Context: an optimization exercise on an open-source flow, tuned for small area, a short achievable clock period and few clock cycles. The choices shown serve that exercise and are no tape-out recipe.
RTL that was checked went through simulation tests only; none was proved equivalent to the original.
Some runs may be left out. An edit can pass the tests and still lose a function that they never use.
The RTL of runs 2 to 8, 10 and 11 was laid out without a check of its function.
With no activity given, the tool overestimates toggling in this design, so its power and IR-drop figures are unreliable.

==> design.v <==
module clz_unit
    #(
        parameter WIDTH = 32
    )
    (
        input logic[WIDTH-1:0] clz_input,
        output logic[$clog2(WIDTH)-1:0] clz,
        output logic zero
    );
    localparam TREE_WIDTH = 2**$clog2(WIDTH);
    localparam TREE_CLZ_WIDTH = $clog2(WIDTH)-1;
    localparam HALF_TREE_WIDTH = TREE_WIDTH/2;
    localparam WIDTH_DIFFERENCE = TREE_WIDTH - WIDTH;
    generate if (WIDTH == 2) begin : gen_base_case
            assign zero = ~(clz_input[1] | clz_input[0]);
            assign clz[0] = ~clz_input[1] & clz_input[0];
        end
        else begin : gen_recursive
            logic[TREE_WIDTH-1:0] padded_input;
            if (WIDTH_DIFFERENCE != 0)  
                assign padded_input = {clz_input, {WIDTH_DIFFERENCE{1'b0}}};
            else
                assign padded_input = clz_input;
            logic[TREE_CLZ_WIDTH-1:0] upper_clz;
            logic[TREE_CLZ_WIDTH-1:0] lower_clz;
            logic upper_zero;
            logic lower_zero;
            assign zero = upper_zero & lower_zero;
            assign clz[$clog2(WIDTH)-1] = upper_zero;
            clz_unit #(.WIDTH(HALF_TREE_WIDTH)) upper_tree (
                .clz_input(padded_input[TREE_WIDTH-1:HALF_TREE_WIDTH]),
                .clz(upper_clz),
                .zero(upper_zero)
            );
            clz_unit #(.WIDTH(HALF_TREE_WIDTH)) lower_tree (
                .clz_input(padded_input[HALF_TREE_WIDTH-1:0]),
                .clz(lower_clz),
                .zero(lower_zero)
            );
            for (genvar i = 0; i < TREE_CLZ_WIDTH; i++)  
                assign clz[i] = (~upper_zero & upper_clz[i]) | (upper_zero & lower_clz[i]);
        end
    endgenerate
endmodule
module div_core
    #(
        parameter DIV_WIDTH = 32
    )
    (
        input logic clk,
        input logic rst,
        input logic div_start,
        input logic [DIV_WIDTH-1:0] div_dividend,
        input logic [$clog2(DIV_WIDTH)-1:0] div_dividend_CLZ,
        input logic [DIV_WIDTH-1:0] div_divisor,
        input logic [$clog2(DIV_WIDTH)-1:0] div_divisor_CLZ,
        input logic div_divisor_is_zero,
        output logic [DIV_WIDTH-1:0] div_remainder,
        output logic [DIV_WIDTH-1:0] div_quotient,
        output logic div_done
    );
    localparam CLZ_W = $clog2(DIV_WIDTH);
    logic [CLZ_W-1:0] CLZ_delta;
    logic divisor_greater_than_dividend;
    logic [DIV_WIDTH-1:0] shifted_divisor;
    logic [1:0] new_quotient_bits;
    logic [DIV_WIDTH-1:0] sub_1x;
    logic [DIV_WIDTH-1:0] sub_2x;
    logic sub_1x_overflow;
    logic sub_2x_overflow;
    logic [CLZ_W-2:0] cycles_remaining;
    logic [CLZ_W-2:0] cycles_remaining_next;
    logic running;
    logic terminate;
    assign {divisor_greater_than_dividend, CLZ_delta} = div_divisor_CLZ - div_dividend_CLZ;
    always_ff @ (posedge clk) begin
        if (running)
            shifted_divisor <= {2'b0, shifted_divisor[DIV_WIDTH-1:2]};
        else
            shifted_divisor <= div_divisor << {CLZ_delta[CLZ_W-1:1], 1'b0}; 
    end
    logic sub2x_toss;
    assign {sub_2x_overflow, sub2x_toss, sub_2x} = {1'b0, div_remainder} - {shifted_divisor, 1'b0};
    assign {sub_1x_overflow, sub_1x} = sub_2x_overflow ? {sub2x_toss, sub_2x} + {1'b0, shifted_divisor} : {sub2x_toss, sub_2x} - {1'b0, shifted_divisor};
    assign new_quotient_bits[1] = ~sub_2x_overflow;
    assign new_quotient_bits[0] = ~sub_1x_overflow;
    always_ff @ (posedge clk) begin
        if (div_start)
            div_quotient <= '0;
        else if (running) 
            div_quotient <= {div_quotient[(DIV_WIDTH-3):0], new_quotient_bits};
    end
    always_ff @ (posedge clk) begin
        if (div_start | (running & |new_quotient_bits)) begin   
            case ({~running, sub_1x_overflow})
                0 : div_remainder <= sub_1x;
                1 : div_remainder <= sub_2x;
                default : div_remainder <= div_dividend; 
            endcase
        end
    end
    assign {terminate, cycles_remaining_next} = cycles_remaining - 1;
    always_ff @ (posedge clk) begin
        cycles_remaining <= running ? cycles_remaining_next : CLZ_delta[CLZ_W-1:1];
    end
    always_ff @ (posedge clk) begin
        if (rst)
            running <= 0;
        else
            running <= (running & ~terminate) | (div_start & ~divisor_greater_than_dividend);
    end
    assign div_done = (running & terminate) | (div_start & divisor_greater_than_dividend);
endmodule
module div_unit
    (
        input logic clk,
        input logic rst,
        input logic init_clear,
        input logic instruction_issued_with_rd,
        input logic [4:0] issue_rd_addr,
        input logic [1:0] issue_fn3,
        input logic [4:0] issue_rs1_addr,
        input logic [4:0] issue_rs2_addr,
        input logic [31:0] rs1,
        input logic [31:0] rs2,
        input logic issue_new_request,
        input logic [3:0] issue_id,
        output logic issue_ready,
        input logic wb_ack,
        output logic wb_done,
        output logic [3:0] wb_id,
        output logic [31:0] wb_rd
    );
    logic signed_divop;
    logic negate_quotient;
    logic negate_remainder;
    logic negate_dividend;
    logic negate_divisor;
    logic [31:0] unsigned_dividend;
    logic [31:0] unsigned_divisor;
    logic [4:0] dividend_CLZ;
    logic [4:0] divisor_CLZ;
    logic divisor_is_zero;
    logic fifo_valid;
    logic [31:0] fifo_unsigned_dividend;
    logic [31:0] fifo_unsigned_divisor;
    logic [4:0] fifo_dividend_CLZ;
    logic [4:0] fifo_divisor_CLZ;
    logic fifo_divisor_is_zero;
    logic fifo_reuse_result;
    logic fifo_remainder_op;
    logic fifo_negate_result;
    logic [3:0] fifo_id;
    logic fifo_pop;
    logic wb_remainder_op;
    logic wb_negate_result;
    logic core_start;
    logic core_done;
    logic [31:0] core_quotient;
    logic [31:0] core_remainder;
    logic in_progress;
    logic div_done;
    function logic [31:0] negate_if  (input logic [31:0] a, input logic b);
        negate_if = ({32{b}} ^ a) + {31'b0, b};
    endfunction
    logic [4:0] prev_div_rs1_addr;
    logic [4:0] prev_div_rs2_addr;
    logic prev_div_signed;
    logic [1:0] div_rd_match;
    logic prev_div_result_valid;
    logic div_rs_overwrite;
    logic div_op_reuse;
    assign signed_divop = ~issue_fn3[0];
    always_ff @(posedge clk) begin
        if (issue_new_request) begin
            prev_div_rs1_addr <= issue_rs1_addr;
            prev_div_rs2_addr <= issue_rs2_addr;
            prev_div_signed <= signed_divop;
        end
    end
    assign div_op_reuse = {prev_div_result_valid, prev_div_signed, prev_div_rs1_addr, prev_div_rs2_addr} == {1'b1, signed_divop, issue_rs1_addr, issue_rs2_addr};
    assign div_rd_match[0] = (issue_rd_addr == prev_div_rs1_addr);
    assign div_rd_match[1] = (issue_rd_addr == prev_div_rs2_addr);
    assign div_rs_overwrite = |div_rd_match;
    always_ff @ (posedge clk) begin
        if (rst)
            prev_div_result_valid <= 0;
        else if (issue_new_request)
            prev_div_result_valid <= ~((issue_rd_addr == issue_rs1_addr) | (issue_rd_addr == issue_rs2_addr));
        else if ((instruction_issued_with_rd & div_rs_overwrite) | init_clear)
            prev_div_result_valid <= 0;
    end
    assign negate_dividend = signed_divop & rs1[31];
    assign negate_divisor = signed_divop & rs2[31];
    assign negate_quotient = signed_divop & (rs1[31] ^ rs2[31]);
    assign negate_remainder = signed_divop & (rs1[31]);
    assign unsigned_dividend = negate_if (rs1, negate_dividend);
    assign unsigned_divisor = negate_if (rs2, negate_divisor);
    clz_unit #(.WIDTH(32)) dividend_clz_block (
        .clz_input(unsigned_dividend),
        .clz(dividend_CLZ),
        .zero()
    );
    clz_unit #(.WIDTH(32)) divisor_clz_block (
        .clz_input(unsigned_divisor),
        .clz(divisor_CLZ),
        .zero(divisor_is_zero)
    );
    logic div_ready;
    assign div_ready = (~in_progress) | wb_ack;
    always_ff @ (posedge clk) begin
        if (rst)
            fifo_valid <= 0;
        else if (issue_new_request & ~fifo_pop)
            fifo_valid <= 1;
        else if (fifo_pop & ~issue_new_request)
            fifo_valid <= 0;
    end
    always_ff @ (posedge clk) begin
        if (issue_new_request) begin
            fifo_unsigned_dividend <= unsigned_dividend;
            fifo_unsigned_divisor <= unsigned_divisor;
            fifo_dividend_CLZ <= divisor_is_zero ? '0 : dividend_CLZ;
            fifo_divisor_CLZ <= divisor_CLZ;
            fifo_divisor_is_zero <= divisor_is_zero;
            fifo_reuse_result <= div_op_reuse;
            fifo_remainder_op <= issue_fn3[1];
            fifo_negate_result <= (issue_fn3[1] ? negate_remainder : (negate_quotient & ~divisor_is_zero));
            fifo_id <= issue_id;
        end
    end
    assign issue_ready = ~fifo_valid | (~in_progress);
    assign fifo_pop = fifo_valid & div_ready;
    assign core_start = fifo_pop & ~fifo_reuse_result;
    assign div_done = core_done | (fifo_pop & fifo_reuse_result);
    always_ff @ (posedge clk) begin
        if (rst)
            in_progress <= 0;
        else
            in_progress <= fifo_pop | (in_progress & ~wb_ack);
    end
    always_ff @ (posedge clk) begin
        if (fifo_pop) begin
            wb_remainder_op <= fifo_remainder_op;
            wb_negate_result <= fifo_negate_result;
            wb_id <= fifo_id;
        end
    end
    div_core #(.DIV_WIDTH(32))
    divider_block (
        .clk(clk),
        .rst(rst),
        .div_start(core_start),
        .div_dividend(fifo_unsigned_dividend),
        .div_dividend_CLZ(fifo_dividend_CLZ),
        .div_divisor(fifo_unsigned_divisor),
        .div_divisor_CLZ(fifo_divisor_CLZ),
        .div_divisor_is_zero(fifo_divisor_is_zero),
        .div_remainder(core_remainder),
        .div_quotient(core_quotient),
        .div_done(core_done)
    );
    assign wb_rd = negate_if (wb_remainder_op ? core_remainder : core_quotient, wb_negate_result);
    always_ff @ (posedge clk) begin
        if (rst)
            wb_done <= 0;
        else
            wb_done <= (wb_done & ~wb_ack) | div_done;
    end
endmodule
==> run.sh <==
#!/bin/bash
# synth_recipe.tcl (not shown) runs the flow's synth.tcl, then flattens the netlist and writes it again
# the make line also repeats each setting of config.mk as NAME=value (left out here)
make -C /OpenROAD-flow-scripts/flow DESIGN_CONFIG=/design/flow/config.mk WORK_HOME=/design/flow/orfs CLKGATE_MAP_FILE= SYNTH_SCRIPT=/design/flow/synth_recipe.tcl finish
==> config.mk <==
export PLATFORM = sky130hd
export DESIGN_NAME = div_unit
export DESIGN_NICKNAME = div_unit
export VERILOG_FILES = /design/flow/design.v
export SDC_FILE = /design/flow/constraint.sdc
export NUM_CORES = 4
export LEC_CHECK = 0
export CAP_MARGIN = 20
export CORE_MARGIN = 2
export CORE_UTILIZATION = 40
export SLEW_MARGIN = 20
==> constraint.sdc <==
create_clock -name core_clock -period 6.5 [get_ports {clk}]
set_input_delay 1.3000 -clock core_clock [delete_from_list [all_inputs] [get_ports {clk}]]
set_output_delay 1.3000 -clock core_clock [all_outputs]
set_load 0.01 [all_outputs]
### Placement density heat map, run 1

Drawn at 1.5 px/µm. The die is cut into 22 by 22 equal tiles; black is low, pale yellow is high, 0 to 100% covered.
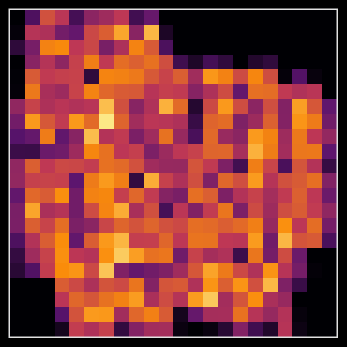
mean over tiles: 43%
emptiest ninth of the die: upper right
tiles over 75% full: 8.9%
nearly empty tiles: 15%
fullest tile: 95%
Initial Utilization: 40.4%
utilization after layout: 46.5%

### Clock distribution, run 1

Drawn at 2 px/µm.
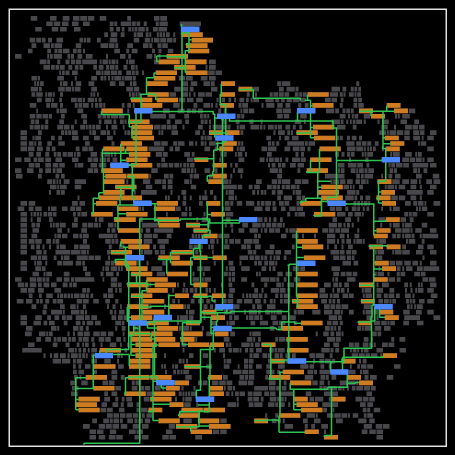
[green] clock wires | length: 2,740 µm
[orange] flip-flops | count: 203
[blue] clock-net drivers | count: 23
routed clock nets: 24
insertion delay to the later sink of the worst-skew pair: 0.55 ns
skew final: 0.0259 ns

==> impl_metrics.ini, run 1 <==
[clock_network]
htreeDepth = 1
clock-sinks = 203
clk_pin_slew_ns = 0.06
cts_root_buffer = clkbuf_16
cts_buffers = 23

[synthesis]
synthCells = 2090
synth_commonest_cells = xnor2_1 (182), nor2_1 (176), a21oi_1 (167)
ys.flop_type = edfxtp_1
yosys_warnings = 2
synth_edf_count = 130
async_reset_ff_share_pct = 0
synth_nets = 2260

[placed_design]
place.gp.congestion = 0.947
hpwl_mm = 40.5
place_area_um2 = 20300

[hold_path]
hold_path.startpoint = fifo_remainder_op

[critical_path]
setup.worst_path.class = flip-flop to flip-flop
cp.required_ns = 6.75
slowest_stage = fa_1
crit_top_cell = o21ai_0
cp-start-kind = flip-flop
path_max_fanout = 11
r2r_slack_ns = 0.42
critPathArrivalTime_ns = 6.32
end_kind = flip-flop

[layout]
syn2layout_area_growth_pct = 15.1
design_area_um2 = 21000
antenna_cells = 0
regArea_um2 = 5370
drive_gt1_share_pct = 7.69

[die]
fp.dieH_um = 218
dieArea_um2 = 47400

[timing]
layout_worst_path_cycle_share_pct = 93.5
setup_ws_ns = 0.425
min_period_ns = 6.08

[run_status]
status = complete, no violations

[run]
drv_cap = 0

[drt]
dr.pass1.iters = 5
wl_mm = 50.6

[global_routing]
grt_pass1_wl_mm = 80.6

[pwr]
Testbench counts for the RTL of run 1, summed over its fixed seeds: cycles 39,989.
### Routed metal, one colour a layer, run 1

Drawn at 2 px/µm. Only two layers are drawn.
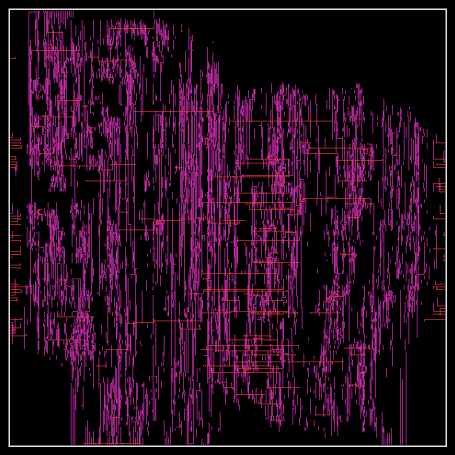
| colour | layer | wire length |
|---|---|---|
| magenta | M2 | 23.1 mm |
| red | M3 | 1,980 µm |
vias: 16,000
Wirelength per Cell: 18.0 µm

==> run 1: layer usage <==
layer | track usage [%] | vias up | share of wire, %
met3 | 1.28 | 63 | 3.9
met4 | 5.59 | 0 | 2.2
met2 | 34.2 | 372 | 46
li1 | - | 7937 | -
met5 | 0 | - | 0
met1 | 30.0 | 7625 | 48
==> run 1: layout make-up <==
| class | instances | share of cell area [%] |
|---|---|---|
| Multi-Input combinational cell | 1675 | 57.4 |
| Sequential cell | 203 | 25.5 |
| Timing Repair Buffer | 185 | 8.17 |
| Tap cell | 600 | 3.57 |
| Clock buffer | 29 | 2.89 |
| Inverter | 107 | 1.91 |
| Clock inverter | 13 | 0.506 |
==> run 1: how the worst max path moves through the flow <==
stage | start | end | slack [ns]
after floorplan | divider_block.div_remainder[1] | divider_block.div_remainder[10] | 0.40
final | divider_block.div_remainder[1] | divider_block.div_remainder[15] | 0.42
after global routing | divider_block.shifted_divisor[9] | divider_block.div_remainder[31] | 0.02
after detailed placement | divider_block.div_remainder[6] | divider_block.div_remainder[15] | -0.06
after global placement | divider_block.shifted_divisor[9] | divider_block.div_remainder[9] | 0.09
after CTS | divider_block.div_remainder[1] | divider_block.div_remainder[15] | 0.05
==> run 1: worst max-delay path: cells and delay by family (launching register included) <==
kind,cells,cell delay [ns]
xor+xnor,1,0.37
fa+ha+maj,3,1.02
mux,1,0.20
flops,1,0.39
compound gates,12,2.60
simple gates,5,0.79
buf+inv,3,0.35
==> run 1: stage by stage <==
stage,util (%),cells
global placement,44.8,2767
global route,46.5,2812
detailed placement,44.8,2767
finish,46.5,2812
CTS,46.5,2809
floorplan,-,2090
==> run 1: flip-flops by register name, summed over array words and instances (netlist names), 4 cells and up <==
signal	cells
fifo_unsigned_dividend	32
fifo_id	4
prev_div_rs2_addr	5
divider_block.div_remainder	32
fifo_dividend_CLZ	5
fifo_unsigned_divisor	32
prev_div_rs1_addr	5
divider_block.shifted_divisor	32
wb_id	4
divider_block.cycles_remaining	4
divider_block.div_quotient	32
fifo_divisor_CLZ	5
==> run 1: cells by family (layout without fill, tap and decap cells) <==
kind of cell | Yosys count | in the layout | share of synthesized area, %
simple gates | 666 | 666 | 19.1
compound gates | 529 | 529 | 19.9
xor+xnor | 243 | 243 | 12.2
buf+inv | 212 | 334 | 4.99
flops | 203 | 203 | 29.4
mux | 158 | 158 | 8.98
fa+ha+maj | 79 | 79 | 5.53
==> run 1: repair_timing <==
action,CTS,global route
pin swaps,0,2
hold buffers,0,0
gates resized for setup,1,4
setup endpoints to repair,56,67
setup buffers,0,3
==> run 1: layout by cell type, fill, tap and decap left out, types with 10 or more instances in the layout <==
cell,synthesis,layout
nor3_1,34,34
buf_4,2,57
edfxtp_1,130,130
nor2_1,176,175
dfxtp_1,73,72
mux2i_1,147,147
nand4_1,39,39
ha_1,76,76
nand2_1,127,127
inv_1,102,102
clkdlybuf4s50_1,0,127
a211oi_1,36,35
xnor2_1,182,180
a21oi_1,167,166
a31oi_1,19,19
a21o_1,44,44
nand3_1,57,57
nor2b_1,38,38
and3_1,30,30
or3_1,27,27
or2_2,11,11
nand2b_1,32,31
clkbuf_16,0,23
o21ai_0,72,71
a221oi_1,14,13
and2_1,18,18
a311oi_1,10,10
o31ai_1,13,13
o21bai_1,15,15
nor3b_1,10,10
xor2_1,53,52
### Cells coloured by class, run 1

Drawn at 2 px/µm.
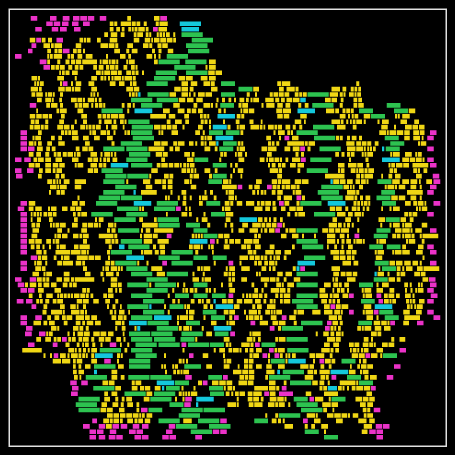

--- run 2 (changed files replaced; the others as in run 1) ---
==> design.v <==
module clz_unit
    #(
        parameter WIDTH = 32
    )
    (
        input logic[WIDTH-1:0] clz_input,
        output logic[$clog2(WIDTH)-1:0] clz,
        output logic zero
    );
    localparam TREE_WIDTH = 2**$clog2(WIDTH);
    localparam TREE_CLZ_WIDTH = $clog2(WIDTH)-1;
    localparam HALF_TREE_WIDTH = TREE_WIDTH/2;
    localparam WIDTH_DIFFERENCE = TREE_WIDTH - WIDTH;
    generate if (WIDTH == 2) begin : gen_base_case
            assign zero = ~(clz_input[1] | clz_input[0]);
            assign clz[0] = ~clz_input[1] & clz_input[0];
        end
        else begin : gen_recursive
            logic[TREE_WIDTH-1:0] padded_input;
            if (WIDTH_DIFFERENCE != 0)  
                assign padded_input = {clz_input, {WIDTH_DIFFERENCE{1'b0}}};
            else
                assign padded_input = clz_input;
            logic[TREE_CLZ_WIDTH-1:0] upper_clz;
            logic[TREE_CLZ_WIDTH-1:0] lower_clz;
            logic upper_zero;
            logic lower_zero;
            assign zero = upper_zero & lower_zero;
            assign clz[$clog2(WIDTH)-1] = upper_zero;
            clz_unit #(.WIDTH(HALF_TREE_WIDTH)) upper_tree (
                .clz_input(padded_input[TREE_WIDTH-1:HALF_TREE_WIDTH]),
                .clz(upper_clz),
                .zero(upper_zero)
            );
            clz_unit #(.WIDTH(HALF_TREE_WIDTH)) lower_tree (
                .clz_input(padded_input[HALF_TREE_WIDTH-1:0]),
                .clz(lower_clz),
                .zero(lower_zero)
            );
            for (genvar i = 0; i < TREE_CLZ_WIDTH; i++)  
                assign clz[i] = (~upper_zero & upper_clz[i]) | (upper_zero & lower_clz[i]);
        end
    endgenerate
endmodule
module div_core
    (
        input logic [31:0] remainder,
        input logic [31:0] divisor,
        input logic divisor_negative,
        output logic [31:0] remainder_next,
        output logic quotient_bit
    );
    logic [32:0] diff;
    assign diff = {1'b0, remainder} + ({divisor_negative, divisor} ^ {33{~divisor_negative}}) + {32'b0, ~divisor_negative};
    assign quotient_bit = ~diff[32];
    assign remainder_next = quotient_bit ? diff[31:0] : remainder;
endmodule
module div_unit
    (
        input logic clk,
        input logic rst,
        input logic init_clear,
        input logic instruction_issued_with_rd,
        input logic [4:0] issue_rd_addr,
        input logic [1:0] issue_fn3,
        input logic [4:0] issue_rs1_addr,
        input logic [4:0] issue_rs2_addr,
        input logic [31:0] rs1,
        input logic [31:0] rs2,
        input logic issue_new_request,
        input logic [3:0] issue_id,
        output logic issue_ready,
        input logic wb_ack,
        output logic wb_done,
        output logic [3:0] wb_id,
        output logic [31:0] wb_rd
    );
    localparam logic [2:0] IDLE = 3'd0;
    localparam logic [2:0] ALIGN = 3'd2;
    localparam logic [2:0] RUN = 3'd3;
    localparam logic [2:0] POST = 3'd4;
    localparam logic [2:0] DONE = 3'd5;
    logic [2:0] state;
    logic [31:0] rem_r;      
    logic [31:0] div_r;      
    logic [31:0] quo_r;      
    logic [4:0] count;
    logic negate_dividend;
    logic negate_divisor;
    logic negate_quotient;
    logic remainder_op;
    logic [5:0] dividend_clz;
    logic [5:0] divisor_clz;
    logic dividend_pow2;
    logic divisor_pow2;
    logic divisor_zero;
    logic [4:0] prev_div_rs1_addr;
    logic [4:0] prev_div_rs2_addr;
    logic prev_div_signed;
    logic prev_div_result_valid;
    logic signed_divop;
    logic div_op_reuse;
    assign signed_divop = ~issue_fn3[0];
    always_ff @(posedge clk) begin
        if (issue_new_request) begin
            prev_div_rs1_addr <= issue_rs1_addr;
            prev_div_rs2_addr <= issue_rs2_addr;
            prev_div_signed <= signed_divop;
        end
    end
    assign div_op_reuse = {prev_div_result_valid, prev_div_signed, prev_div_rs1_addr, prev_div_rs2_addr} == {1'b1, signed_divop, issue_rs1_addr, issue_rs2_addr};
    always_ff @ (posedge clk) begin
        if (rst)
            prev_div_result_valid <= 0;
        else if (issue_new_request)
            prev_div_result_valid <= ~((issue_rd_addr == issue_rs1_addr) | (issue_rd_addr == issue_rs2_addr));
        else if ((instruction_issued_with_rd & ((issue_rd_addr == prev_div_rs1_addr) | (issue_rd_addr == prev_div_rs2_addr))) | init_clear)
            prev_div_result_valid <= 0;
    end
    logic neg_rs1;
    logic neg_rs2;
    logic [4:0] rs1_clz;
    logic [4:0] rs2_clz;
    logic rs1_clz_zero;
    logic rs2_clz_zero;
    assign neg_rs1 = signed_divop & rs1[31];
    assign neg_rs2 = signed_divop & rs2[31];
    clz_unit #(.WIDTH(32)) rs1_clz_block (
        .clz_input(rs1 ^ {32{neg_rs1}}),
        .clz(rs1_clz),
        .zero(rs1_clz_zero)
    );
    clz_unit #(.WIDTH(32)) rs2_clz_block (
        .clz_input(rs2 ^ {32{neg_rs2}}),
        .clz(rs2_clz),
        .zero(rs2_clz_zero)
    );
    logic [6:0] clz_delta;
    assign clz_delta = {1'b0, divisor_clz} - {1'b0, dividend_clz} + {6'b0, dividend_pow2} - {6'b0, divisor_pow2};
    logic [31:0] rem_next;
    logic quotient_bit;
    div_core divider_block (
        .remainder(rem_r),
        .divisor(div_r),
        .divisor_negative(negate_divisor),
        .remainder_next(rem_next),
        .quotient_bit(quotient_bit)
    );
    logic start;
    logic quotient_zero;
    logic post_needed;
    assign issue_ready = (state == IDLE) | wb_ack;
    assign start = issue_new_request & ~div_op_reuse;
    assign quotient_zero = divisor_zero | clz_delta[6];
    assign post_needed = negate_dividend | negate_quotient;
    always_ff @ (posedge clk) begin
        if (rst) begin
            state <= IDLE;
            wb_done <= 0;
        end
        else if (issue_new_request) begin
            state <= div_op_reuse ? DONE : ALIGN;
            wb_done <= div_op_reuse;
        end
        else begin
            case (state)
                ALIGN : begin
                    if (quotient_zero) begin
                        state <= DONE;
                        wb_done <= 1;
                    end
                    else
                        state <= RUN;
                end
                RUN : begin
                    if (count == 0) begin
                        state <= post_needed ? POST : DONE;
                        wb_done <= ~post_needed;
                    end
                end
                POST : begin
                    state <= DONE;
                    wb_done <= 1;
                end
                DONE : begin
                    if (wb_ack) begin
                        state <= IDLE;
                        wb_done <= 0;
                    end
                end
                default : state <= IDLE;
            endcase
        end
    end
    always_ff @ (posedge clk) begin
        if (issue_new_request) begin
            wb_id <= issue_id;
            remainder_op <= issue_fn3[1];
        end
        if (start) begin
            negate_dividend <= neg_rs1;
            negate_divisor <= neg_rs2;
            negate_quotient <= neg_rs1 ^ neg_rs2;
            dividend_clz <= {rs1_clz_zero, rs1_clz & {5{~rs1_clz_zero}}};
            divisor_clz <= {rs2_clz_zero, rs2_clz & {5{~rs2_clz_zero}}};
            dividend_pow2 <= neg_rs1 & ~|(~rs1[31:1] & rs1[30:0]);
            divisor_pow2 <= neg_rs2 & ~|(~rs2[31:1] & rs2[30:0]);
            divisor_zero <= rs2_clz_zero & ~neg_rs2;
        end
    end
    always_ff @ (posedge clk) begin
        if (start)
            rem_r <= rs1;
        else if (state == ALIGN & ~quotient_zero & negate_dividend)
            rem_r <= -rem_r;
        else if (state == RUN)
            rem_r <= rem_next;
        else if (state == POST & negate_dividend)
            rem_r <= -rem_r;
    end
    always_ff @ (posedge clk) begin
        if (start)
            div_r <= rs2;
        else if (state == ALIGN)
            div_r <= div_r << clz_delta[4:0];
        else if (state == RUN)
            div_r <= {negate_divisor, div_r[31:1]};
    end
    always_ff @ (posedge clk) begin
        if (start)
            quo_r <= '0;
        else if (state == ALIGN & divisor_zero)
            quo_r <= '1;
        else if (state == RUN)
            quo_r <= {quo_r[30:0], quotient_bit};
        else if (state == POST & negate_quotient)
            quo_r <= -quo_r;
    end
    always_ff @ (posedge clk) begin
        if (state == ALIGN)
            count <= clz_delta[4:0];
        else if (state == RUN)
            count <= count - 1;
    end
    assign wb_rd = remainder_op ? rem_r : quo_r;
endmodule
==> config.mk <==
export PLATFORM = sky130hd
export DESIGN_NAME = div_unit
export DESIGN_NICKNAME = div_unit
export VERILOG_FILES = /design/flow/design.v
export SDC_FILE = /design/flow/constraint.sdc
export NUM_CORES = 4
export LEC_CHECK = 0
export ABC_AREA = 1
export CAP_MARGIN = 20
export CORE_MARGIN = 2
export CORE_UTILIZATION = 40
export SLEW_MARGIN = 20
### Cells coloured by class, run 2

Drawn at 2 px/µm.
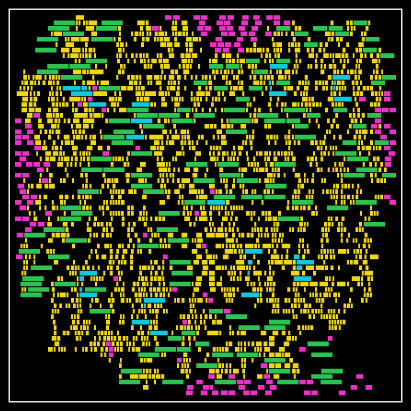
| colour | class | cells |
|---|---|---|
| cyan | clock drivers and dummy loads | 32 |
| green | registers | 140 |
| magenta | remaining buffers and delay cells | 148 |
| yellow | remaining logic cells | 2,102 |
Core Region: 36,300 µm²
Core Rows: 70
post-route cell area: 16,900 µm²
sequential share of cell area: 22.7%
utilization after layout: 46.5%

### Sequential cells coloured by netlist name, run 2

Drawn at 2 px/µm.
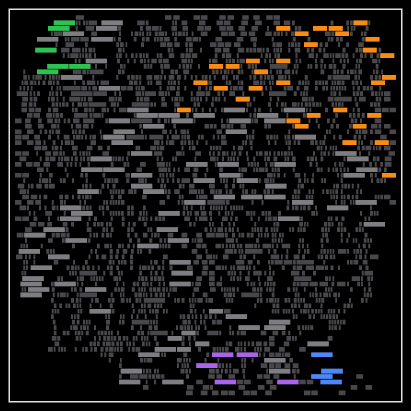
| colour | netlist name | sequential cells |
|---|---|---|
| purple | prev_div_rs1_addr | 5 |
| orange | quo_r | 32 |
| blue | wb_id | 4 |
| green | divisor_clz | 6 |
not coloured: 93
Register Area: 3830 µm²

==> impl_metrics.ini, run 2 <==
[clock_network]
cts_setup_buffers = 0
clock-sinks = 140
cts_root_buffer = clkbuf_16
htreeDepth = 4
cts_buffers = 17
ctsHoldBuffers = 0
post_cts_resized = 0
clk_pin_slew_ns = 0.07

[die]
die_x_um = 196
start_util_pct = 40.4
dieArea_um2 = 38200
fp.dieH_um = 196

[synthesis]
synth_xor_area_share_pct = 8.92
synth_top_cells_by_area = edfxtp_1 (21%), nand2_1 (16%), nand3_1 (8.0%)
ys.flop_type = edfxtp_1
synthCells = 2324
synth_cell_type_count = 52
synth_simple_gate_area_share_pct = 34.3
synth.area.mux_share_pct = 0
synth_compound_area_share_pct = 15.7
synth_commonest_cells = nand2_1 (622), inv_1 (291), nand3_1 (235)
synth_area_leader_cell = edfxtp_1
synth_nets = 2467
synth_top_family_by_area = simple AND/OR/NAND/NOR gates
yosys_warnings = 1
async_reset_ff_share_pct = 0
synth_edf_count = 103
synth_fa_ha_area_share_pct = 4.64

[critical_path]
crit_path_cell_trace = fa_1, inv_1, fa_1, inv_1, ha_1, inv_1, fa_1, buf_4, inv_1, a31oi_1, o21ai_0, nand2_1, a21oi_1, o21ai_0, nand2_1, nor2_1, nor2_1
rr_startpoint = divisor_clz[0]
slowest_delay_ns = 0.53
path_max_fanout = 37
critPathArrivalTime_ns = 4.54
crit_top_cell = inv_1
setup.worst_path.class = flip-flop to flip-flop
cp.required_ns = 6.71
r2r_slack_ns = 2.17
critPathCapture = div_r[30]
startpoint = divisor_clz[0]
cp-start-kind = flip-flop
end_kind = flip-flop
slowest_stage = inv_1

[drt]
wl_mm = 56.2
dr.pass1.iters = 8
vias = 16100
routedWlPerCell_um = 19.4
postRouteAntennaNets = 0
drcViolationCount = 0

[timing]
fmaxAchievable_ghz = 0.231
hold_viol_final = 0
min_period_ns = 4.33
layout_worst_path_cycle_share_pct = 66.6
slew_headroom_pct = 37.7
rsz0062_at_grt = false
fin_skew_ns = 0.0108

[global_routing]
grt_pass1_wl_mm = 87.0
globalRouteOverflowTotal = 0
grt_pass1_vias = 15200
antenna_found_initial = 0

[run]
drv_cap = 0

[placed_design]
place_area_um2 = 16300
placed_cells = 2858
place.gp.congestion = 0.953
hpwl_mm = 44.0

[layout]
reg_top3 = div_r: 32 flops, quo_r: 32 flops, rem_r: 32 flops
stdcell_count = 2890
syn2layout_area_growth_pct = 15.2
drive_gt1_share_pct = 3.67
final_cell_mix = nand2_1 (620), inv_1 (291), nand3_1 (235)
antenna_cells = 0
layout_commonest_cell = nand2_1
multi_input_area_um2 = 9350

[run_status]
status = complete, no violations
### Clock distribution, run 2

Drawn at 2 px/µm.
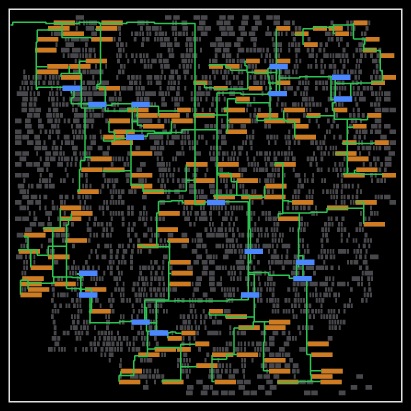
[orange] flip-flops | count: 140
[blue] clock-net drivers | count: 17
[green] clock wires | length: 2,620 µm
flops lie: spread over the die
insertion delay to the later sink of the worst-skew pair: 0.46 ns

==> run 2: area by class of cell <==
class / instances / share of cell area, %
Multi-Input combinational cell: 1804 / 55.3
Timing Repair Buffer: 148 / 8.44
Tap cell: 468 / 3.46
Sequential cell: 140 / 22.7
Clock inverter: 12 / 0.873
Clock buffer: 20 / 2.58
Inverter: 298 / 6.62
==> run 2: cell families (layout without fill, tap and decap cells) <==
kind of cell,count (synthesis),in the layout
AO/OA/AOI/OAI,420,420
XOR/XNOR,146,146
adder cells (fa/ha/maj),52,52
buffers and inverters,380,478
flip-flops,140,140
AND/OR/NAND/NOR,1186,1186
==> run 2: worst min path at each step <==
| stage | slack (ns) | start | end |
|---|---|---|---|
| CTS | 0.48 | quo_r[1] | quo_r[1] |
| global route | 0.50 | quo_r[1] | quo_r[1] |
| finish | 0.48 | quo_r[1] | quo_r[1] |
| detailed placement | 0.47 | quo_r[1] | quo_r[1] |
| floorplan | 0.44 | quo_r[1] | quo_r[1] |
| global placement | 0.46 | quo_r[1] | quo_r[1] |
==> run 2: through the flow <==
step                setup slack [ns]  hold slack (ns)
floorplan                       3.14            0.445
global placement                2.17            0.455
detailed placement              2.10            0.468
CTS                             2.26            0.478
global route                    1.95            0.500
finish                          2.17            0.478
==> run 2: per-layer routing <==
metal | global-route usage, % | part of all wire (%) | vias to the layer above
met3 | 4.30 | 6.9 | 130
met4 | 11.6 | 3.6 | 0
met2 | 50.0 | 47 | 656
li1 | - | - | 7832
met1 | 37.5 | 42 | 7490
met5 | 0 | 0 | -
==> run 2: worst max-delay path, delay by kind of cell (launching register included) <==
family / cells / cell delay (ns)
and+or+nand+nor: 4 / 0.38
adders and majority gates: 4 / 1.48
buffers and inverters: 5 / 1.11
DFF: 1 / 0.39
AOI/OAI and AO/OA: 4 / 0.71
### The clock tree on the layout, run 2

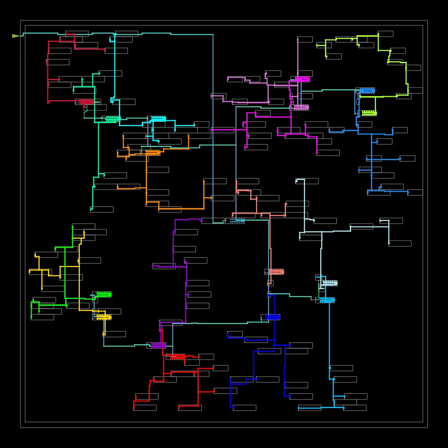

## Run 3: what changed since run 2
--- a/config.mk
+++ b/config.mk
@@ -5,7 +5,6 @@
 export SDC_FILE = /design/flow/constraint.sdc
 export NUM_CORES = 4
 export LEC_CHECK = 0
-export ABC_AREA = 1
 export CAP_MARGIN = 20
 export CORE_MARGIN = 2
 export CORE_UTILIZATION = 40
### The clock tree on the layout, run 3

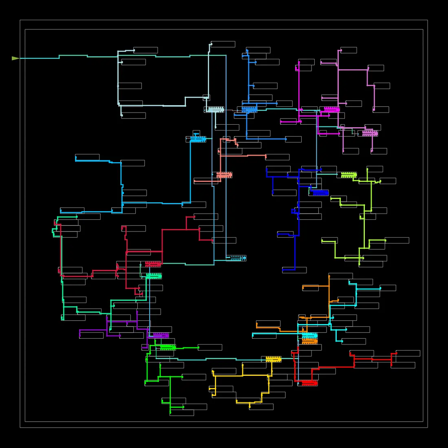
total CTS buffers: 17
CTS H-tree lvls: 4
clk root buf: clkbuf_16
clock sink count: 140

### IR drop map, run 3

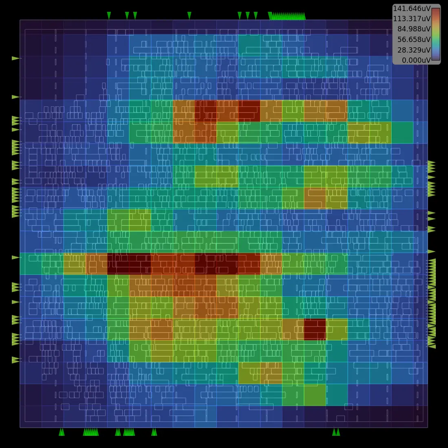

### Placement density heat map, run 3

Drawn at 2 px/µm. The die is cut into 19 by 19 equal tiles; black is low, pale yellow is high, 0 to 100% covered.
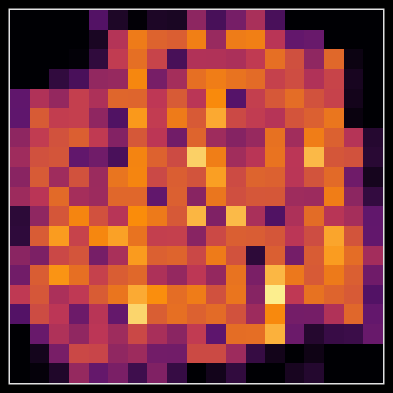
nearly empty tiles: 11%
emptiest ninth of the die: upper left
densest ninth of the die: centre
mean over tiles: 43%
fullest tile: 96%
tiles over 75% full: 5.3%
Core Region: 32,700 µm²
utilization after layout: 47.6%
Initial Utilization: 40.8%

==> impl_metrics.ini, run 3 <==
[global_routing]
grt_pass1_vias = 12100
antenna_found_initial = 0
grt_pass1_wl_mm = 69.7
globalRouteOverflowTotal = 0

[layout]
reg_top3 = div_r: 32 flops, quo_r: 32 flops, rem_r: 32 flops
nets = 1836
drive_gt1_share_pct = 7.62
regArea_um2 = 3830
syn2layout_area_growth_pct = 16.7
antenna_cells = 0
layout_commonest_cell = nor2_1
final_cell_mix = nor2_1 (151), a21oi_1 (147), nand2_1 (143)

[drt]
routedWlPerCell_um = 20.7
drt-met1-wl_mm = 19.9
wl_met2_mm = 19.5
postRouteAntennaNets = 0
vias = 13300
wl_mm = 44.5
drcViolationCount = 0
routed.top_layer = met4
dr.first_iter.drc_count = 1452
dr_wl_met3_mm = 4.31
dr.pass1.iters = 6

[critical_path]
crit_path_cell_trace = fa_1, inv_1, fa_1, inv_1, ha_1, inv_1, fa_1, buf_4, nor3b_1, nor2_1, a21oi_1, a21oi_1, nor2_1, a21oi_1, o21ai_0
crit_family = adder cells
cp-start-kind = flip-flop
end_kind = flip-flop
r2r_slack_ns = 1.92
slowest_stage = fa_1
rr_startpoint = divisor_clz[0]
slowest_delay_ns = 0.85
cp.required_ns = 6.77
setup.worst_path.class = flip-flop to flip-flop
path_buf_inv = 4
startpoint = divisor_clz[0]
path_max_fanout = 31
critPathArrivalTime_ns = 4.86
worstSetupPathDepth = 15

[timing]
fin_skew_ns = 0.0174
hold_viol_final = 0
rsz0062_at_grt = false
fmaxAchievable_ghz = 0.218
layout_worst_path_cycle_share_pct = 70.5
min_period_ns = 4.58
slew_headroom_pct = 27.8
hold_ws_ns = 0.518

[die]
fp.dieH_um = 187
die_x_um = 187
std_cell_rows = 66
dieArea_um2 = 34800

[synthesis]
synth_top_cells_by_area = edfxtp_1 (23%), xnor2_1 (6.2%), dfxtp_1 (5.6%)
async_reset_ff_share_pct = 0
synth_edf_count = 103
yosys_warnings = 1
ys.flop_type = edfxtp_1
synthCells = 1638
synth_area_leader_cell = edfxtp_1
yosys_register_bits = 140
synth_commonest_cells = nor2_1 (152), a21oi_1 (147), nand2_1 (144)
synth_cell_type_count = 78
synth_nets = 1781

[placed_design]
portBuffers = 128
hpwl_mm = 33.0
place.gp.congestion = 0.929

[clock_network]
ctsHoldBuffers = 0
post_cts_resized = 0
cts_setup_buffers = 0
clk_pin_slew_ns = 0.07
clock_latency_ns = 0.45

[run]
drv_cap = 0

[run_status]
status = complete, no violations

[hold_path]
min_delay_worst_endpoint = quo_r[1]
hold_path.startpoint = quo_r[1]
[run 3: changes by cell type after synthesis, moves of 23 or more]
cell / before / now
a211oi_1: 1 / 33
inv_1: 291 / 61
o21ai_0: 184 / 139
nor3_1: 22 / 45
nand2_1: 622 / 144
xor2_1: 93 / 41
nor2_1: 214 / 152
mux2i_1: 0 / 29
nand3_1: 235 / 67
clkbuf_1: 48 / 88
xnor2_1: 49 / 94
mux2_2: 0 / 39
nor2b_1: 3 / 26
[run 3: per-layer routing]
| metal | up-vias | global-route usage, % |
|---|---|---|
| met5 | - | 0 |
| met4 | 0 | 6.62 |
| met3 | 63 | 4.53 |
| met2 | 689 | 38.0 |
| met1 | 6316 | 37.0 |
| li1 | 6208 | - |
[run 3: layout make-up]
cell class                 count  area share, %
inverter                      64           1.55
clock buffer                  25           3.81
timing repair buffer         144           9.01
multi-input combinational   1326           57.0
tap                          442           3.56
sequential                   140           24.7
clock inverter                 7          0.370
[run 3: kinds of logic (layout without fill, tap and decap cells)]
group / Yosys count / after routing / share of synthesized area, %
AND/OR/NAND/NOR: 548 / 548 / 19.8
multiplexers: 90 / 90 / 9.19
XOR/XNOR: 135 / 135 / 8.87
flip-flops: 140 / 140 / 28.8
adder cells (fa/ha/maj): 52 / 52 / 5.11
AO/OA/AOI/OAI: 501 / 501 / 23.4
buffers and inverters: 172 / 240 / 4.88
[run 3: per-stage QoR]
step / std cells / utilization, % / instance area (µm²) / worst slack (ns)
finish: 2148 / 47.6 / 15600 / 1.92
global route: 2148 / 47.6 / 15600 / 1.70
CTS: 2148 / 47.5 / 15500 / 2.00
detailed placement: 2116 / 45.5 / 14900 / 1.65
global placement: 2116 / 45.5 / 14900 / 1.79
floorplan: 1638 / - / 13300 / 1.77
[run 3: worst max path at each step]
stage / slack, ns / to
CTS: 2.00 / div_r[25]
global placement: 1.79 / divisor_clz[0]
detailed placement: 1.65 / divisor_clz[0]
global route: 1.70 / div_r[25]
floorplan: 1.77 / rem_r[10]
finish: 1.92 / div_r[25]
[run 3: worst min-delay path, stage by stage, from the launching register on]
cell	delay (ns)
dfxtp_1	0.35
nand2_1	0.07
a21oi_1	0.05
### Cells coloured by class, run 3

Drawn at 2 px/µm.
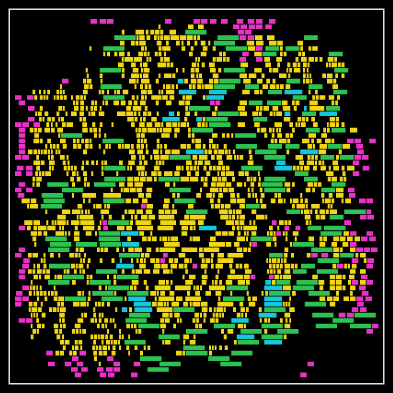

## Run 4: what changed since run 3
--- a/config.mk
+++ b/config.mk
@@ -8,4 +8,5 @@
 export CAP_MARGIN = 20
 export CORE_MARGIN = 2
 export CORE_UTILIZATION = 40
+export SETUP_SLACK_MARGIN = 2.0
 export SLEW_MARGIN = 20
### Cells coloured by class, run 4

Drawn at 2 px/µm.
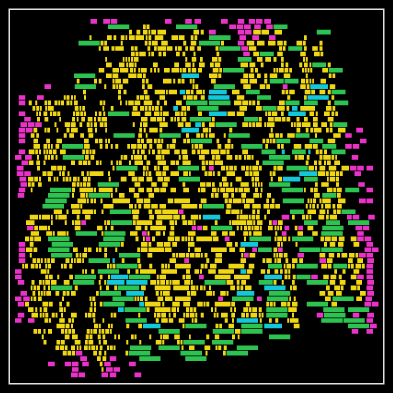
| colour | class | cells |
|---|---|---|
| green | registers | 140 |
| yellow | remaining logic cells | 1,390 |
| cyan | clock drivers and dummy loads | 32 |
| magenta | remaining buffers and delay cells | 150 |
Core Rows: 66
post-route cell area: 15,600 µm²
sequential share of cell area: 24.6%
utilization after layout: 47.7%

### Placement density heat map, run 4

Drawn at 2 px/µm. The die is cut into 19 by 19 equal tiles; black is low, pale yellow is high, 0 to 100% covered.
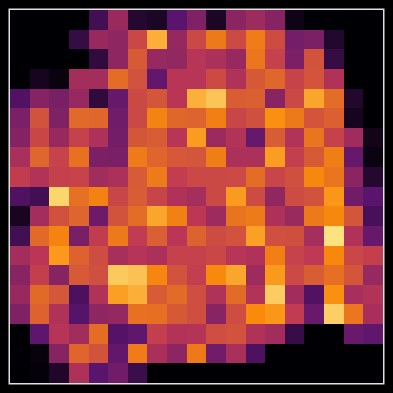
emptiest ninth of the die: upper left
mean over tiles: 43%
fullest tile: 94%
nearly empty tiles: 14%

==> impl_metrics.ini, run 4 <==
[run_status]
status = complete, no violations

[die]
dieArea_um2 = 34800
core-area_um2 = 32700
start_util_pct = 40.8
fp.dieH_um = 187
die_x_um = 187

[timing]
setup_ws_ns = 2.16
worstMarginPinSlew_ns = 1.09
fin_skew_ns = 0.0169
rsz0062_at_grt = true
min_period_ns = 4.34
layout_worst_path_cycle_share_pct = 66.8
hold_viol_final = 0
fmaxAchievable_ghz = 0.230
finalSetupTns_ns = 0
slew_headroom_pct = 27.4

[layout]
stdcell_count = 2154
antenna_cells = 0
drive_gt1_share_pct = 8.00
final_cell_mix = nor2_1 (151), a21oi_1 (147), nand2_1 (143)
nets = 1842
num-fill-cells = 3227
layout_commonest_cell = nor2_1
reg_top3 = div_r: 32 flops, quo_r: 32 flops, rem_r: 32 flops
syn2layout_area_growth_pct = 17.1

[clock_network]
ctsHoldBuffers = 0
clock-sinks = 140
clk_pin_slew_ns = 0.07
clock_latency_ns = 0.44
cts_buffers = 17
htreeDepth = 4
cts_root_buffer = clkbuf_16

[synthesis]
synth_nets = 1781
yosys_warnings = 1
synth_top_cells_by_area = edfxtp_1 (23%), xnor2_1 (6.2%), dfxtp_1 (5.6%)
synth.yosys.seq_area_share_pct = 28.8
synth_area_leader_cell = edfxtp_1
ys.flop_type = edfxtp_1
syn_area_um2 = 13300
async_reset_ff_share_pct = 0
synth_commonest_cells = nor2_1 (152), a21oi_1 (147), nand2_1 (144)
yosys_register_bits = 140
synth_cell_type_count = 78
synth_edf_count = 103
synthCells = 1638

[placed_design]
place_area_um2 = 14900
portBuffers = 128
post-place-ws_ns = 1.70
placed_cells = 2119
hpwl_mm = 32.9
place.gp.congestion = 0.979

[critical_path]
critPathArrivalTime_ns = 4.41
end_kind = flip-flop
cp-start-kind = flip-flop
setup.worst_path.class = flip-flop to flip-flop
path_max_fanout = 9
cp.required_ns = 6.57

[global_routing]
antenna_found_initial = 0
grt_pass1_wl_mm = 68.6
globalRouteOverflowTotal = 0
grt_pass1_vias = 12000

[drt]
dr.first_iter.drc_count = 1304
drcViolationCount = 0
postRouteAntennaNets = 0
routedWlPerCell_um = 20.5
wl_mm = 44.1
dr_wl_met3_mm = 3.41
routed.top_layer = met4
wl_met2_mm = 19.1
drt-met1-wl_mm = 20.6
vias = 13100
dr.pass1.iters = 5

[hold_path]
hp-class = flip-flop to flip-flop

[run]
drv_cap = 0
### Sequential cells coloured by netlist name, run 4

Drawn at 2 px/µm.
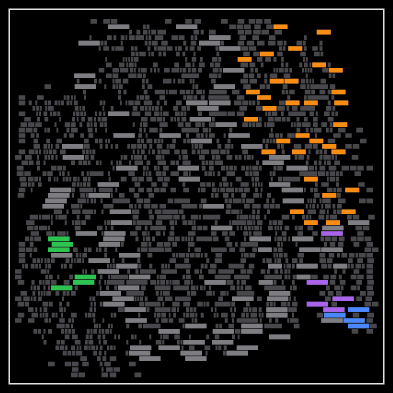
| colour | netlist name | sequential cells |
|---|---|---|
| blue | wb_id | 4 |
| orange | quo_r | 32 |
| purple | prev_div_rs1_addr | 5 |
| green | divisor_clz | 6 |

run 4: cell counts after synthesis:
No cell type changed its count.
run 4: what timing repair did:
action                                  in CTS  in global routing
setup buffers                                0                  3
resized for setup                            0                  2
endpoints found under the setup margin       0                 38
run 4: cell families (layout without fill, tap and decap cells):
group	Yosys count	after routing	share of synthesized area, %
multiplexers	90	90	9.19
AND/OR/NAND/NOR	548	548	19.8
adder cells (fa/ha/maj)	52	52	5.11
AO/OA/AOI/OAI	501	501	23.4
flip-flops	140	140	28.8
XOR/XNOR	135	135	8.87
buffers and inverters	172	246	4.88
run 4: worst paths after layout:
kind                             endpoint            start  cells after the start  slack (ns)
worst max-delay path            div_r[31]  dividend_clz[0]                     12        2.16
worst min-delay path             quo_r[1]         quo_r[1]                      2        0.53
worst max register to register  div_r[31]  dividend_clz[0]                     12        2.16
worst min register to register   quo_r[1]         quo_r[1]                      2        0.53
run 4: routing by layer:
layer  vias to the layer above  track usage (%)
met4                         0             7.57
met2                       572             37.1
li1                       6222                -
met3                        64             4.01
met5                         -                0
met1                      6198             36.5
run 4: layout make-up:
type,instances,area [µm²],area share (%)
inverter,64,241,1.55
sequential,140,3830,24.6
timing repair buffer,150,1450,9.29
multi-input combinational,1326,8880,56.9
clock buffer,19,433,2.77
tap,442,553,3.54
clock inverter,13,214,1.37
run 4: critical path, stage by stage (launching register included):
cell and delay [ns]:
edfxtp_1 0.37, inv_1 0.07, fa_1 0.43, inv_1 0.09
fa_1 0.42, inv_1 0.08, ha_2 0.18, inv_1 0.05
fa_1 0.43, xnor2_1 0.78, nor3_1 0.27, and3_1 0.27
o21ai_0 0.54
run 4: metrics by stage:
stage,hold slack (ns),utilization (%)
6_report,0.528,47.7
5_1_grt,0.556,47.7
4_1_cts,0.519,47.6
3_5_place_dp,0.509,45.6
3_3_place_gp,0.504,45.6
2_1_floorplan,0.480,-
### Clock distribution, run 4

Drawn at 2 px/µm.
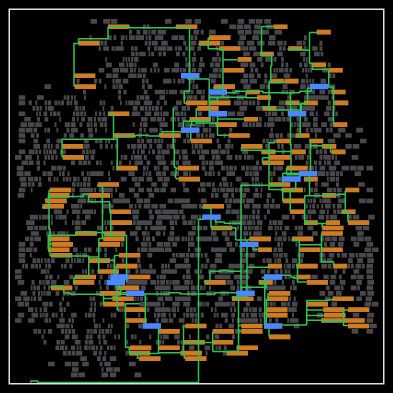

## Run 5: what changed since run 4
--- a/config.mk
+++ b/config.mk
@@ -8,5 +8,5 @@
 export CAP_MARGIN = 20
 export CORE_MARGIN = 2
 export CORE_UTILIZATION = 40
-export SETUP_SLACK_MARGIN = 2.0
+export SETUP_SLACK_MARGIN = 3.0
 export SLEW_MARGIN = 20
### Clock distribution, run 5

Drawn at 2 px/µm.
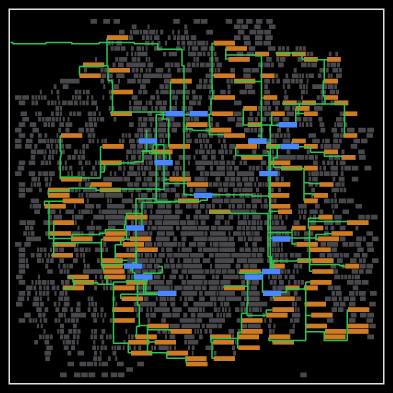
insertion delay to the later sink of the worst-skew pair: 0.43 ns
skew final: 0.0124 ns

### Cells coloured by class, run 5

Drawn at 2 px/µm.
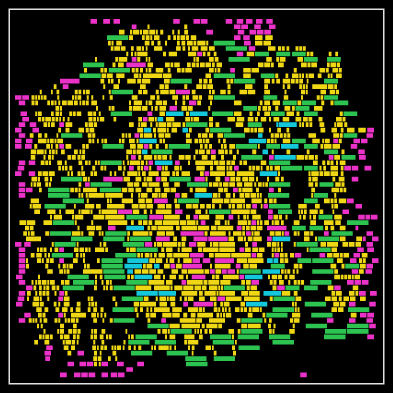
| colour | class | cells |
|---|---|---|
| cyan | clock drivers and dummy loads | 32 |
| magenta | remaining buffers and delay cells | 218 |
| yellow | remaining logic cells | 1,393 |
| green | registers | 140 |
sequential share of cell area: 22.3%
post-route cell area: 17,200 µm²
utilization after layout: 52.5%

==> impl_metrics.ini, run 5 <==
[layout]
nets = 1913
drive_gt1_share_pct = 17.6
syn2layout_area_growth_pct = 28.9
stdcell_count = 2225
antenna_cells = 0
num-fill-cells = 2988
reg_top3 = div_r: 32 flops, quo_r: 32 flops, rem_r: 32 flops
final_cell_mix = nor2_1 (143), nand2_1 (138), a21oi_1 (128)
multi_input_area_um2 = 9620

[critical_path]
cp.required_ns = 6.64
path_max_fanout = 8
critPathArrivalTime_ns = 3.81
end_kind = flip-flop

[global_routing]
globalRouteOverflowTotal = 0
grt_pass1_vias = 13000
grt_pass1_wl_mm = 74.3

[drt]
dr.first_iter.drc_count = 1508
routedWlPerCell_um = 21.6
dr.pass1.iters = 6
drcViolationCount = 0
vias = 13900
wl_mm = 48.1

[placed_design]
hpwl_mm = 33.2
place.gp.congestion = 0.933
placed_cells = 2117
portBuffers = 128
place_area_um2 = 14900

[synthesis]
yosys_register_bits = 140
synth_edf_count = 103
async_reset_ff_share_pct = 0
synth_cell_type_count = 78
synth_nets = 1781
synthCells = 1638
synth_commonest_cells = nor2_1 (152), a21oi_1 (147), nand2_1 (144)
synth.yosys.seq_area_share_pct = 28.8
synth_top_cells_by_area = edfxtp_1 (23%), xnor2_1 (6.2%), dfxtp_1 (5.6%)
synth_area_leader_cell = edfxtp_1

[clock_network]
cts_buffers = 17
cts_root_buffer = clkbuf_16
ctsHoldBuffers = 0
clk_pin_slew_ns = 0.06

[run]
drv_cap = 0

[die]
std_cell_rows = 66
core-area_um2 = 32700
die_x_um = 187
start_util_pct = 40.8
dieArea_um2 = 34800
fp.dieH_um = 187

[timing]
fmaxAchievable_ghz = 0.273
finalSetupTns_ns = 0
slew_headroom_pct = 36.2
rsz0062_at_grt = true

[run_status]
status = complete, no violations

[hold_path]
hp-class = flip-flop to flip-flop
### IR drop map, run 5

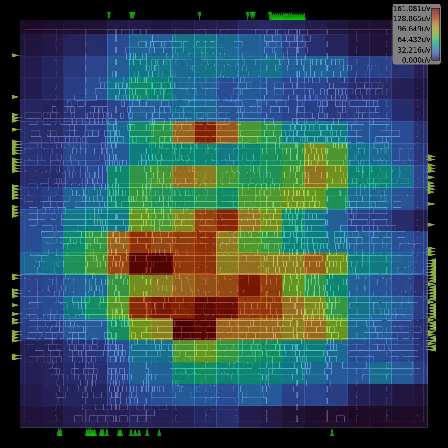

run 5: area by class of cell:
type | instances | area share, %
Clock buffer | 18 | 2.50
Sequential cell | 140 | 22.3
Tap cell | 442 | 3.22
Multi-Input combinational cell | 1327 | 56.0
Timing Repair Buffer | 218 | 13.3
Inverter | 64 | 1.43
Clock inverter | 14 | 1.21
Timing Repair inverter | 2 | 0.0728
run 5: logic make-up after synthesis:
kind of cell | after synthesis | share of synthesized area [%]
xor gates and xnor gates | 135 | 8.87
AOI/OAI and AO/OA | 501 | 23.4
muxes | 90 | 9.19
and+or+nand+nor | 548 | 19.8
DFF | 140 | 28.8
buffers and inverters | 172 | 4.88
adders and majority gates | 52 | 5.11
run 5: final timing paths:
kind	start	to	slack, ns	depth (start not counted)
setup reg to reg	negate_divisor	rem_r[2]	2.83	16
hold / removal	quo_r[1]	quo_r[1]	0.52	2
hold reg to reg	quo_r[1]	quo_r[1]	0.52	2
setup / recovery	negate_divisor	rem_r[2]	2.83	16
run 5: what timing repair did:
action / CTS / global route
endpoints found under the setup margin: 176 / 139
setup buffers: 48 / 17
resized for setup: 143 / 72
pin swaps: 35 / 27
gates cloned: 10 / 1
run 5: through the flow:
stage / hold slack (ns) / setup WS (ns)
final: 0.523 / 2.83
after global routing: 0.552 / 2.67
after CTS: 0.517 / 2.81
after detailed placement: 0.507 / 1.59
after global placement: 0.508 / 1.69
after floorplan: 0.480 / 2.18
run 5: critical path: stages (launching register included):
cell and delay, ns:
edfxtp_1 0.47, buf_6 0.19, xnor2_2 0.16, inv_1 0.08
fa_2 0.39, nor2b_4 0.16, o2111ai_4 0.14, a31oi_4 0.22
a31oi_4 0.15, o21ai_2 0.21, nand2_2 0.09, o211ai_1 0.24
a21oi_2 0.15, o211ai_1 0.28, buf_4 0.17, buf_4 0.12
buf_8 0.14
run 5: per-layer routing:
metal / global-route usage [%] / part of all wire (%)
met1: 38.3 / 44
met2: 41.6 / 44
met3: 4.31 / 8.8
met4: 8.33 / 3.0
met5: 0 / 0
### Sequential cells coloured by netlist name, run 5

Drawn at 2 px/µm.
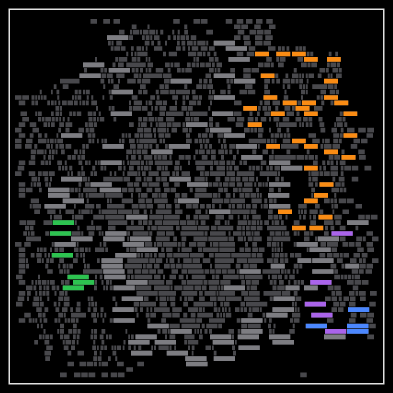

## Run 6: what changed since run 5
--- a/design.v
+++ b/design.v
@@ -48,12 +48,44 @@
         input logic [31:0] divisor,
         input logic divisor_negative,
         output logic [31:0] remainder_next,
-        output logic quotient_bit
-    );
-    logic [32:0] diff;
-    assign diff = {1'b0, remainder} + ({divisor_negative, divisor} ^ {33{~divisor_negative}}) + {32'b0, ~divisor_negative};
-    assign quotient_bit = ~diff[32];
-    assign remainder_next = quotient_bit ? diff[31:0] : remainder;
+        output logic [1:0] quotient_bits
+    );
+    logic [34:0] r;
+    logic [34:0] e;
+    logic [34:0] e2;
+    logic c;
+    logic [34:0] t1;
+    logic [34:0] t2;
+    logic [34:0] t3;
+    logic [34:0] s3;
+    logic [34:0] c3;
+    assign c = ~divisor_negative;
+    assign r = {3'b0, remainder};
+    assign e = {{3{divisor_negative}}, divisor} ^ {35{c}};
+    assign e2 = {e[33:0], c};
+    assign t1 = r + e + {34'b0, c};
+    assign t2 = r + e2 + {34'b0, c};
+    assign s3 = r ^ e ^ e2;
+    assign c3 = {(r[33:0] & e[33:0]) | (r[33:0] & e2[33:0]) | (e[33:0] & e2[33:0]), c};
+    assign t3 = s3 + c3 + {34'b0, c};
+    always_comb begin
+        if (~t3[34]) begin
+            quotient_bits = 2'b11;
+            remainder_next = t3[31:0];
+        end
+        else if (~t2[34]) begin
+            quotient_bits = 2'b10;
+            remainder_next = t2[31:0];
+        end
+        else if (~t1[34]) begin
+            quotient_bits = 2'b01;
+            remainder_next = t1[31:0];
+        end
+        else begin
+            quotient_bits = 2'b00;
+            remainder_next = remainder;
+        end
+    end
 endmodule
 module div_unit
     (
@@ -84,7 +116,7 @@
     logic [31:0] rem_r;      
     logic [31:0] div_r;      
     logic [31:0] quo_r;      
-    logic [4:0] count;
+    logic [3:0] count;
     logic negate_dividend;
     logic negate_divisor;
     logic negate_quotient;
@@ -138,13 +170,13 @@
     logic [6:0] clz_delta;
     assign clz_delta = {1'b0, divisor_clz} - {1'b0, dividend_clz} + {6'b0, dividend_pow2} - {6'b0, divisor_pow2};
     logic [31:0] rem_next;
-    logic quotient_bit;
+    logic [1:0] quotient_bits;
     div_core divider_block (
         .remainder(rem_r),
         .divisor(div_r),
         .divisor_negative(negate_divisor),
         .remainder_next(rem_next),
-        .quotient_bit(quotient_bit)
+        .quotient_bits(quotient_bits)
     );
     logic start;
     logic quotient_zero;
@@ -222,9 +254,9 @@
         if (start)
             div_r <= rs2;
         else if (state == ALIGN)
-            div_r <= div_r << clz_delta[4:0];
-        else if (state == RUN)
-            div_r <= {negate_divisor, div_r[31:1]};
+            div_r <= div_r << {clz_delta[4:1], 1'b0}; 
+        else if (state == RUN)
+            div_r <= {{2{negate_divisor}}, div_r[31:2]};
     end
     always_ff @ (posedge clk) begin
         if (start)
@@ -232,13 +264,13 @@
         else if (state == ALIGN & divisor_zero)
             quo_r <= '1;
         else if (state == RUN)
-            quo_r <= {quo_r[30:0], quotient_bit};
+            quo_r <= {quo_r[29:0], quotient_bits};
         else if (state == POST & negate_quotient)
             quo_r <= -quo_r;
     end
     always_ff @ (posedge clk) begin
         if (state == ALIGN)
-            count <= clz_delta[4:0];
+            count <= clz_delta[4:1];
         else if (state == RUN)
             count <= count - 1;
     end
### Sequential cells coloured by netlist name, run 6

Drawn at 2 px/µm.
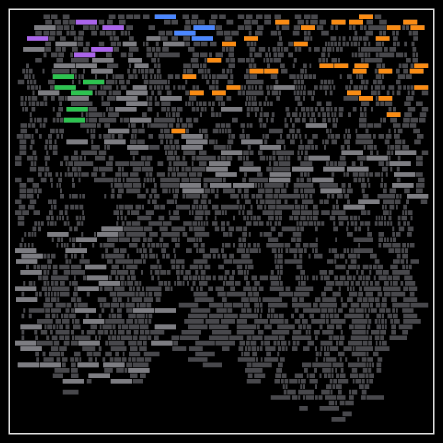
| colour | netlist name | sequential cells |
|---|---|---|
| blue | wb_id | 4 |
| green | divisor_clz | 6 |
| purple | prev_div_rs1_addr | 5 |
| orange | quo_r | 32 |
not coloured: 92
Register Area: 3800 µm²

### Cells coloured by class, run 6

Drawn at 2 px/µm.
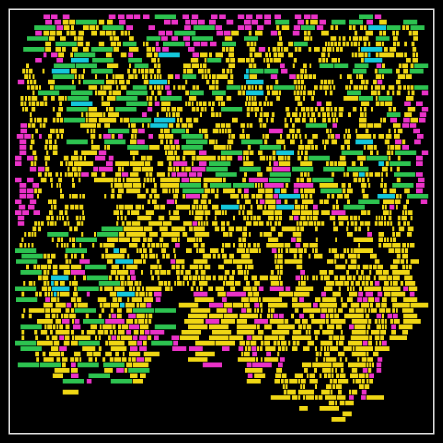
| colour | class | cells |
|---|---|---|
| magenta | remaining buffers and delay cells | 284 |
| green | registers | 139 |
| cyan | clock drivers and dummy loads | 32 |
| yellow | remaining logic cells | 1,983 |
post-route cell area: 23,100 µm²
Core Region: 42,800 µm²
Core Rows: 76
sequential share of cell area: 16.5%
utilization after layout: 53.9%

### IR drop map, run 6

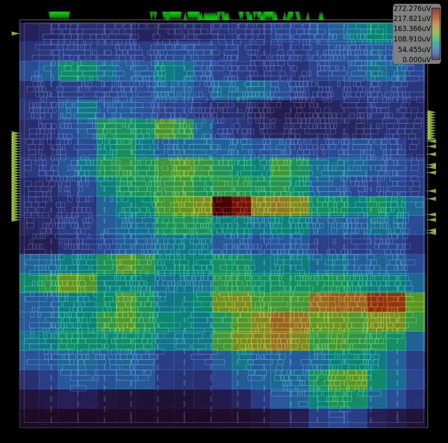

==> impl_metrics.ini, run 6 <==
[timing]
min_period_ns = 4.20
worstMarginPinSlew_ns = 0.856
fmaxAchievable_ghz = 0.238
layout_worst_path_cycle_share_pct = 64.6
finalSetupTns_ns = 0
fin_skew_ns = 0.0190
hold_viol_final = 0

[hold_path]
hp-class = flip-flop to flip-flop
hold_path.startpoint = quo_r[31]

[die]
dieArea_um2 = 44700
die_x_um = 211
fp.dieH_um = 211
start_util_pct = 40.2

[synthesis]
ys.flop_type = edfxtp_1
async_reset_ff_share_pct = 0
yosys_warnings = 2
synth_commonest_cells = a21oi_1 (230), nand2_1 (227), o21ai_0 (194)
synth.area.mux_share_pct = 3.84
synth_top_family_by_area = compound AO/OA/AOI/OAI gates
synth_cell_type_count = 92
yosys_register_bits = 139

[critical_path]
cp-start-kind = flip-flop
slowest_stage = fa_1
crit_family = compound AO/OA/AOI/OAI gates
rr_startpoint = negate_divisor
startpoint = negate_divisor
crit_top_cell = buf_12

[placed_design]
hpwl_mm = 51.9
placed_cells = 2814

[clock_network]
clock_latency_ns = 0.47
cts_buffers = 17
htreeDepth = 4
ctsHoldBuffers = 0
clock-sinks = 139

[global_routing]
antenna_found_initial = 0

[drt]
wl_mm = 72.3
drcViolationCount = 0
dr.first_iter.drc_count = 2123
dr.pass1.iters = 5
vias = 19100

[layout]
reg_top3 = div_r: 32 flops, quo_r: 32 flops, rem_r: 32 flops
syn2layout_area_growth_pct = 34.1
layout_commonest_cell = nand2_1

[run_status]
status = complete, no violations
run 6: timing repair:
item                       in CTS  in global routing
gates cloned                   13                  2
setup endpoints to repair     116                115
setup buffers                  92                 31
pin swaps                      99                 55
gates resized for setup       256                112
run 6: logic make-up after synthesis:
kind of cell,count (synthesis)
muxes,57
and+or+nand+nor,728
AOI/OAI and AO/OA,768
xor gates and xnor gates,187
buffers and inverters,203
DFF,139
adders and majority gates,145
run 6: final timing paths:
path,depth (start not counted),slack [ns],to
setup / recovery,16,2.30,rem_r[2]
hold reg to reg,1,0.48,quo_r[31]
setup reg to reg,16,2.30,rem_r[2]
hold / removal,1,0.48,quo_r[31]
run 6: per-layer routing:
metal / part of all wire (%) / GRT usage, % / wire, µm / up-vias
met1: 40 / 40.0 / 29200 / 9145
met4: 5.9 / 17.3 / 4240 / 0
met5: 0 / 0 / 0 / -
met3: 7.5 / 4.35 / 5390 / 222
li1: - / - / - / 8721
met2: 46 / 51.5 / 33500 / 1009
run 6: cell type report:
type	count	area, µm²	area share, %
clock buffers	18	429	1.86
clock inverters	14	215	0.932
inverters	91	347	1.50
multi-input cells	1892	14700	63.7
flip-flops and latches	139	3800	16.5
well taps	546	683	2.96
repair buffers	284	2900	12.6
run 6: stage by stage:
stage / utilization, % / setup WS [ns] / hold WS [ns] / area, µm²
after floorplan: - / 2.61 / 0.442 / 17800
after global placement: 45.5 / 1.66 / 0.462 / 19500
after detailed placement: 45.5 / 1.58 / 0.476 / 19500
after CTS: 52.3 / 2.38 / 0.484 / 22400
after global routing: 53.9 / 2.18 / 0.507 / 23100
final: 53.9 / 2.30 / 0.484 / 23100
### The clock tree on the layout, run 6

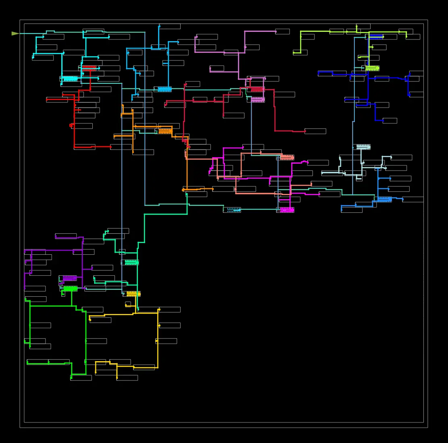

## Run 7: what changed since run 6
--- a/design.v
+++ b/design.v
@@ -121,10 +121,7 @@
     logic negate_divisor;
     logic negate_quotient;
     logic remainder_op;
-    logic [5:0] dividend_clz;
-    logic [5:0] divisor_clz;
-    logic dividend_pow2;
-    logic divisor_pow2;
+    logic [6:0] clz_delta;
     logic divisor_zero;
     logic [4:0] prev_div_rs1_addr;
     logic [4:0] prev_div_rs2_addr;
@@ -167,8 +164,14 @@
         .clz(rs2_clz),
         .zero(rs2_clz_zero)
     );
-    logic [6:0] clz_delta;
-    assign clz_delta = {1'b0, divisor_clz} - {1'b0, dividend_clz} + {6'b0, dividend_pow2} - {6'b0, divisor_pow2};
+    logic [5:0] dividend_clz;
+    logic [5:0] divisor_clz;
+    logic dividend_pow2;
+    logic divisor_pow2;
+    assign dividend_clz = {rs1_clz_zero, rs1_clz & {5{~rs1_clz_zero}}};
+    assign divisor_clz = {rs2_clz_zero, rs2_clz & {5{~rs2_clz_zero}}};
+    assign dividend_pow2 = neg_rs1 & ~|(~rs1[31:1] & rs1[30:0]);
+    assign divisor_pow2 = neg_rs2 & ~|(~rs2[31:1] & rs2[30:0]);
     logic [31:0] rem_next;
     logic [1:0] quotient_bits;
     div_core divider_block (
@@ -181,25 +184,27 @@
     logic start;
     logic quotient_zero;
     logic post_needed;
+    logic wb_done_r;
     assign issue_ready = (state == IDLE) | wb_ack;
     assign start = issue_new_request & ~div_op_reuse;
     assign quotient_zero = divisor_zero | clz_delta[6];
+    assign wb_done = wb_done_r | (state == ALIGN & quotient_zero);
     assign post_needed = negate_dividend | negate_quotient;
     always_ff @ (posedge clk) begin
         if (rst) begin
             state <= IDLE;
-            wb_done <= 0;
+            wb_done_r <= 0;
         end
         else if (issue_new_request) begin
             state <= div_op_reuse ? DONE : ALIGN;
-            wb_done <= div_op_reuse;
+            wb_done_r <= div_op_reuse;
         end
         else begin
             case (state)
                 ALIGN : begin
                     if (quotient_zero) begin
-                        state <= DONE;
-                        wb_done <= 1;
+                        state <= wb_ack ? IDLE : DONE;
+                        wb_done_r <= ~wb_ack;
                     end
                     else
                         state <= RUN;
@@ -207,17 +212,17 @@
                 RUN : begin
                     if (count == 0) begin
                         state <= post_needed ? POST : DONE;
-                        wb_done <= ~post_needed;
+                        wb_done_r <= ~post_needed;
                     end
                 end
                 POST : begin
                     state <= DONE;
-                    wb_done <= 1;
+                    wb_done_r <= 1;
                 end
                 DONE : begin
                     if (wb_ack) begin
                         state <= IDLE;
-                        wb_done <= 0;
+                        wb_done_r <= 0;
                     end
                 end
                 default : state <= IDLE;
@@ -233,11 +238,8 @@
             negate_dividend <= neg_rs1;
             negate_divisor <= neg_rs2;
             negate_quotient <= neg_rs1 ^ neg_rs2;
-            dividend_clz <= {rs1_clz_zero, rs1_clz & {5{~rs1_clz_zero}}};
-            divisor_clz <= {rs2_clz_zero, rs2_clz & {5{~rs2_clz_zero}}};
-            dividend_pow2 <= neg_rs1 & ~|(~rs1[31:1] & rs1[30:0]);
-            divisor_pow2 <= neg_rs2 & ~|(~rs2[31:1] & rs2[30:0]);
-            divisor_zero <= rs2_clz_zero & ~neg_rs2;
+            clz_delta <= {1'b0, divisor_clz} - {1'b0, dividend_clz} + {6'b0, dividend_pow2} - {6'b0, divisor_pow2};
+            divisor_zero <= ~|rs2;
         end
     end
     always_ff @ (posedge clk) begin
@@ -260,9 +262,7 @@
     end
     always_ff @ (posedge clk) begin
         if (start)
-            quo_r <= '0;
-        else if (state == ALIGN & divisor_zero)
-            quo_r <= '1;
+            quo_r <= {32{~|rs2}};
         else if (state == RUN)
             quo_r <= {quo_r[29:0], quotient_bits};
         else if (state == POST & negate_quotient)
### The clock tree on the layout, run 7

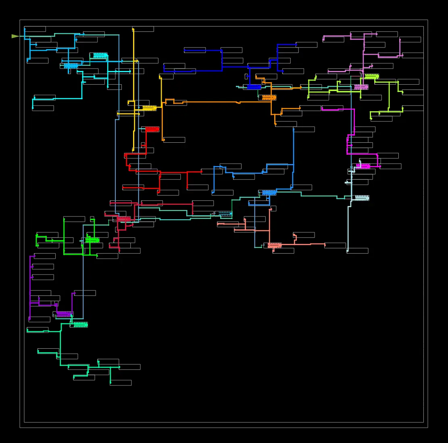
seq_cells: 130
clock sink count: 130

### Clock distribution, run 7

Drawn at 2 px/µm.
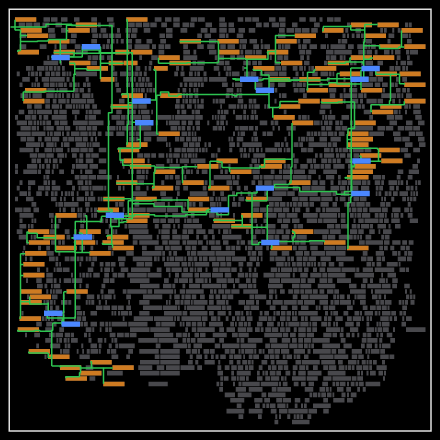
[green] clock wires | length: 2,470 µm
[blue] clock-net drivers | count: 17
[orange] flip-flops | count: 130
routed clock nets: 18
skew final: 0.0136 ns

### IR drop map, run 7

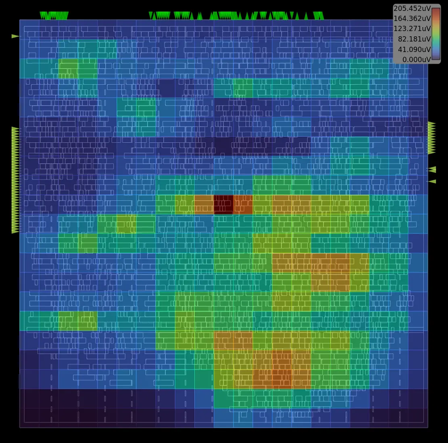

==> impl_metrics.ini, run 7 <==
[run_status]
status = complete, no violations

[layout]
layout_commonest_cell = nand2_1
reg_top3 = div_r: 32 flops, quo_r: 32 flops, rem_r: 32 flops
syn2layout_area_growth_pct = 45.0
regArea_um2 = 3850
multi_input_area_um2 = 15300
nets = 2698
final_cell_mix = nand2_1 (189), buf_4 (165), nor2_1 (164)

[die]
start_util_pct = 40.5
fp.dieH_um = 210
die_x_um = 210
std_cell_rows = 75
core-area_um2 = 41900

[critical_path]
reg2reg_to = rem_r[24]
critPathArrivalTime_ns = 4.61
end_kind = flip-flop
path_max_fanout = 6
rr_startpoint = negate_divisor
cp.required_ns = 6.71
r2r_slack_ns = 2.22
r2r.worst_path.cells = 18
startpoint = rs2[10]
cp-start-kind = input pin

[clock_network]
clk_pin_slew_ns = 0.06
cts_buffers = 17
clock_latency_ns = 0.47
htreeDepth = 4

[global_routing]
globalRouteOverflowTotal = 0
grt_pass1_vias = 18000
grt_pass1_wl_mm = 107

[timing]
layout_worst_path_cycle_share_pct = 67.7
rsz0062_at_grt = true
hold_ws_ns = 0.513
finalSetupTns_ns = 0

[drt]
vias = 19200
routedWlPerCell_um = 24.0
drcViolationCount = 0
dr.pass1.iters = 6

[synthesis]
synth_area_leader_cell = edfxtp_1
async_reset_ff_share_pct = 0
synth_edf_count = 125
synth_commonest_cells = nand2_1 (219), a21oi_1 (200), nor2_1 (188)
ys.flop_type = edfxtp_1
synth.yosys.seq_area_share_pct = 22.7
synth_cell_type_count = 78
synth_nets = 2390
syn_area_um2 = 17000

[placed_design]
hpwl_mm = 51.4
place.gp.congestion = 0.967

[hold_path]
hp-class = flip-flop to flip-flop
whs_path_depth = 2
## run 7: repair_timing
item	in CTS	in global routing
pin swaps	115	125
endpoints found under the setup margin	202	184
setup buffers	171	64
resized for setup	440	269
cloned	10	3
## run 7: critical path, cell delays in order
cell and delay (ns):
clkdlybuf4s15_1 0.31, a21oi_1 0.09, nor3_1 0.22, a31oi_1 0.10
nand2_1 0.10, nand2_1 0.07, a21oi_2 0.14, nand2_1 0.07
a311oi_2 0.33, a31oi_4 0.07, fa_1 0.44, inv_1 0.08
fa_1 0.42, ha_2 0.20, buf_6 0.11, fa_1 0.40
xor2_1 0.16
## run 7: final cells by class
cell class	instances	area share (%)
multi-input combinational	1831	61.9
sequential	130	15.6
timing repair inverter	1	0.0356
antenna	2	0.0203
clock buffer	20	1.77
tap	539	2.74
inverter	82	1.32
clock inverter	12	0.472
timing repair buffer	399	16.1
## run 7: how the worst max path moves through the flow
stage | slack (ns) | depth (start not counted) | to
3_3_place_gp | 0.93 | 21 | clz_delta[6]
5_1_grt | 1.87 | 20 | clz_delta[6]
2_1_floorplan | 1.96 | 19 | clz_delta[6]
3_5_place_dp | 0.76 | 19 | clz_delta[6]
4_1_cts | 2.04 | 22 | clz_delta[6]
6_report | 2.10 | 17 | clz_delta[3]
## run 7: cells by family after synthesis
group           count (synthesis)  synth area share, %
compound gates                706                 26.1
simple gates                  706                 19.6
buf+inv                       195                 4.34
xor+xnor                      193                 9.95
fa+ha+maj                     145                 12.1
flops                         130                 22.7
mux                            79                 5.18
## run 7: layer usage
layer,up-vias,track usage [%],wire length [µm]
li1,8729,-,-
met1,9200,40.2,29000
met2,964,51.0,33500
met3,255,4.51,5040
met4,8,19.1,4840
met5,-,0,53
## run 7: per-stage QoR
| stage | instance area, µm² | cells | setup WS [ns] | util [%] |
|---|---|---|---|---|
| after global routing | 24600 | 3015 | 1.87 | 58.7 |
| after CTS | 23000 | 2947 | 2.04 | 54.9 |
| after floorplan | 18000 | 2154 | 1.96 | - |
| after detailed placement | 19500 | 2734 | 0.762 | 46.6 |
| after global placement | 19500 | 2734 | 0.929 | 46.6 |
| final | 24600 | 3016 | 2.10 | 58.7 |
### Sequential cells coloured by netlist name, run 7

Drawn at 2 px/µm.
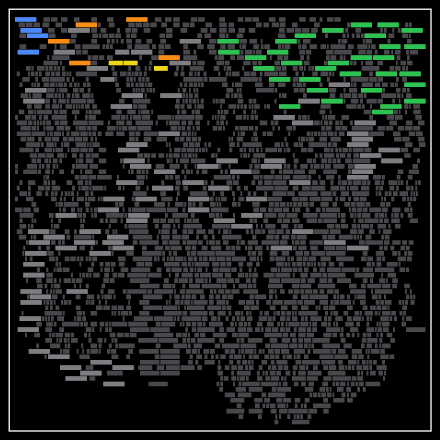

## Run 8: what changed since run 7
--- a/config.mk
+++ b/config.mk
@@ -8,5 +8,4 @@
 export CAP_MARGIN = 20
 export CORE_MARGIN = 2
 export CORE_UTILIZATION = 40
-export SETUP_SLACK_MARGIN = 3.0
 export SLEW_MARGIN = 20
### Sequential cells coloured by netlist name, run 8

Drawn at 2 px/µm.
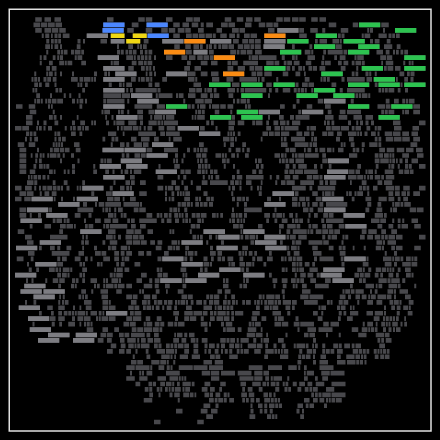
| colour | netlist name | sequential cells |
|---|---|---|
| yellow | state | 3 |
| orange | prev_div_rs1_addr | 5 |
| blue | wb_id | 4 |
| green | quo_r | 32 |
not coloured: 86
Register Area: 3850 µm²
sequential share of cell area: 19.6%
utilization after layout: 46.9%

### IR drop map, run 8

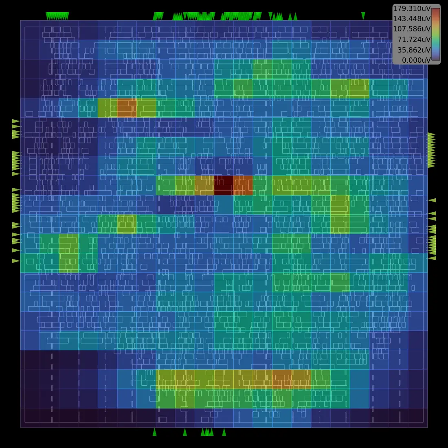

### Clock distribution, run 8

Drawn at 2 px/µm.
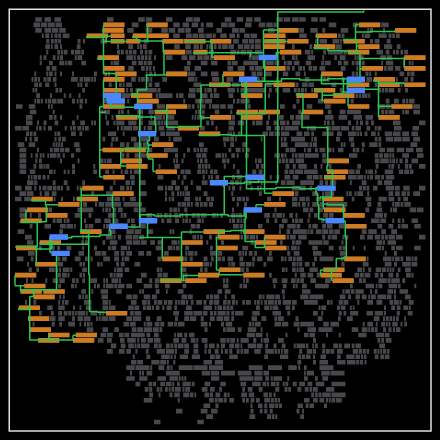
insertion delay to the later sink of the worst-skew pair: 0.45 ns
skew final: 0.0132 ns

==> impl_metrics.ini, run 8 <==
[die]
std_cell_rows = 75
core-area_um2 = 41900
fp.dieH_um = 210
start_util_pct = 40.5
dieArea_um2 = 44100
die_x_um = 210

[global_routing]
globalRouteOverflowTotal = 0
antenna_found_initial = 0
grt_pass1_wl_mm = 101

[clock_network]
clk_pin_slew_ns = 0.06
ctsHoldBuffers = 0
cts_root_buffer = clkbuf_16
cts_setup_buffers = 0
post_cts_resized = 0
htreeDepth = 4
cts_buffers = 17

[drt]
dr.first_iter.drc_count = 1874
postRouteAntennaNets = 0
routedWlPerCell_um = 23.3
vias = 17600
wl_mm = 65.5
drcViolationCount = 0
dr.pass1.iters = 6

[layout]
num-fill-cells = 4132
drive_gt1_share_pct = 7.24
syn2layout_area_growth_pct = 15.7
multi_input_area_um2 = 12400
reg_top3 = div_r: 32 flops, quo_r: 32 flops, rem_r: 32 flops
layout_commonest_cell = nand2_1
final_cell_mix = nand2_1 (218), a21oi_1 (199), nor2_1 (188)
nets = 2489
design_area_um2 = 19700

[critical_path]
cp-start-kind = input pin
end_kind = flip-flop
slowest_stage = clkdlybuf4s50_1
path_max_fanout = 13
crit_top_cell = a21oi_1
r2r.worst_path.cells = 15
critPathArrivalTime_ns = 5.98
setup.worst_path.class = input pin to flip-flop
crit_path_cell_trace = clkdlybuf4s50_1, nand2b_1, inv_1, buf_4, nor3_1, a31oi_1, a21oi_1, o21ai_0, nor2_1, a211o_1, a31oi_1, fa_1, a2111oi_0, nand4_1, nor3_1, ha_1, a21o_1, a21oi_1, o21bai_1, a21oi_1, xnor2_1
cp.required_ns = 6.69

[synthesis]
synthCells = 2154
yosys_warnings = 2
async_reset_ff_share_pct = 0
synth_nets = 2390
syn_avg_cell_area_um2 = 7.89
synth_edf_count = 125
synth_area_leader_cell = edfxtp_1
synth.yosys.seq_area_share_pct = 22.7
ys.flop_type = edfxtp_1
yosys_register_bits = 130
syn_area_um2 = 17000
synth_commonest_cells = nand2_1 (219), a21oi_1 (200), nor2_1 (188)
synth_top_cells_by_area = edfxtp_1 (22%), ha_1 (8.2%), xnor2_1 (6.5%)

[placed_design]
place.gp.congestion = 0.957
portBuffers = 128
place_area_um2 = 19100
hpwl_mm = 51.5

[timing]
finalSetupTns_ns = 0
hold_viol_final = 0
rsz0062_at_grt = false
fmaxAchievable_ghz = 0.172
hold_ws_ns = 0.508
min_period_ns = 5.80
slew_headroom_pct = 30.0
worstMarginPinSlew_ns = 1.04

[run]
drv_cap = 0

[hold_path]
whs_path_depth = 2
hp-class = flip-flop to flip-flop

[run_status]
status = complete, no violations
-- run 8: cell counts after synthesis --
No cell type changed its count.
-- run 8: kinds of logic after synthesis --
| family | synth area share [%] |
|---|---|
| flops | 22.7 |
| fa+ha+maj | 12.1 |
| buf+inv | 4.34 |
| compound gates | 26.1 |
| xor+xnor | 9.95 |
| mux | 5.18 |
| simple gates | 19.6 |
-- run 8: final cells by class --
| cell class | count | area share (%) |
|---|---|---|
| flip-flops and latches | 130 | 19.6 |
| clock inverters | 13 | 0.827 |
| well taps | 539 | 3.43 |
| clock buffers | 18 | 2.18 |
| multi-input cells | 1829 | 63.2 |
| diodes | 1 | 0.0127 |
| repair buffers | 193 | 9.19 |
| inverters | 82 | 1.57 |
-- run 8: metrics by stage --
step	std cells	worst slack [ns]
after floorplan	2154	1.26
after global placement	2773	0.529
after detailed placement	2773	0.323
after CTS	2804	0.764
after global routing	2804	0.250
final	2805	0.703
-- run 8: path summary, 6_finish.rpt --
kind	slack (ns)	from	to
hold / removal	0.51	wb_done_r	wb_done_r
hold reg to reg	0.51	wb_done_r	wb_done_r
setup reg to reg	0.86	negate_divisor	rem_r[17]
setup / recovery	0.70	issue_fn3[0]	clz_delta[6]
-- run 8: critical path, delay by kind of cell --
kind	cells	cell delay, ns
buffers and inverters	3	1.07
XOR/XNOR	1	0.12
AO/OA/AOI/OAI	10	2.00
adder cells (fa/ha/maj)	2	0.73
AND/OR/NAND/NOR	5	0.75
-- run 8: metal layers --
metal  wire length, µm  GRT usage, %
met1             27900          38.4
met2             30400          48.5
met3              4010          3.62
met4              3170          14.3
met5                 0             0
### Placement density heat map, run 8

Drawn at 2 px/µm. The die is cut into 21 by 21 equal tiles; black is low, pale yellow is high, 0 to 100% covered.
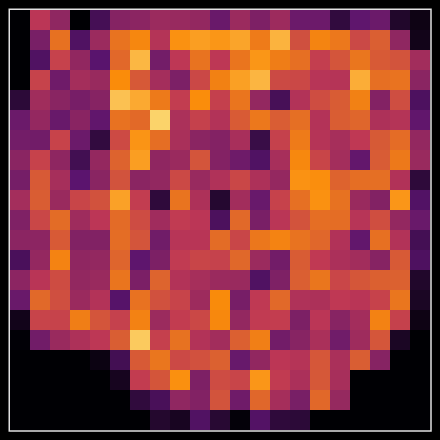

## Run 9: files that changed since run 8, shown whole
==> design.v <==
module clz_unit
    #(
        parameter WIDTH = 32
    )
    (
        input logic[WIDTH-1:0] clz_input,
        output logic[$clog2(WIDTH)-1:0] clz,
        output logic zero
    );
    localparam TREE_WIDTH = 2**$clog2(WIDTH);
    localparam TREE_CLZ_WIDTH = $clog2(WIDTH)-1;
    localparam HALF_TREE_WIDTH = TREE_WIDTH/2;
    localparam WIDTH_DIFFERENCE = TREE_WIDTH - WIDTH;
    generate if (WIDTH == 2) begin : gen_base_case
            assign zero = ~(clz_input[1] | clz_input[0]);
            assign clz[0] = ~clz_input[1] & clz_input[0];
        end
        else begin : gen_recursive
            logic[TREE_WIDTH-1:0] padded_input;
            if (WIDTH_DIFFERENCE != 0)  
                assign padded_input = {clz_input, {WIDTH_DIFFERENCE{1'b0}}};
            else
                assign padded_input = clz_input;
            logic[TREE_CLZ_WIDTH-1:0] upper_clz;
            logic[TREE_CLZ_WIDTH-1:0] lower_clz;
            logic upper_zero;
            logic lower_zero;
            assign zero = upper_zero & lower_zero;
            assign clz[$clog2(WIDTH)-1] = upper_zero;
            clz_unit #(.WIDTH(HALF_TREE_WIDTH)) upper_tree (
                .clz_input(padded_input[TREE_WIDTH-1:HALF_TREE_WIDTH]),
                .clz(upper_clz),
                .zero(upper_zero)
            );
            clz_unit #(.WIDTH(HALF_TREE_WIDTH)) lower_tree (
                .clz_input(padded_input[HALF_TREE_WIDTH-1:0]),
                .clz(lower_clz),
                .zero(lower_zero)
            );
            for (genvar i = 0; i < TREE_CLZ_WIDTH; i++)  
                assign clz[i] = (~upper_zero & upper_clz[i]) | (upper_zero & lower_clz[i]);
        end
    endgenerate
endmodule
module div_core
    (
        input logic [31:0] remainder,
        input logic [31:0] divisor,
        output logic [31:0] remainder_next,
        output logic quotient_bit
    );
    logic [32:0] diff;
    assign diff = {1'b0, remainder} - {1'b0, divisor};
    assign quotient_bit = ~diff[32];
    assign remainder_next = quotient_bit ? diff[31:0] : remainder;
endmodule
module div_unit
    (
        input logic clk,
        input logic rst,
        input logic init_clear,
        input logic instruction_issued_with_rd,
        input logic [4:0] issue_rd_addr,
        input logic [1:0] issue_fn3,
        input logic [4:0] issue_rs1_addr,
        input logic [4:0] issue_rs2_addr,
        input logic [31:0] rs1,
        input logic [31:0] rs2,
        input logic issue_new_request,
        input logic [3:0] issue_id,
        output logic issue_ready,
        input logic wb_ack,
        output logic wb_done,
        output logic [3:0] wb_id,
        output logic [31:0] wb_rd
    );
    localparam logic [2:0] IDLE = 3'd0;
    localparam logic [2:0] NEG = 3'd1;
    localparam logic [2:0] ALIGN = 3'd2;
    localparam logic [2:0] RUN = 3'd3;
    localparam logic [2:0] POST = 3'd4;
    localparam logic [2:0] DONE = 3'd5;
    logic [2:0] state;
    logic [31:0] rem_r;      
    logic [31:0] div_r;      
    logic [31:0] quo_r;      
    logic [4:0] count;
    logic negate_dividend;
    logic negate_divisor;
    logic negate_remainder;
    logic negate_quotient;
    logic remainder_op;
    logic [4:0] prev_div_rs1_addr;
    logic [4:0] prev_div_rs2_addr;
    logic prev_div_signed;
    logic prev_div_result_valid;
    logic signed_divop;
    logic div_op_reuse;
    assign signed_divop = ~issue_fn3[0];
    always_ff @(posedge clk) begin
        if (issue_new_request) begin
            prev_div_rs1_addr <= issue_rs1_addr;
            prev_div_rs2_addr <= issue_rs2_addr;
            prev_div_signed <= signed_divop;
        end
    end
    assign div_op_reuse = {prev_div_result_valid, prev_div_signed, prev_div_rs1_addr, prev_div_rs2_addr} == {1'b1, signed_divop, issue_rs1_addr, issue_rs2_addr};
    always_ff @ (posedge clk) begin
        if (rst)
            prev_div_result_valid <= 0;
        else if (issue_new_request)
            prev_div_result_valid <= ~((issue_rd_addr == issue_rs1_addr) | (issue_rd_addr == issue_rs2_addr));
        else if ((instruction_issued_with_rd & ((issue_rd_addr == prev_div_rs1_addr) | (issue_rd_addr == prev_div_rs2_addr))) | init_clear)
            prev_div_result_valid <= 0;
    end
    logic [4:0] rem_clz;
    logic [4:0] div_clz;
    logic rem_zero;
    logic div_zero;
    logic [5:0] clz_delta;
    clz_unit #(.WIDTH(32)) rem_clz_block (
        .clz_input(rem_r),
        .clz(rem_clz),
        .zero(rem_zero)
    );
    clz_unit #(.WIDTH(32)) div_clz_block (
        .clz_input(div_r),
        .clz(div_clz),
        .zero(div_zero)
    );
    assign clz_delta = {1'b0, div_clz} - {1'b0, rem_clz};
    logic [31:0] rem_next;
    logic quotient_bit;
    div_core divider_block (
        .remainder(rem_r),
        .divisor(div_r),
        .remainder_next(rem_next),
        .quotient_bit(quotient_bit)
    );
    logic start;
    assign issue_ready = (state == IDLE) | wb_ack;
    assign start = issue_new_request & ~div_op_reuse;
    logic post_needed;
    assign post_needed = negate_remainder | negate_quotient;
    always_ff @ (posedge clk) begin
        if (rst) begin
            state <= IDLE;
            wb_done <= 0;
        end
        else if (issue_new_request) begin
            state <= div_op_reuse ? DONE : ((signed_divop & (rs1[31] | rs2[31])) ? NEG : ALIGN);
            wb_done <= div_op_reuse;
        end
        else begin
            case (state)
                NEG : state <= ALIGN;
                ALIGN : begin
                    if (div_zero | rem_zero | clz_delta[5]) begin
                        state <= negate_remainder ? POST : DONE;
                        wb_done <= ~negate_remainder;
                    end
                    else
                        state <= RUN;
                end
                RUN : begin
                    if (count == 0) begin
                        state <= post_needed ? POST : DONE;
                        wb_done <= ~post_needed;
                    end
                end
                POST : begin
                    state <= DONE;
                    wb_done <= 1;
                end
                DONE : begin
                    if (wb_ack) begin
                        state <= IDLE;
                        wb_done <= 0;
                    end
                end
                default : state <= IDLE;
            endcase
        end
    end
    always_ff @ (posedge clk) begin
        if (issue_new_request) begin
            wb_id <= issue_id;
            remainder_op <= issue_fn3[1];
        end
        if (start) begin
            negate_dividend <= signed_divop & rs1[31];
            negate_divisor <= signed_divop & rs2[31];
            negate_remainder <= signed_divop & rs1[31];
            negate_quotient <= signed_divop & (rs1[31] ^ rs2[31]);
        end
        else if (state == ALIGN & div_zero)
            negate_quotient <= 0;
    end
    always_ff @ (posedge clk) begin
        if (start)
            rem_r <= rs1;
        else if (state == NEG & negate_dividend)
            rem_r <= -rem_r;
        else if (state == RUN)
            rem_r <= rem_next;
        else if (state == POST & negate_remainder)
            rem_r <= -rem_r;
    end
    always_ff @ (posedge clk) begin
        if (start)
            div_r <= rs2;
        else if (state == NEG & negate_divisor)
            div_r <= -div_r;
        else if (state == ALIGN)
            div_r <= div_r << clz_delta[4:0];
        else if (state == RUN)
            div_r <= {1'b0, div_r[31:1]};
    end
    always_ff @ (posedge clk) begin
        if (start)
            quo_r <= '0;
        else if (state == ALIGN & div_zero)
            quo_r <= '1;
        else if (state == RUN)
            quo_r <= {quo_r[30:0], quotient_bit};
        else if (state == POST & negate_quotient)
            quo_r <= -quo_r;
    end
    always_ff @ (posedge clk) begin
        if (state == ALIGN)
            count <= clz_delta[4:0];
        else if (state == RUN)
            count <= count - 1;
    end
    assign wb_rd = remainder_op ? rem_r : quo_r;
endmodule
### Placement density heat map, run 9

Drawn at 2 px/µm. The die is cut into 18 by 18 equal tiles; black is low, pale yellow is high, 0 to 100% covered.
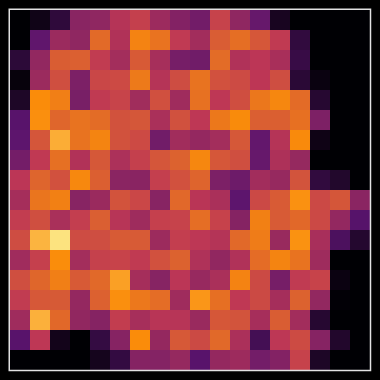
Core Region: 30,500 µm²
utilization after layout: 47.2%
Initial Utilization: 40.5%

### Clock distribution, run 9

Drawn at 3 px/µm.
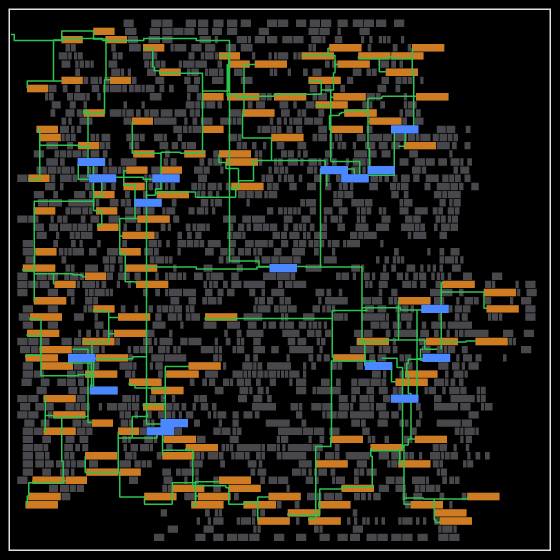
[blue] clock-net drivers | count: 17
[green] clock wires | length: 2,420 µm
[orange] flip-flops | count: 125
routed clock nets: 18
flops lie: spread over the die
skew final: 0.0135 ns

==> impl_metrics.ini, run 9 <==
[run_status]
status = complete, no violations

[critical_path]
cp.required_ns = 6.67
slowest_delay_ns = 0.73
critPathArrivalTime_ns = 5.40
crit_path_cell_trace = or4_4, or3_1, nor4_4, a21oi_1, ha_1, nor2b_1, o21ai_0, nand2b_1, xnor2_1, nor2_1, a221oi_1, a21oi_1, a21oi_1, a21oi_1
path_max_fanout = 10
rr_startpoint = div_r[25]
crit_family = simple AND/OR/NAND/NOR gates
end_kind = flip-flop
cp-start-kind = flip-flop
r2r_slack_ns = 1.27
r2r.worst_path.cells = 14
path_buf_inv = 0
crit_top_cell = a21oi_1
setup.worst_path.class = flip-flop to flip-flop
slowest_stage = xnor2_1
reg2reg_to = div_r[30]

[clock_network]
clock-sinks = 125
cts_root_buffer = clkbuf_16
post_cts_resized = 0
clock_latency_ns = 0.45
cts_buffers = 17
ctsHoldBuffers = 0
htreeDepth = 4
clockBufferDepth = 2
cts_tree = built
clk_pin_slew_ns = 0.07
cts_setup_buffers = 0

[synthesis]
synth_commonest_cells = nor2_1 (170), nand2_1 (156), a21oi_1 (132)
yosys_warnings = 1
yosys_register_bits = 125
syn_avg_cell_area_um2 = 7.98
synth_nets = 1689
synth.top_cell.area_share_pct = 21.4
ys.flop_type = edfxtp_1
synth_area_leader_cell = edfxtp_1
synth.yosys.seq_area_share_pct = 27.3
syn_area_um2 = 12400
yosys.cell_count.top_type = nor2_1
synth_top_cells_by_area = edfxtp_1 (21%), xnor2_1 (6.1%), dfxtp_1 (6.0%)
synth_cell_type_count = 81
synth_edf_count = 88
synthCells = 1551
async_reset_ff_share_pct = 0

[timing]
hold_viol_final = 0
worstMarginPinSlew_ns = 1.16
finalSetupTns_ns = 0
slew_viol_final = 0
layout_worst_path_cycle_share_pct = 80.4
rsz0062_at_grt = false
min_period_ns = 5.23
setup_viol = 0
slew_headroom_pct = 23.0
fmaxAchievable_ghz = 0.191

[layout]
reg_top3 = div_r: 32 flops, quo_r: 32 flops, rem_r: 32 flops
syn2layout_area_growth_pct = 16.4
layout_commonest_cell = nor2_1
antenna_cells = 0
drive_gt1_share_pct = 8.63
design_area_um2 = 14400
final_cell_mix = nor2_1 (170), nand2_1 (154), a21oi_1 (132)
nets = 1735
stdcell_count = 2006

[placed_design]
place.gp.congestion = 0.945
placed_cells = 1974
place_area_um2 = 13800
portBuffers = 128
hpwl_mm = 32.2

[global_routing]
grt_pass1_vias = 11800
antenna_found_initial = 0
grt_max_degree = 74
globalRouteOverflowTotal = 0
track_usage_pct = 26.9
grt_pass1_wl_mm = 69.1

[hold_path]
min_delay_worst_endpoint = wb_done
hp-class = flip-flop to flip-flop
hold_path.startpoint = wb_done
whs_path_depth = 2

[drt]
routedWlPerCell_um = 22.3
drcViolationCount = 0
wl_mm = 44.8
viasPerCell = 6.23
postRouteAntennaNets = 0
dr.first_iter.drc_count = 1456
vias = 12500
dr.pass1.iters = 6

[die]
std_cell_rows = 64
dieArea_um2 = 32300
die_x_um = 180
ioPinCount = 129
fp.dieH_um = 180

[run]
drv_cap = 0
Testbench counts for the RTL of run 9, summed over its fixed seeds: cycles 71,538.
### Sequential cells coloured by netlist name, run 9

Drawn at 2 px/µm.
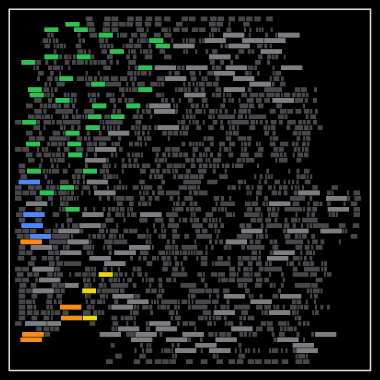
| colour | netlist name | sequential cells |
|---|---|---|
| yellow | state | 3 |
| green | quo_r | 32 |
| orange | prev_div_rs1_addr | 5 |
| blue | wb_id | 4 |
Register Area: 3380 µm²
sequential share of cell area: 23.5%

run 9: routing by layer:
metal | wire (µm) | track usage [%] | vias up
met4 | 1600 | 10.6 | 0
met1 | 19300 | 36.9 | 5941
met3 | 3810 | 5.61 | 114
li1 | - | - | 5802
met2 | 20100 | 41.4 | 635
met5 | 0 | 0 | -
run 9: worst reg2reg max path, delay by kind of cell, from the launching register on:
family	cells	cell delay (ns)
AND/OR/NAND/NOR	6	2.20
AO/OA/AOI/OAI	6	0.98
XOR/XNOR	1	0.73
flip-flops	1	0.63
adder cells (fa/ha/maj)	1	0.40
run 9: worst max-delay path by stage:
stage / start / end / slack (ns) / cells after the start
floorplan: div_r[16] / rem_r[10] / 1.49 / 12
global placement: rem_r[26] / div_r[30] / 1.36 / 16
detailed placement: div_r[25] / div_r[30] / 1.36 / 14
CTS: div_r[25] / div_r[30] / 1.36 / 14
global route: rem_r[2] / div_r[24] / 0.86 / 19
finish: div_r[25] / div_r[30] / 1.27 / 14
run 9: per-stage QoR:
step | setup WS [ns] | hold slack [ns]
5_1_grt | 0.862 | 0.567
3_5_place_dp | 1.36 | 0.516
2_1_floorplan | 1.49 | 0.471
6_report | 1.27 | 0.523
3_3_place_gp | 1.36 | 0.487
4_1_cts | 1.36 | 0.536
run 9: kinds of logic (layout without fill, tap and decap cells):
kind of cell / count (synthesis) / in the layout / synth area share [%]
mux: 76 / 76 / 8.36
simple gates: 533 / 533 / 20.6
xor+xnor: 131 / 131 / 9.27
compound gates: 456 / 456 / 23.6
flops: 125 / 125 / 27.3
buf+inv: 183 / 242 / 5.90
fa+ha+maj: 47 / 47 / 4.88
run 9: final cells by class:
cell class,instances,area [µm²]
Timing Repair Buffer,149,1440
Sequential cell,125,3380
Clock buffer,21,487
Clock inverter,11,77.6
Multi-Input combinational cell,1243,8290
Fill cell,3007,16100
Tap cell,396,495
Inverter,61,229
### Cells coloured by class, run 9

Drawn at 3 px/µm.
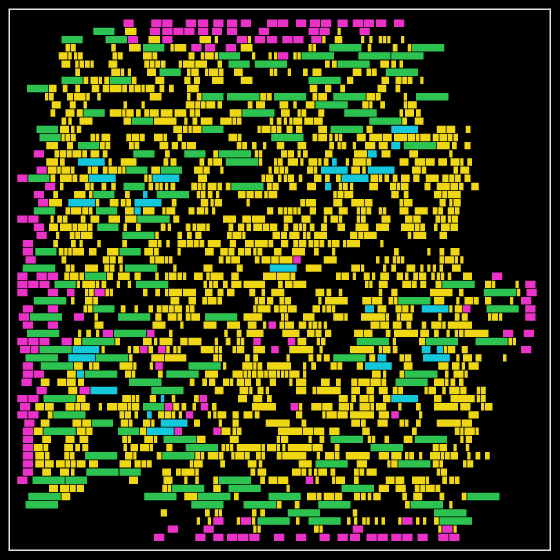

## Run 10: files that changed since run 9, shown whole
==> design.v <==
module clz_unit
    #(
        parameter WIDTH = 32
    )
    (
        input logic[WIDTH-1:0] clz_input,
        output logic[$clog2(WIDTH)-1:0] clz,
        output logic zero,
        output logic one_hot  
    );
    localparam TREE_WIDTH = 2**$clog2(WIDTH);
    localparam TREE_CLZ_WIDTH = $clog2(WIDTH)-1;
    localparam HALF_TREE_WIDTH = TREE_WIDTH/2;
    localparam WIDTH_DIFFERENCE = TREE_WIDTH - WIDTH;
    generate if (WIDTH == 2) begin : gen_base_case
            assign zero = ~(clz_input[1] | clz_input[0]);
            assign clz[0] = ~clz_input[1] & clz_input[0];
            assign one_hot = clz_input[1] ^ clz_input[0];
        end
        else begin : gen_recursive
            logic[TREE_WIDTH-1:0] padded_input;
            if (WIDTH_DIFFERENCE != 0)  
                assign padded_input = {clz_input, {WIDTH_DIFFERENCE{1'b0}}};
            else
                assign padded_input = clz_input;
            logic[TREE_CLZ_WIDTH-1:0] upper_clz;
            logic[TREE_CLZ_WIDTH-1:0] lower_clz;
            logic upper_zero;
            logic lower_zero;
            logic upper_one_hot;
            logic lower_one_hot;
            assign zero = upper_zero & lower_zero;
            assign one_hot = (upper_one_hot & lower_zero) | (upper_zero & lower_one_hot);
            assign clz[$clog2(WIDTH)-1] = upper_zero;
            clz_unit #(.WIDTH(HALF_TREE_WIDTH)) upper_tree (
                .clz_input(padded_input[TREE_WIDTH-1:HALF_TREE_WIDTH]),
                .clz(upper_clz),
                .zero(upper_zero),
                .one_hot(upper_one_hot)
            );
            clz_unit #(.WIDTH(HALF_TREE_WIDTH)) lower_tree (
                .clz_input(padded_input[HALF_TREE_WIDTH-1:0]),
                .clz(lower_clz),
                .zero(lower_zero),
                .one_hot(lower_one_hot)
            );
            for (genvar i = 0; i < TREE_CLZ_WIDTH; i++)  
                assign clz[i] = (~upper_zero & upper_clz[i]) | (upper_zero & lower_clz[i]);
        end
    endgenerate
endmodule
module div_core
    (
        input logic [31:0] remainder,
        input logic [31:0] divisor_e,
        input logic c,
        output logic [31:0] remainder_next,
        output logic [1:0] quotient_bits
    );
    logic [34:0] r;
    logic [34:0] e;
    logic [34:0] e2;
    logic [34:0] t1;
    logic [34:0] t2;
    logic [34:0] t3;
    logic [34:0] s3;
    logic [34:0] c3;
    assign r = {3'b0, remainder};
    assign e = {3'b111, divisor_e};
    assign e2 = {e[33:0], c};
    assign t1 = r + e + {34'b0, c};
    assign t2 = r + e2 + {34'b0, c};
    assign s3 = r ^ e ^ e2;
    assign c3 = {(r[33:0] & e[33:0]) | (r[33:0] & e2[33:0]) | (e[33:0] & e2[33:0]), c};
    assign t3 = s3 + c3 + {34'b0, c};
    always_comb begin
        if (~t3[34]) begin
            quotient_bits = 2'b11;
            remainder_next = t3[31:0];
        end
        else if (~t2[34]) begin
            quotient_bits = 2'b10;
            remainder_next = t2[31:0];
        end
        else if (~t1[34]) begin
            quotient_bits = 2'b01;
            remainder_next = t1[31:0];
        end
        else begin
            quotient_bits = 2'b00;
            remainder_next = remainder;
        end
    end
endmodule
module div_unit
    (
        input logic clk,
        input logic rst,
        input logic init_clear,
        input logic instruction_issued_with_rd,
        input logic [4:0] issue_rd_addr,
        input logic [1:0] issue_fn3,
        input logic [4:0] issue_rs1_addr,
        input logic [4:0] issue_rs2_addr,
        input logic [31:0] rs1,
        input logic [31:0] rs2,
        input logic issue_new_request,
        input logic [3:0] issue_id,
        output logic issue_ready,
        input logic wb_ack,
        output logic wb_done,
        output logic [3:0] wb_id,
        output logic [31:0] wb_rd
    );
    localparam logic [2:0] IDLE = 3'd0;
    localparam logic [2:0] ALIGN = 3'd1;
    localparam logic [2:0] RUN = 3'd2;
    localparam logic [2:0] POW2 = 3'd3;
    localparam logic [2:0] DONE = 3'd5;
    logic [2:0] state;
    logic [31:0] rem_r;      
    logic [31:0] div_r;      
    logic [31:0] quo_r;      
    logic [3:0] count;
    logic negate_dividend;
    logic negate_divisor;
    logic negate_quotient;
    logic remainder_op;
    logic [5:0] dividend_clz_r;
    logic [5:0] divisor_clz_r;
    logic dividend_neg_pow2;
    logic divisor_neg_pow2;
    logic divisor_pow2;
    logic [4:0] prev_div_rs1_addr;
    logic [4:0] prev_div_rs2_addr;
    logic prev_div_signed;
    logic prev_div_result_valid;
    logic signed_divop;
    logic div_op_reuse;
    assign signed_divop = ~issue_fn3[0];
    always_ff @(posedge clk) begin
        if (issue_new_request) begin
            prev_div_rs1_addr <= issue_rs1_addr;
            prev_div_rs2_addr <= issue_rs2_addr;
            prev_div_signed <= signed_divop;
        end
    end
    assign div_op_reuse = {prev_div_result_valid, prev_div_signed, prev_div_rs1_addr, prev_div_rs2_addr} == {1'b1, signed_divop, issue_rs1_addr, issue_rs2_addr};
    always_ff @ (posedge clk) begin
        if (rst)
            prev_div_result_valid <= 0;
        else if (issue_new_request)
            prev_div_result_valid <= ~((issue_rd_addr == issue_rs1_addr) | (issue_rd_addr == issue_rs2_addr));
        else if ((instruction_issued_with_rd & ((issue_rd_addr == prev_div_rs1_addr) | (issue_rd_addr == prev_div_rs2_addr))) | init_clear)
            prev_div_result_valid <= 0;
    end
    logic neg_rs1;
    logic neg_rs2;
    logic [4:0] rs1_clz;
    logic [4:0] rs2_clz;
    logic rs1_clz_zero;
    logic rs2_clz_zero;
    logic rs2_one_hot;
    logic [5:0] dividend_clz;
    logic [5:0] divisor_clz;
    logic rs1_neg_pow2;
    logic rs2_neg_pow2;
    logic rs2_pos_pow2;
    assign neg_rs1 = signed_divop & rs1[31];
    assign neg_rs2 = signed_divop & rs2[31];
    clz_unit #(.WIDTH(32)) rs1_clz_block (
        .clz_input(rs1 ^ {32{neg_rs1}}),
        .clz(rs1_clz),
        .zero(rs1_clz_zero),
        .one_hot()
    );
    clz_unit #(.WIDTH(32)) rs2_clz_block (
        .clz_input(rs2 ^ {32{neg_rs2}}),
        .clz(rs2_clz),
        .zero(rs2_clz_zero),
        .one_hot(rs2_one_hot)
    );
    assign dividend_clz = {rs1_clz_zero, rs1_clz & {5{~rs1_clz_zero}}};
    assign divisor_clz = {rs2_clz_zero, rs2_clz & {5{~rs2_clz_zero}}};
    assign rs1_neg_pow2 = neg_rs1 & ~|(~rs1[31:1] & rs1[30:0]);
    assign rs2_neg_pow2 = neg_rs2 & ~|(~rs2[31:1] & rs2[30:0]);
    assign rs2_pos_pow2 = ~neg_rs2 & rs2_one_hot;
    logic [6:0] clz_delta;
    logic divisor_zero;
    logic [4:0] divisor_log2;
    assign clz_delta = {1'b0, divisor_clz_r} - {1'b0, dividend_clz_r} + {6'b0, dividend_neg_pow2} - {6'b0, divisor_neg_pow2};
    assign divisor_zero = divisor_clz_r[5] & ~negate_divisor;
    assign divisor_log2 = ~divisor_clz_r[4:0] + {4'b0, divisor_neg_pow2};
    logic [31:0] rem_next;
    logic [1:0] quotient_bits;
    div_core divider_block (
        .remainder(rem_r),
        .divisor_e(div_r),
        .c(~negate_divisor),
        .remainder_next(rem_next),
        .quotient_bits(quotient_bits)
    );
    logic [31:0] rem_reversed;
    logic [31:0] shift_in;
    logic [31:0] shift_out;
    logic [31:0] shift_out_reversed;
    logic [4:0] shift_amount;
    logic [31:0] low_mask;
    always_comb begin
        for (int i = 0; i < 32; i++) begin
            rem_reversed[i] = rem_r[31-i];
            shift_out_reversed[i] = shift_out[31-i];
        end
    end
    assign shift_in = divisor_pow2 ? rem_reversed : div_r;
    assign shift_amount = divisor_pow2 ? divisor_log2 : {clz_delta[4:1], 1'b0}; 
    assign shift_out = shift_in << shift_amount;
    assign low_mask = ~(32'hffffffff << divisor_log2);
    logic start;
    logic quotient_zero;
    logic wb_done_r;
    logic pow2_now;
    assign issue_ready = (state == IDLE) | wb_ack;
    assign start = issue_new_request & ~div_op_reuse;
    assign quotient_zero = divisor_zero | clz_delta[6];
    assign wb_done = wb_done_r | (state == ALIGN & quotient_zero);
    assign pow2_now = (state == ALIGN & divisor_pow2 & ~negate_dividend & ~quotient_zero) | (state == POW2);
    always_ff @ (posedge clk) begin
        if (rst) begin
            state <= IDLE;
            wb_done_r <= 0;
        end
        else if (issue_new_request) begin
            state <= div_op_reuse ? DONE : ALIGN;
            wb_done_r <= div_op_reuse;
        end
        else begin
            case (state)
                ALIGN : begin
                    if (quotient_zero) begin
                        state <= wb_ack ? IDLE : DONE;
                        wb_done_r <= ~wb_ack;
                    end
                    else if (divisor_pow2 & ~negate_dividend) begin
                        state <= DONE;
                        wb_done_r <= 1;
                    end
                    else
                        state <= divisor_pow2 ? POW2 : RUN;
                end
                RUN : begin
                    if (count == 0) begin
                        state <= DONE;
                        wb_done_r <= 1;
                    end
                end
                POW2 : begin
                    state <= DONE;
                    wb_done_r <= 1;
                end
                DONE : begin
                    if (wb_ack) begin
                        state <= IDLE;
                        wb_done_r <= 0;
                    end
                end
                default : state <= IDLE;
            endcase
        end
    end
    always_ff @ (posedge clk) begin
        if (issue_new_request) begin
            wb_id <= issue_id;
            remainder_op <= issue_fn3[1];
        end
        if (start) begin
            negate_dividend <= neg_rs1;
            negate_divisor <= neg_rs2;
            negate_quotient <= neg_rs1 ^ neg_rs2;
            dividend_clz_r <= dividend_clz;
            divisor_clz_r <= divisor_clz;
            dividend_neg_pow2 <= rs1_neg_pow2;
            divisor_neg_pow2 <= rs2_neg_pow2;
            divisor_pow2 <= rs2_neg_pow2 | rs2_pos_pow2;
        end
        else if (state == ALIGN & quotient_zero) begin
            negate_dividend <= 0;
            negate_quotient <= 0;
        end
    end
    always_ff @ (posedge clk) begin
        if (start)
            rem_r <= rs1;
        else if (pow2_now)
            rem_r <= rem_r & low_mask;
        else if (state == ALIGN & ~quotient_zero & negate_dividend)
            rem_r <= -rem_r;
        else if (state == RUN)
            rem_r <= rem_next;
    end
    always_ff @ (posedge clk) begin
        if (start)
            div_r <= rs2;
        else if (state == ALIGN)
            div_r <= shift_out ^ {32{~negate_divisor}};
        else if (state == RUN)
            div_r <= {2'b11, div_r[31:2]};
    end
    always_ff @ (posedge clk) begin
        if (start)
            quo_r <= {32{~|rs2}};
        else if (pow2_now)
            quo_r <= shift_out_reversed;
        else if (state == RUN)
            quo_r <= {quo_r[29:0], quotient_bits};
    end
    always_ff @ (posedge clk) begin
        if (state == ALIGN)
            count <= clz_delta[4:1];
        else if (state == RUN)
            count <= count - 1;
    end
    logic [31:0] result_magnitude;
    logic result_negate;
    assign result_magnitude = remainder_op ? rem_r : quo_r;
    assign result_negate = (remainder_op ? negate_dividend : negate_quotient) & (state != ALIGN);
    assign wb_rd = (result_magnitude ^ {32{result_negate}}) + {31'b0, result_negate};
endmodule
==> config.mk <==
export PLATFORM = sky130hd
export DESIGN_NAME = div_unit
export DESIGN_NICKNAME = div_unit
export VERILOG_FILES = /design/flow/design.v
export SDC_FILE = /design/flow/constraint.sdc
export NUM_CORES = 4
export LEC_CHECK = 0
export CAP_MARGIN = 20
export CORE_MARGIN = 2
export CORE_UTILIZATION = 40
export SETUP_SLACK_MARGIN = 2.0
export SLEW_MARGIN = 20
### Cells coloured by class, run 10

Drawn at 2 px/µm.
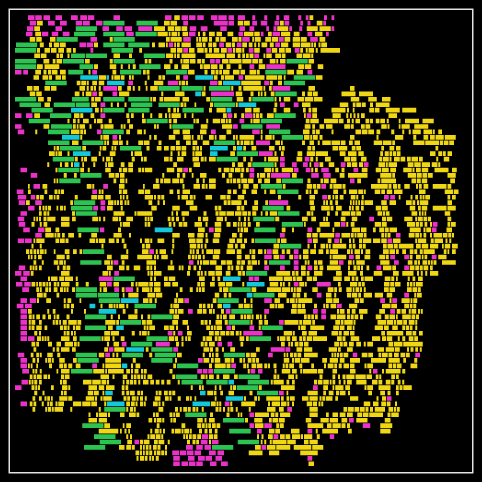
| colour | class | cells |
|---|---|---|
| green | registers | 139 |
| cyan | clock drivers and dummy loads | 32 |
| yellow | remaining logic cells | 2,421 |
| magenta | remaining buffers and delay cells | 319 |
Core Rows: 83
utilization after layout: 49.7%
post-route cell area: 25,400 µm²
Core Region: 51,100 µm²
sequential share of cell area: 16.3%

### The clock tree on the layout, run 10

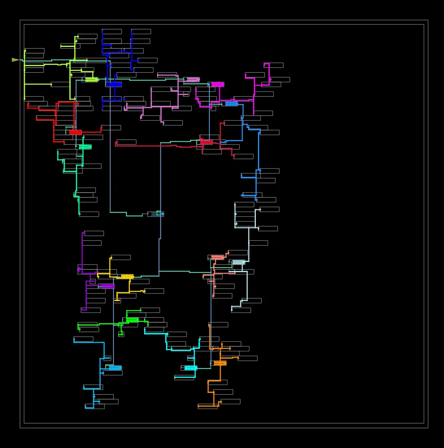
seq_cells: 139
clock sink count: 139

==> impl_metrics.ini, run 10 <==
[clock_network]
clockBufferDepth = 2
cts_buffers = 17
clk_pin_slew_ns = 0.07
cts_root_buffer = clkbuf_16
cts_tree = built
htreeDepth = 4

[synthesis]
synthCells = 2715
synth_edf_count = 134
synth_area_leader_cell = edfxtp_1
synth_commonest_cells = nor2_1 (288), nand2_1 (274), a21oi_1 (244)
ys.flop_type = edfxtp_1
syn_area_um2 = 20600
yosys.cell_count.top_type = nor2_1
synth_nets = 2977
yosys_register_bits = 139
syn_avg_cell_area_um2 = 7.59
async_reset_ff_share_pct = 0
synth_cell_type_count = 89

[layout]
nets = 3160
multi_input_area_um2 = 16500
reg_top3 = div_r: 32 flops, quo_r: 32 flops, rem_r: 32 flops
syn2layout_area_growth_pct = 23.3
antenna_cells = 0
stdcell_count = 3591
drive_gt1_share_pct = 15.4
layout_commonest_cell = nor2_1

[hold_path]
min_delay_worst_endpoint = wb_done_r
hold_path.startpoint = wb_done_r
hp-class = flip-flop to flip-flop
whs_path_depth = 2

[run]
drv_cap = 0

[timing]
setup_ws_ns = 1.64
layout_worst_path_cycle_share_pct = 74.8
setup_viol = 0
finalSetupTns_ns = 0
rsz0062_at_grt = true
slew_headroom_pct = 30.0
fin_skew_ns = 0.0122
worstMarginPinSlew_ns = 1.05
min_period_ns = 4.86
slew_viol_final = 0
fmaxAchievable_ghz = 0.206

[critical_path]
slowest_stage = or4_4
critPathArrivalTime_ns = 3.56
slowest_delay_ns = 0.55
cp-start-kind = flip-flop
rr_startpoint = rem_r[22]
r2r_slack_ns = 1.73
crit_path_cell_trace = buf_4, mux2i_4, or4_4, o22ai_4, nand2b_4, a2111oi_4, and2_4, nand2b_4, or3_4, nor2_4, xnor2_2, buf_2
reg2reg_to = rem_r[14]
end_kind = output pin
cp.required_ns = 5.20
crit_top_cell = nand2b_4
r2r.worst_path.cells = 14

[global_routing]
grt_util_met2_pct = 51.8
met3_usage_pct = 5.51
grt_util_met1_pct = 40.8
antenna_found_initial = 1
grt_max_degree = 71

[drt]
routedWlPerCell_um = 24.8
postRouteAntennaNets = 0
viasPerCell = 6.33
dr.pass1.iters = 6
wl_mm = 89.0
dr.first_iter.drc_count = 2432
vias = 22700

[placed_design]
placed_cells = 3422
place.gp.congestion = 1.04
place_area_um2 = 22700
portBuffers = 128
hpwl_mm = 67.6

[die]
die_x_um = 231
ioPinCount = 129

[run_status]
status = complete, no violations
### Placement density heat map, run 10

Drawn at 1.5 px/µm. The die is cut into 23 by 23 equal tiles; black is low, pale yellow is high, 0 to 100% covered.
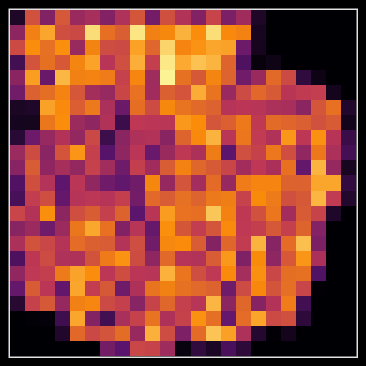
mean over tiles: 46%
emptiest ninth of the die: upper right
tiles over 75% full: 11%
fullest tile: 97%
Initial Utilization: 40.3%

[run 10: worst max-delay path by stage]
stage                       startpoint        end  cells past startpoint  slack (ns)
final                         rem_r[5]  wb_rd[28]                     12        1.64
after floorplan               div_r[0]  rem_r[10]                     14        1.82
after detailed placement      state[2]  wb_rd[30]                     14        1.07
after global placement        state[2]  wb_rd[30]                     14        1.20
after CTS                 remainder_op  wb_rd[30]                     13        1.50
after global routing      remainder_op  wb_rd[27]                     15        1.57
[run 10: what timing repair did]
| action | in CTS | in global routing |
|---|---|---|
| buffers inserted | 65 | 63 |
| setup endpoints to repair | 139 | 110 |
| resized for setup | 173 | 123 |
| pin swaps | 43 | 55 |
| gates cloned | 7 | 2 |
[run 10: final cells by class]
| cell class | count | area share (%) |
|---|---|---|
| multi-input combinational | 2324 | 65.1 |
| clock buffer | 18 | 1.69 |
| timing repair buffer | 319 | 11.6 |
| inverter | 97 | 1.45 |
| clock inverter | 14 | 0.601 |
| sequential | 139 | 16.3 |
| tap | 680 | 3.35 |
[run 10: critical path: cells and delay by family, from the launching register on]
kind	cells	cell delay (ns)
AOI/OAI and AO/OA	2	0.41
DFF	1	0.51
muxes	1	0.13
buffers and inverters	2	0.44
and+or+nand+nor	6	1.49
xor gates and xnor gates	1	0.11
[run 10: cell families after synthesis]
family	Yosys count	synth area share, %
buffers and inverters	255	4.75
AOI/OAI and AO/OA	845	25.7
DFF	139	20.0
and+or+nand+nor	943	21.6
xor gates and xnor gates	242	10.3
muxes	120	5.96
adders and majority gates	171	11.8
[run 10: metal layers]
metal | up-vias | part of all wire, %
li1 | 10300 | -
met1 | 10800 | 39
met2 | 1274 | 45
met3 | 256 | 9.5
met4 | 0 | 6.2
met5 | - | 0
### Sequential cells coloured by netlist name, run 10

Drawn at 1.5 px/µm.
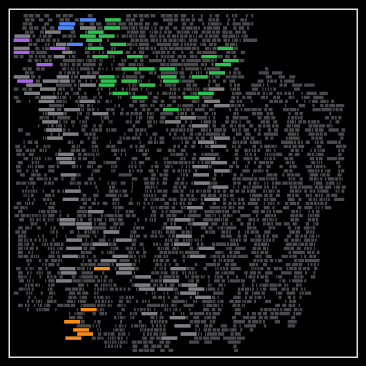

## Run 11: what changed since run 10
--- a/config.mk
+++ b/config.mk
@@ -8,5 +8,5 @@
 export CAP_MARGIN = 20
 export CORE_MARGIN = 2
 export CORE_UTILIZATION = 40
-export SETUP_SLACK_MARGIN = 2.0
+export SETUP_SLACK_MARGIN = 1.0
 export SLEW_MARGIN = 20
### Sequential cells coloured by netlist name, run 11

Drawn at 1.5 px/µm.
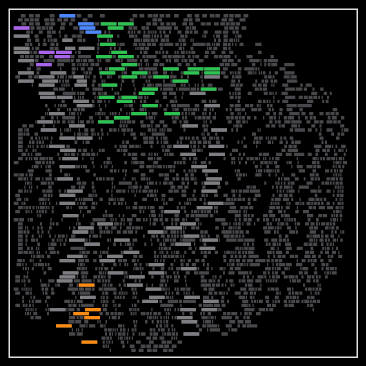
sequential share of cell area: 17.5%
utilization after layout: 46.1%
Register Area: 4130 µm²

### Clock distribution, run 11

Drawn at 2 px/µm.
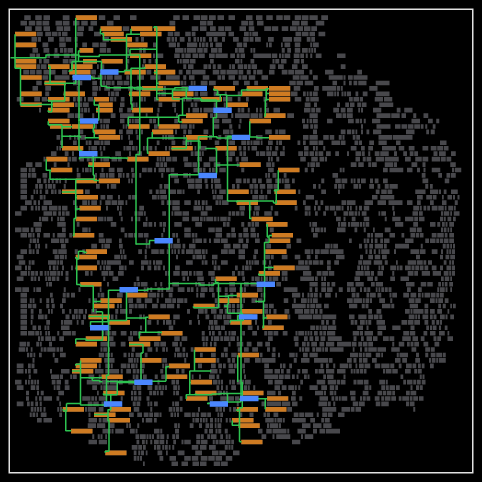
[green] clock wires | length: 2,210 µm
[orange] flip-flops | count: 139
[blue] clock-net drivers | count: 17
routed clock nets: 18
skew final: 0.0156 ns

### Cells coloured by class, run 11

Drawn at 2 px/µm.
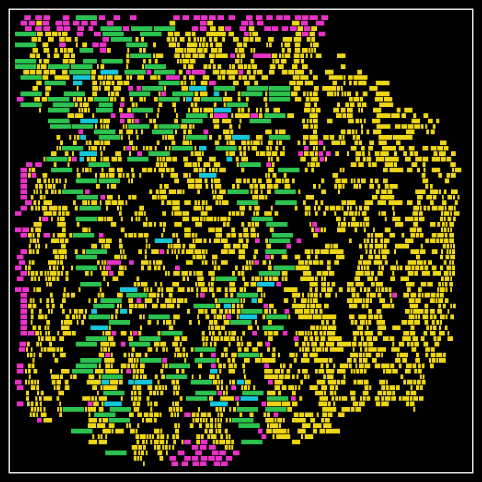
| colour | class | cells |
|---|---|---|
| green | registers | 139 |
| magenta | remaining buffers and delay cells | 208 |
| yellow | remaining logic cells | 2,419 |
| cyan | clock drivers and dummy loads | 32 |
post-route cell area: 23,500 µm²

==> impl_metrics.ini, run 11 <==
[clock_network]
clock_latency_ns = 0.47
cts_root_buffer = clkbuf_16
htreeDepth = 4
cts_buffers = 17
clk_pin_slew_ns = 0.07

[die]
core-area_um2 = 51100
start_util_pct = 40.3

[synthesis]
synth.area.mux_share_pct = 5.96
ys.flop_type = edfxtp_1
synth_xor_area_share_pct = 10.3
synthCells = 2715
synth_top_family_by_area = compound AO/OA/AOI/OAI gates
syn_area_um2 = 20600
syn_avg_cell_area_um2 = 7.59
synth_edf_count = 134
synth_simple_gate_area_share_pct = 21.6
synth.yosys.seq_area_share_pct = 20.0
async_reset_ff_share_pct = 0
synth_compound_area_share_pct = 25.7

[timing]
finalSetupTns_ns = 0
slew_viol_final = 0
min_period_ns = 5.35
setup_viol = 0

[layout]
drive_gt1_share_pct = 7.01
final_cell_mix = nor2_1 (286), nand2_1 (272), a21oi_1 (244)
nets = 3047
layout_commonest_cell = nor2_1

[critical_path]
cp.required_ns = 5.20
path_max_fanout = 21
slowest_stage = clkdlybuf4s50_1
critPathArrivalTime_ns = 4.05
cp-start-kind = flip-flop
crit_family = simple AND/OR/NAND/NOR gates
path_buf_inv = 3

[drt]
drcViolationCount = 0
viasPerCell = 6.25
wl_mm = 84.4
dr.pass1.iters = 6
postRouteAntennaNets = 0

[global_routing]
globalRouteOverflowTotal = 0
grt_max_degree = 68

[run]
drv_cap = 0

[run_status]
status = complete, no violations
-- run 11: area by class of cell --
class | instances | area [µm²] | share of cell area (%)
clock buffer | 18 | 439 | 1.87
clock inverter | 14 | 136 | 0.580
timing repair buffer | 208 | 1970 | 8.37
multi-input combinational | 2322 | 15600 | 66.5
inverter | 97 | 364 | 1.55
sequential | 139 | 4130 | 17.5
tap | 680 | 851 | 3.62
-- run 11: stage by stage --
stage | worst slack [ns] | hold WS [ns]
floorplan | 1.04 | 0.433
global placement | 0.946 | 0.456
detailed placement | 0.885 | 0.453
CTS | 1.01 | 0.478
global route | 0.956 | 0.513
finish | 1.15 | 0.477
-- run 11: worst min-delay path, delay by kind of cell, from the launching register on --
family / cells / cell delay (ns)
DFF: 1 / 0.31
and+or+nand+nor: 1 / 0.05
AOI/OAI and AO/OA: 1 / 0.06
-- run 11: timing repair --
action	CTS	global route
cloned	1	1
hold buffers	0	0
setup buffers	4	4
pin swaps	2	1
setup endpoints to repair	14	40
resized for setup	18	16
-- run 11: cells by family (layout without fill, tap and decap cells) --
| family | after synthesis | in the layout |
|---|---|---|
| mux | 120 | 120 |
| simple gates | 943 | 944 |
| xor+xnor | 242 | 242 |
| fa+ha+maj | 171 | 171 |
| buf+inv | 255 | 337 |
| compound gates | 845 | 845 |
| flops | 139 | 139 |
-- run 11: routing by layer --
layer  vias to the layer above  wire length [µm]  GRT usage, %
li1                      10100                 -             -
met2                      1072             38100          50.6
met5                         -                 0             0
met1                     10300             34400          39.7
met4                         0              4810          15.9
met3                       236              7090          4.90
-- run 11: path summary, 6_finish.rpt --
check / startpoint / to / slack [ns] / depth (start not counted)
worst max-delay path: remainder_op / wb_rd[27] / 1.15 / 12
worst min-delay path: wb_done_r / wb_done_r / 0.48 / 2
worst max register to register: divisor_clz_r[0] / rem_r[6] / 1.25 / 13
worst min register to register: wb_done_r / wb_done_r / 0.48 / 2

## afterwards: timing with drivers on the ports
The flow's constraints put no driver on any port. The routed layouts listed below were extracted and timed again, unchanged, in two steps. Step 1 (the two cells are an assumption about what drives the block):
set clk [get_ports {clk}]
set_driving_cell -lib_cell sky130_fd_sc_hd__clkbuf_16 $clk
set_driving_cell -lib_cell sky130_fd_sc_hd__buf_2 [delete_from_list [all_inputs] $clk]
Step 2 moves the port delays by t, midway between the first and last clock arrival at a register: inputs arrive t later, outputs are due t later. That takes back most of the time a late clock gives input paths. Slacks: ideal / step 1 / step 2; pairs: ideal / step 1.
run	shift t [ns]	setup WS [ns]	worst register clock-pin slew, ns	cell pins on the clock port's net
run 1	0.591	0.425 / 0.425 / 0.425	0.06 / 0.06	1
run 2	0.507	2.172 / 2.172 / 2.111	0.07 / 0.07	1
run 3	0.492	1.915 / 1.915 / 1.644	0.08 / 0.08	1
run 4	0.480	2.157 / 2.157 / 1.828	0.07 / 0.07	1
run 5	0.480	2.830 / 2.830 / 2.663	0.07 / 0.07	1
run 6	0.520	2.303 / 2.303 / 2.252	0.07 / 0.07	1
run 7	0.518	2.097 / 2.132 / 1.614	0.07 / 0.07	1
run 8	0.489	0.703 / 0.729 / 0.240	0.07 / 0.07	1
run 9	0.491	1.273 / 1.273 / 1.273	0.07 / 0.07	1
run 10	0.510	1.638 / 1.585 / 1.733	0.07 / 0.07	1
run 11	0.516	1.152 / 1.098 / 1.251	0.08 / 0.08	1
After both steps setup and hold are still met in every run listed. The setup slack of run 7, which loses most, moves by +0.035 ns with the drivers and by -0.483 ns with both steps.
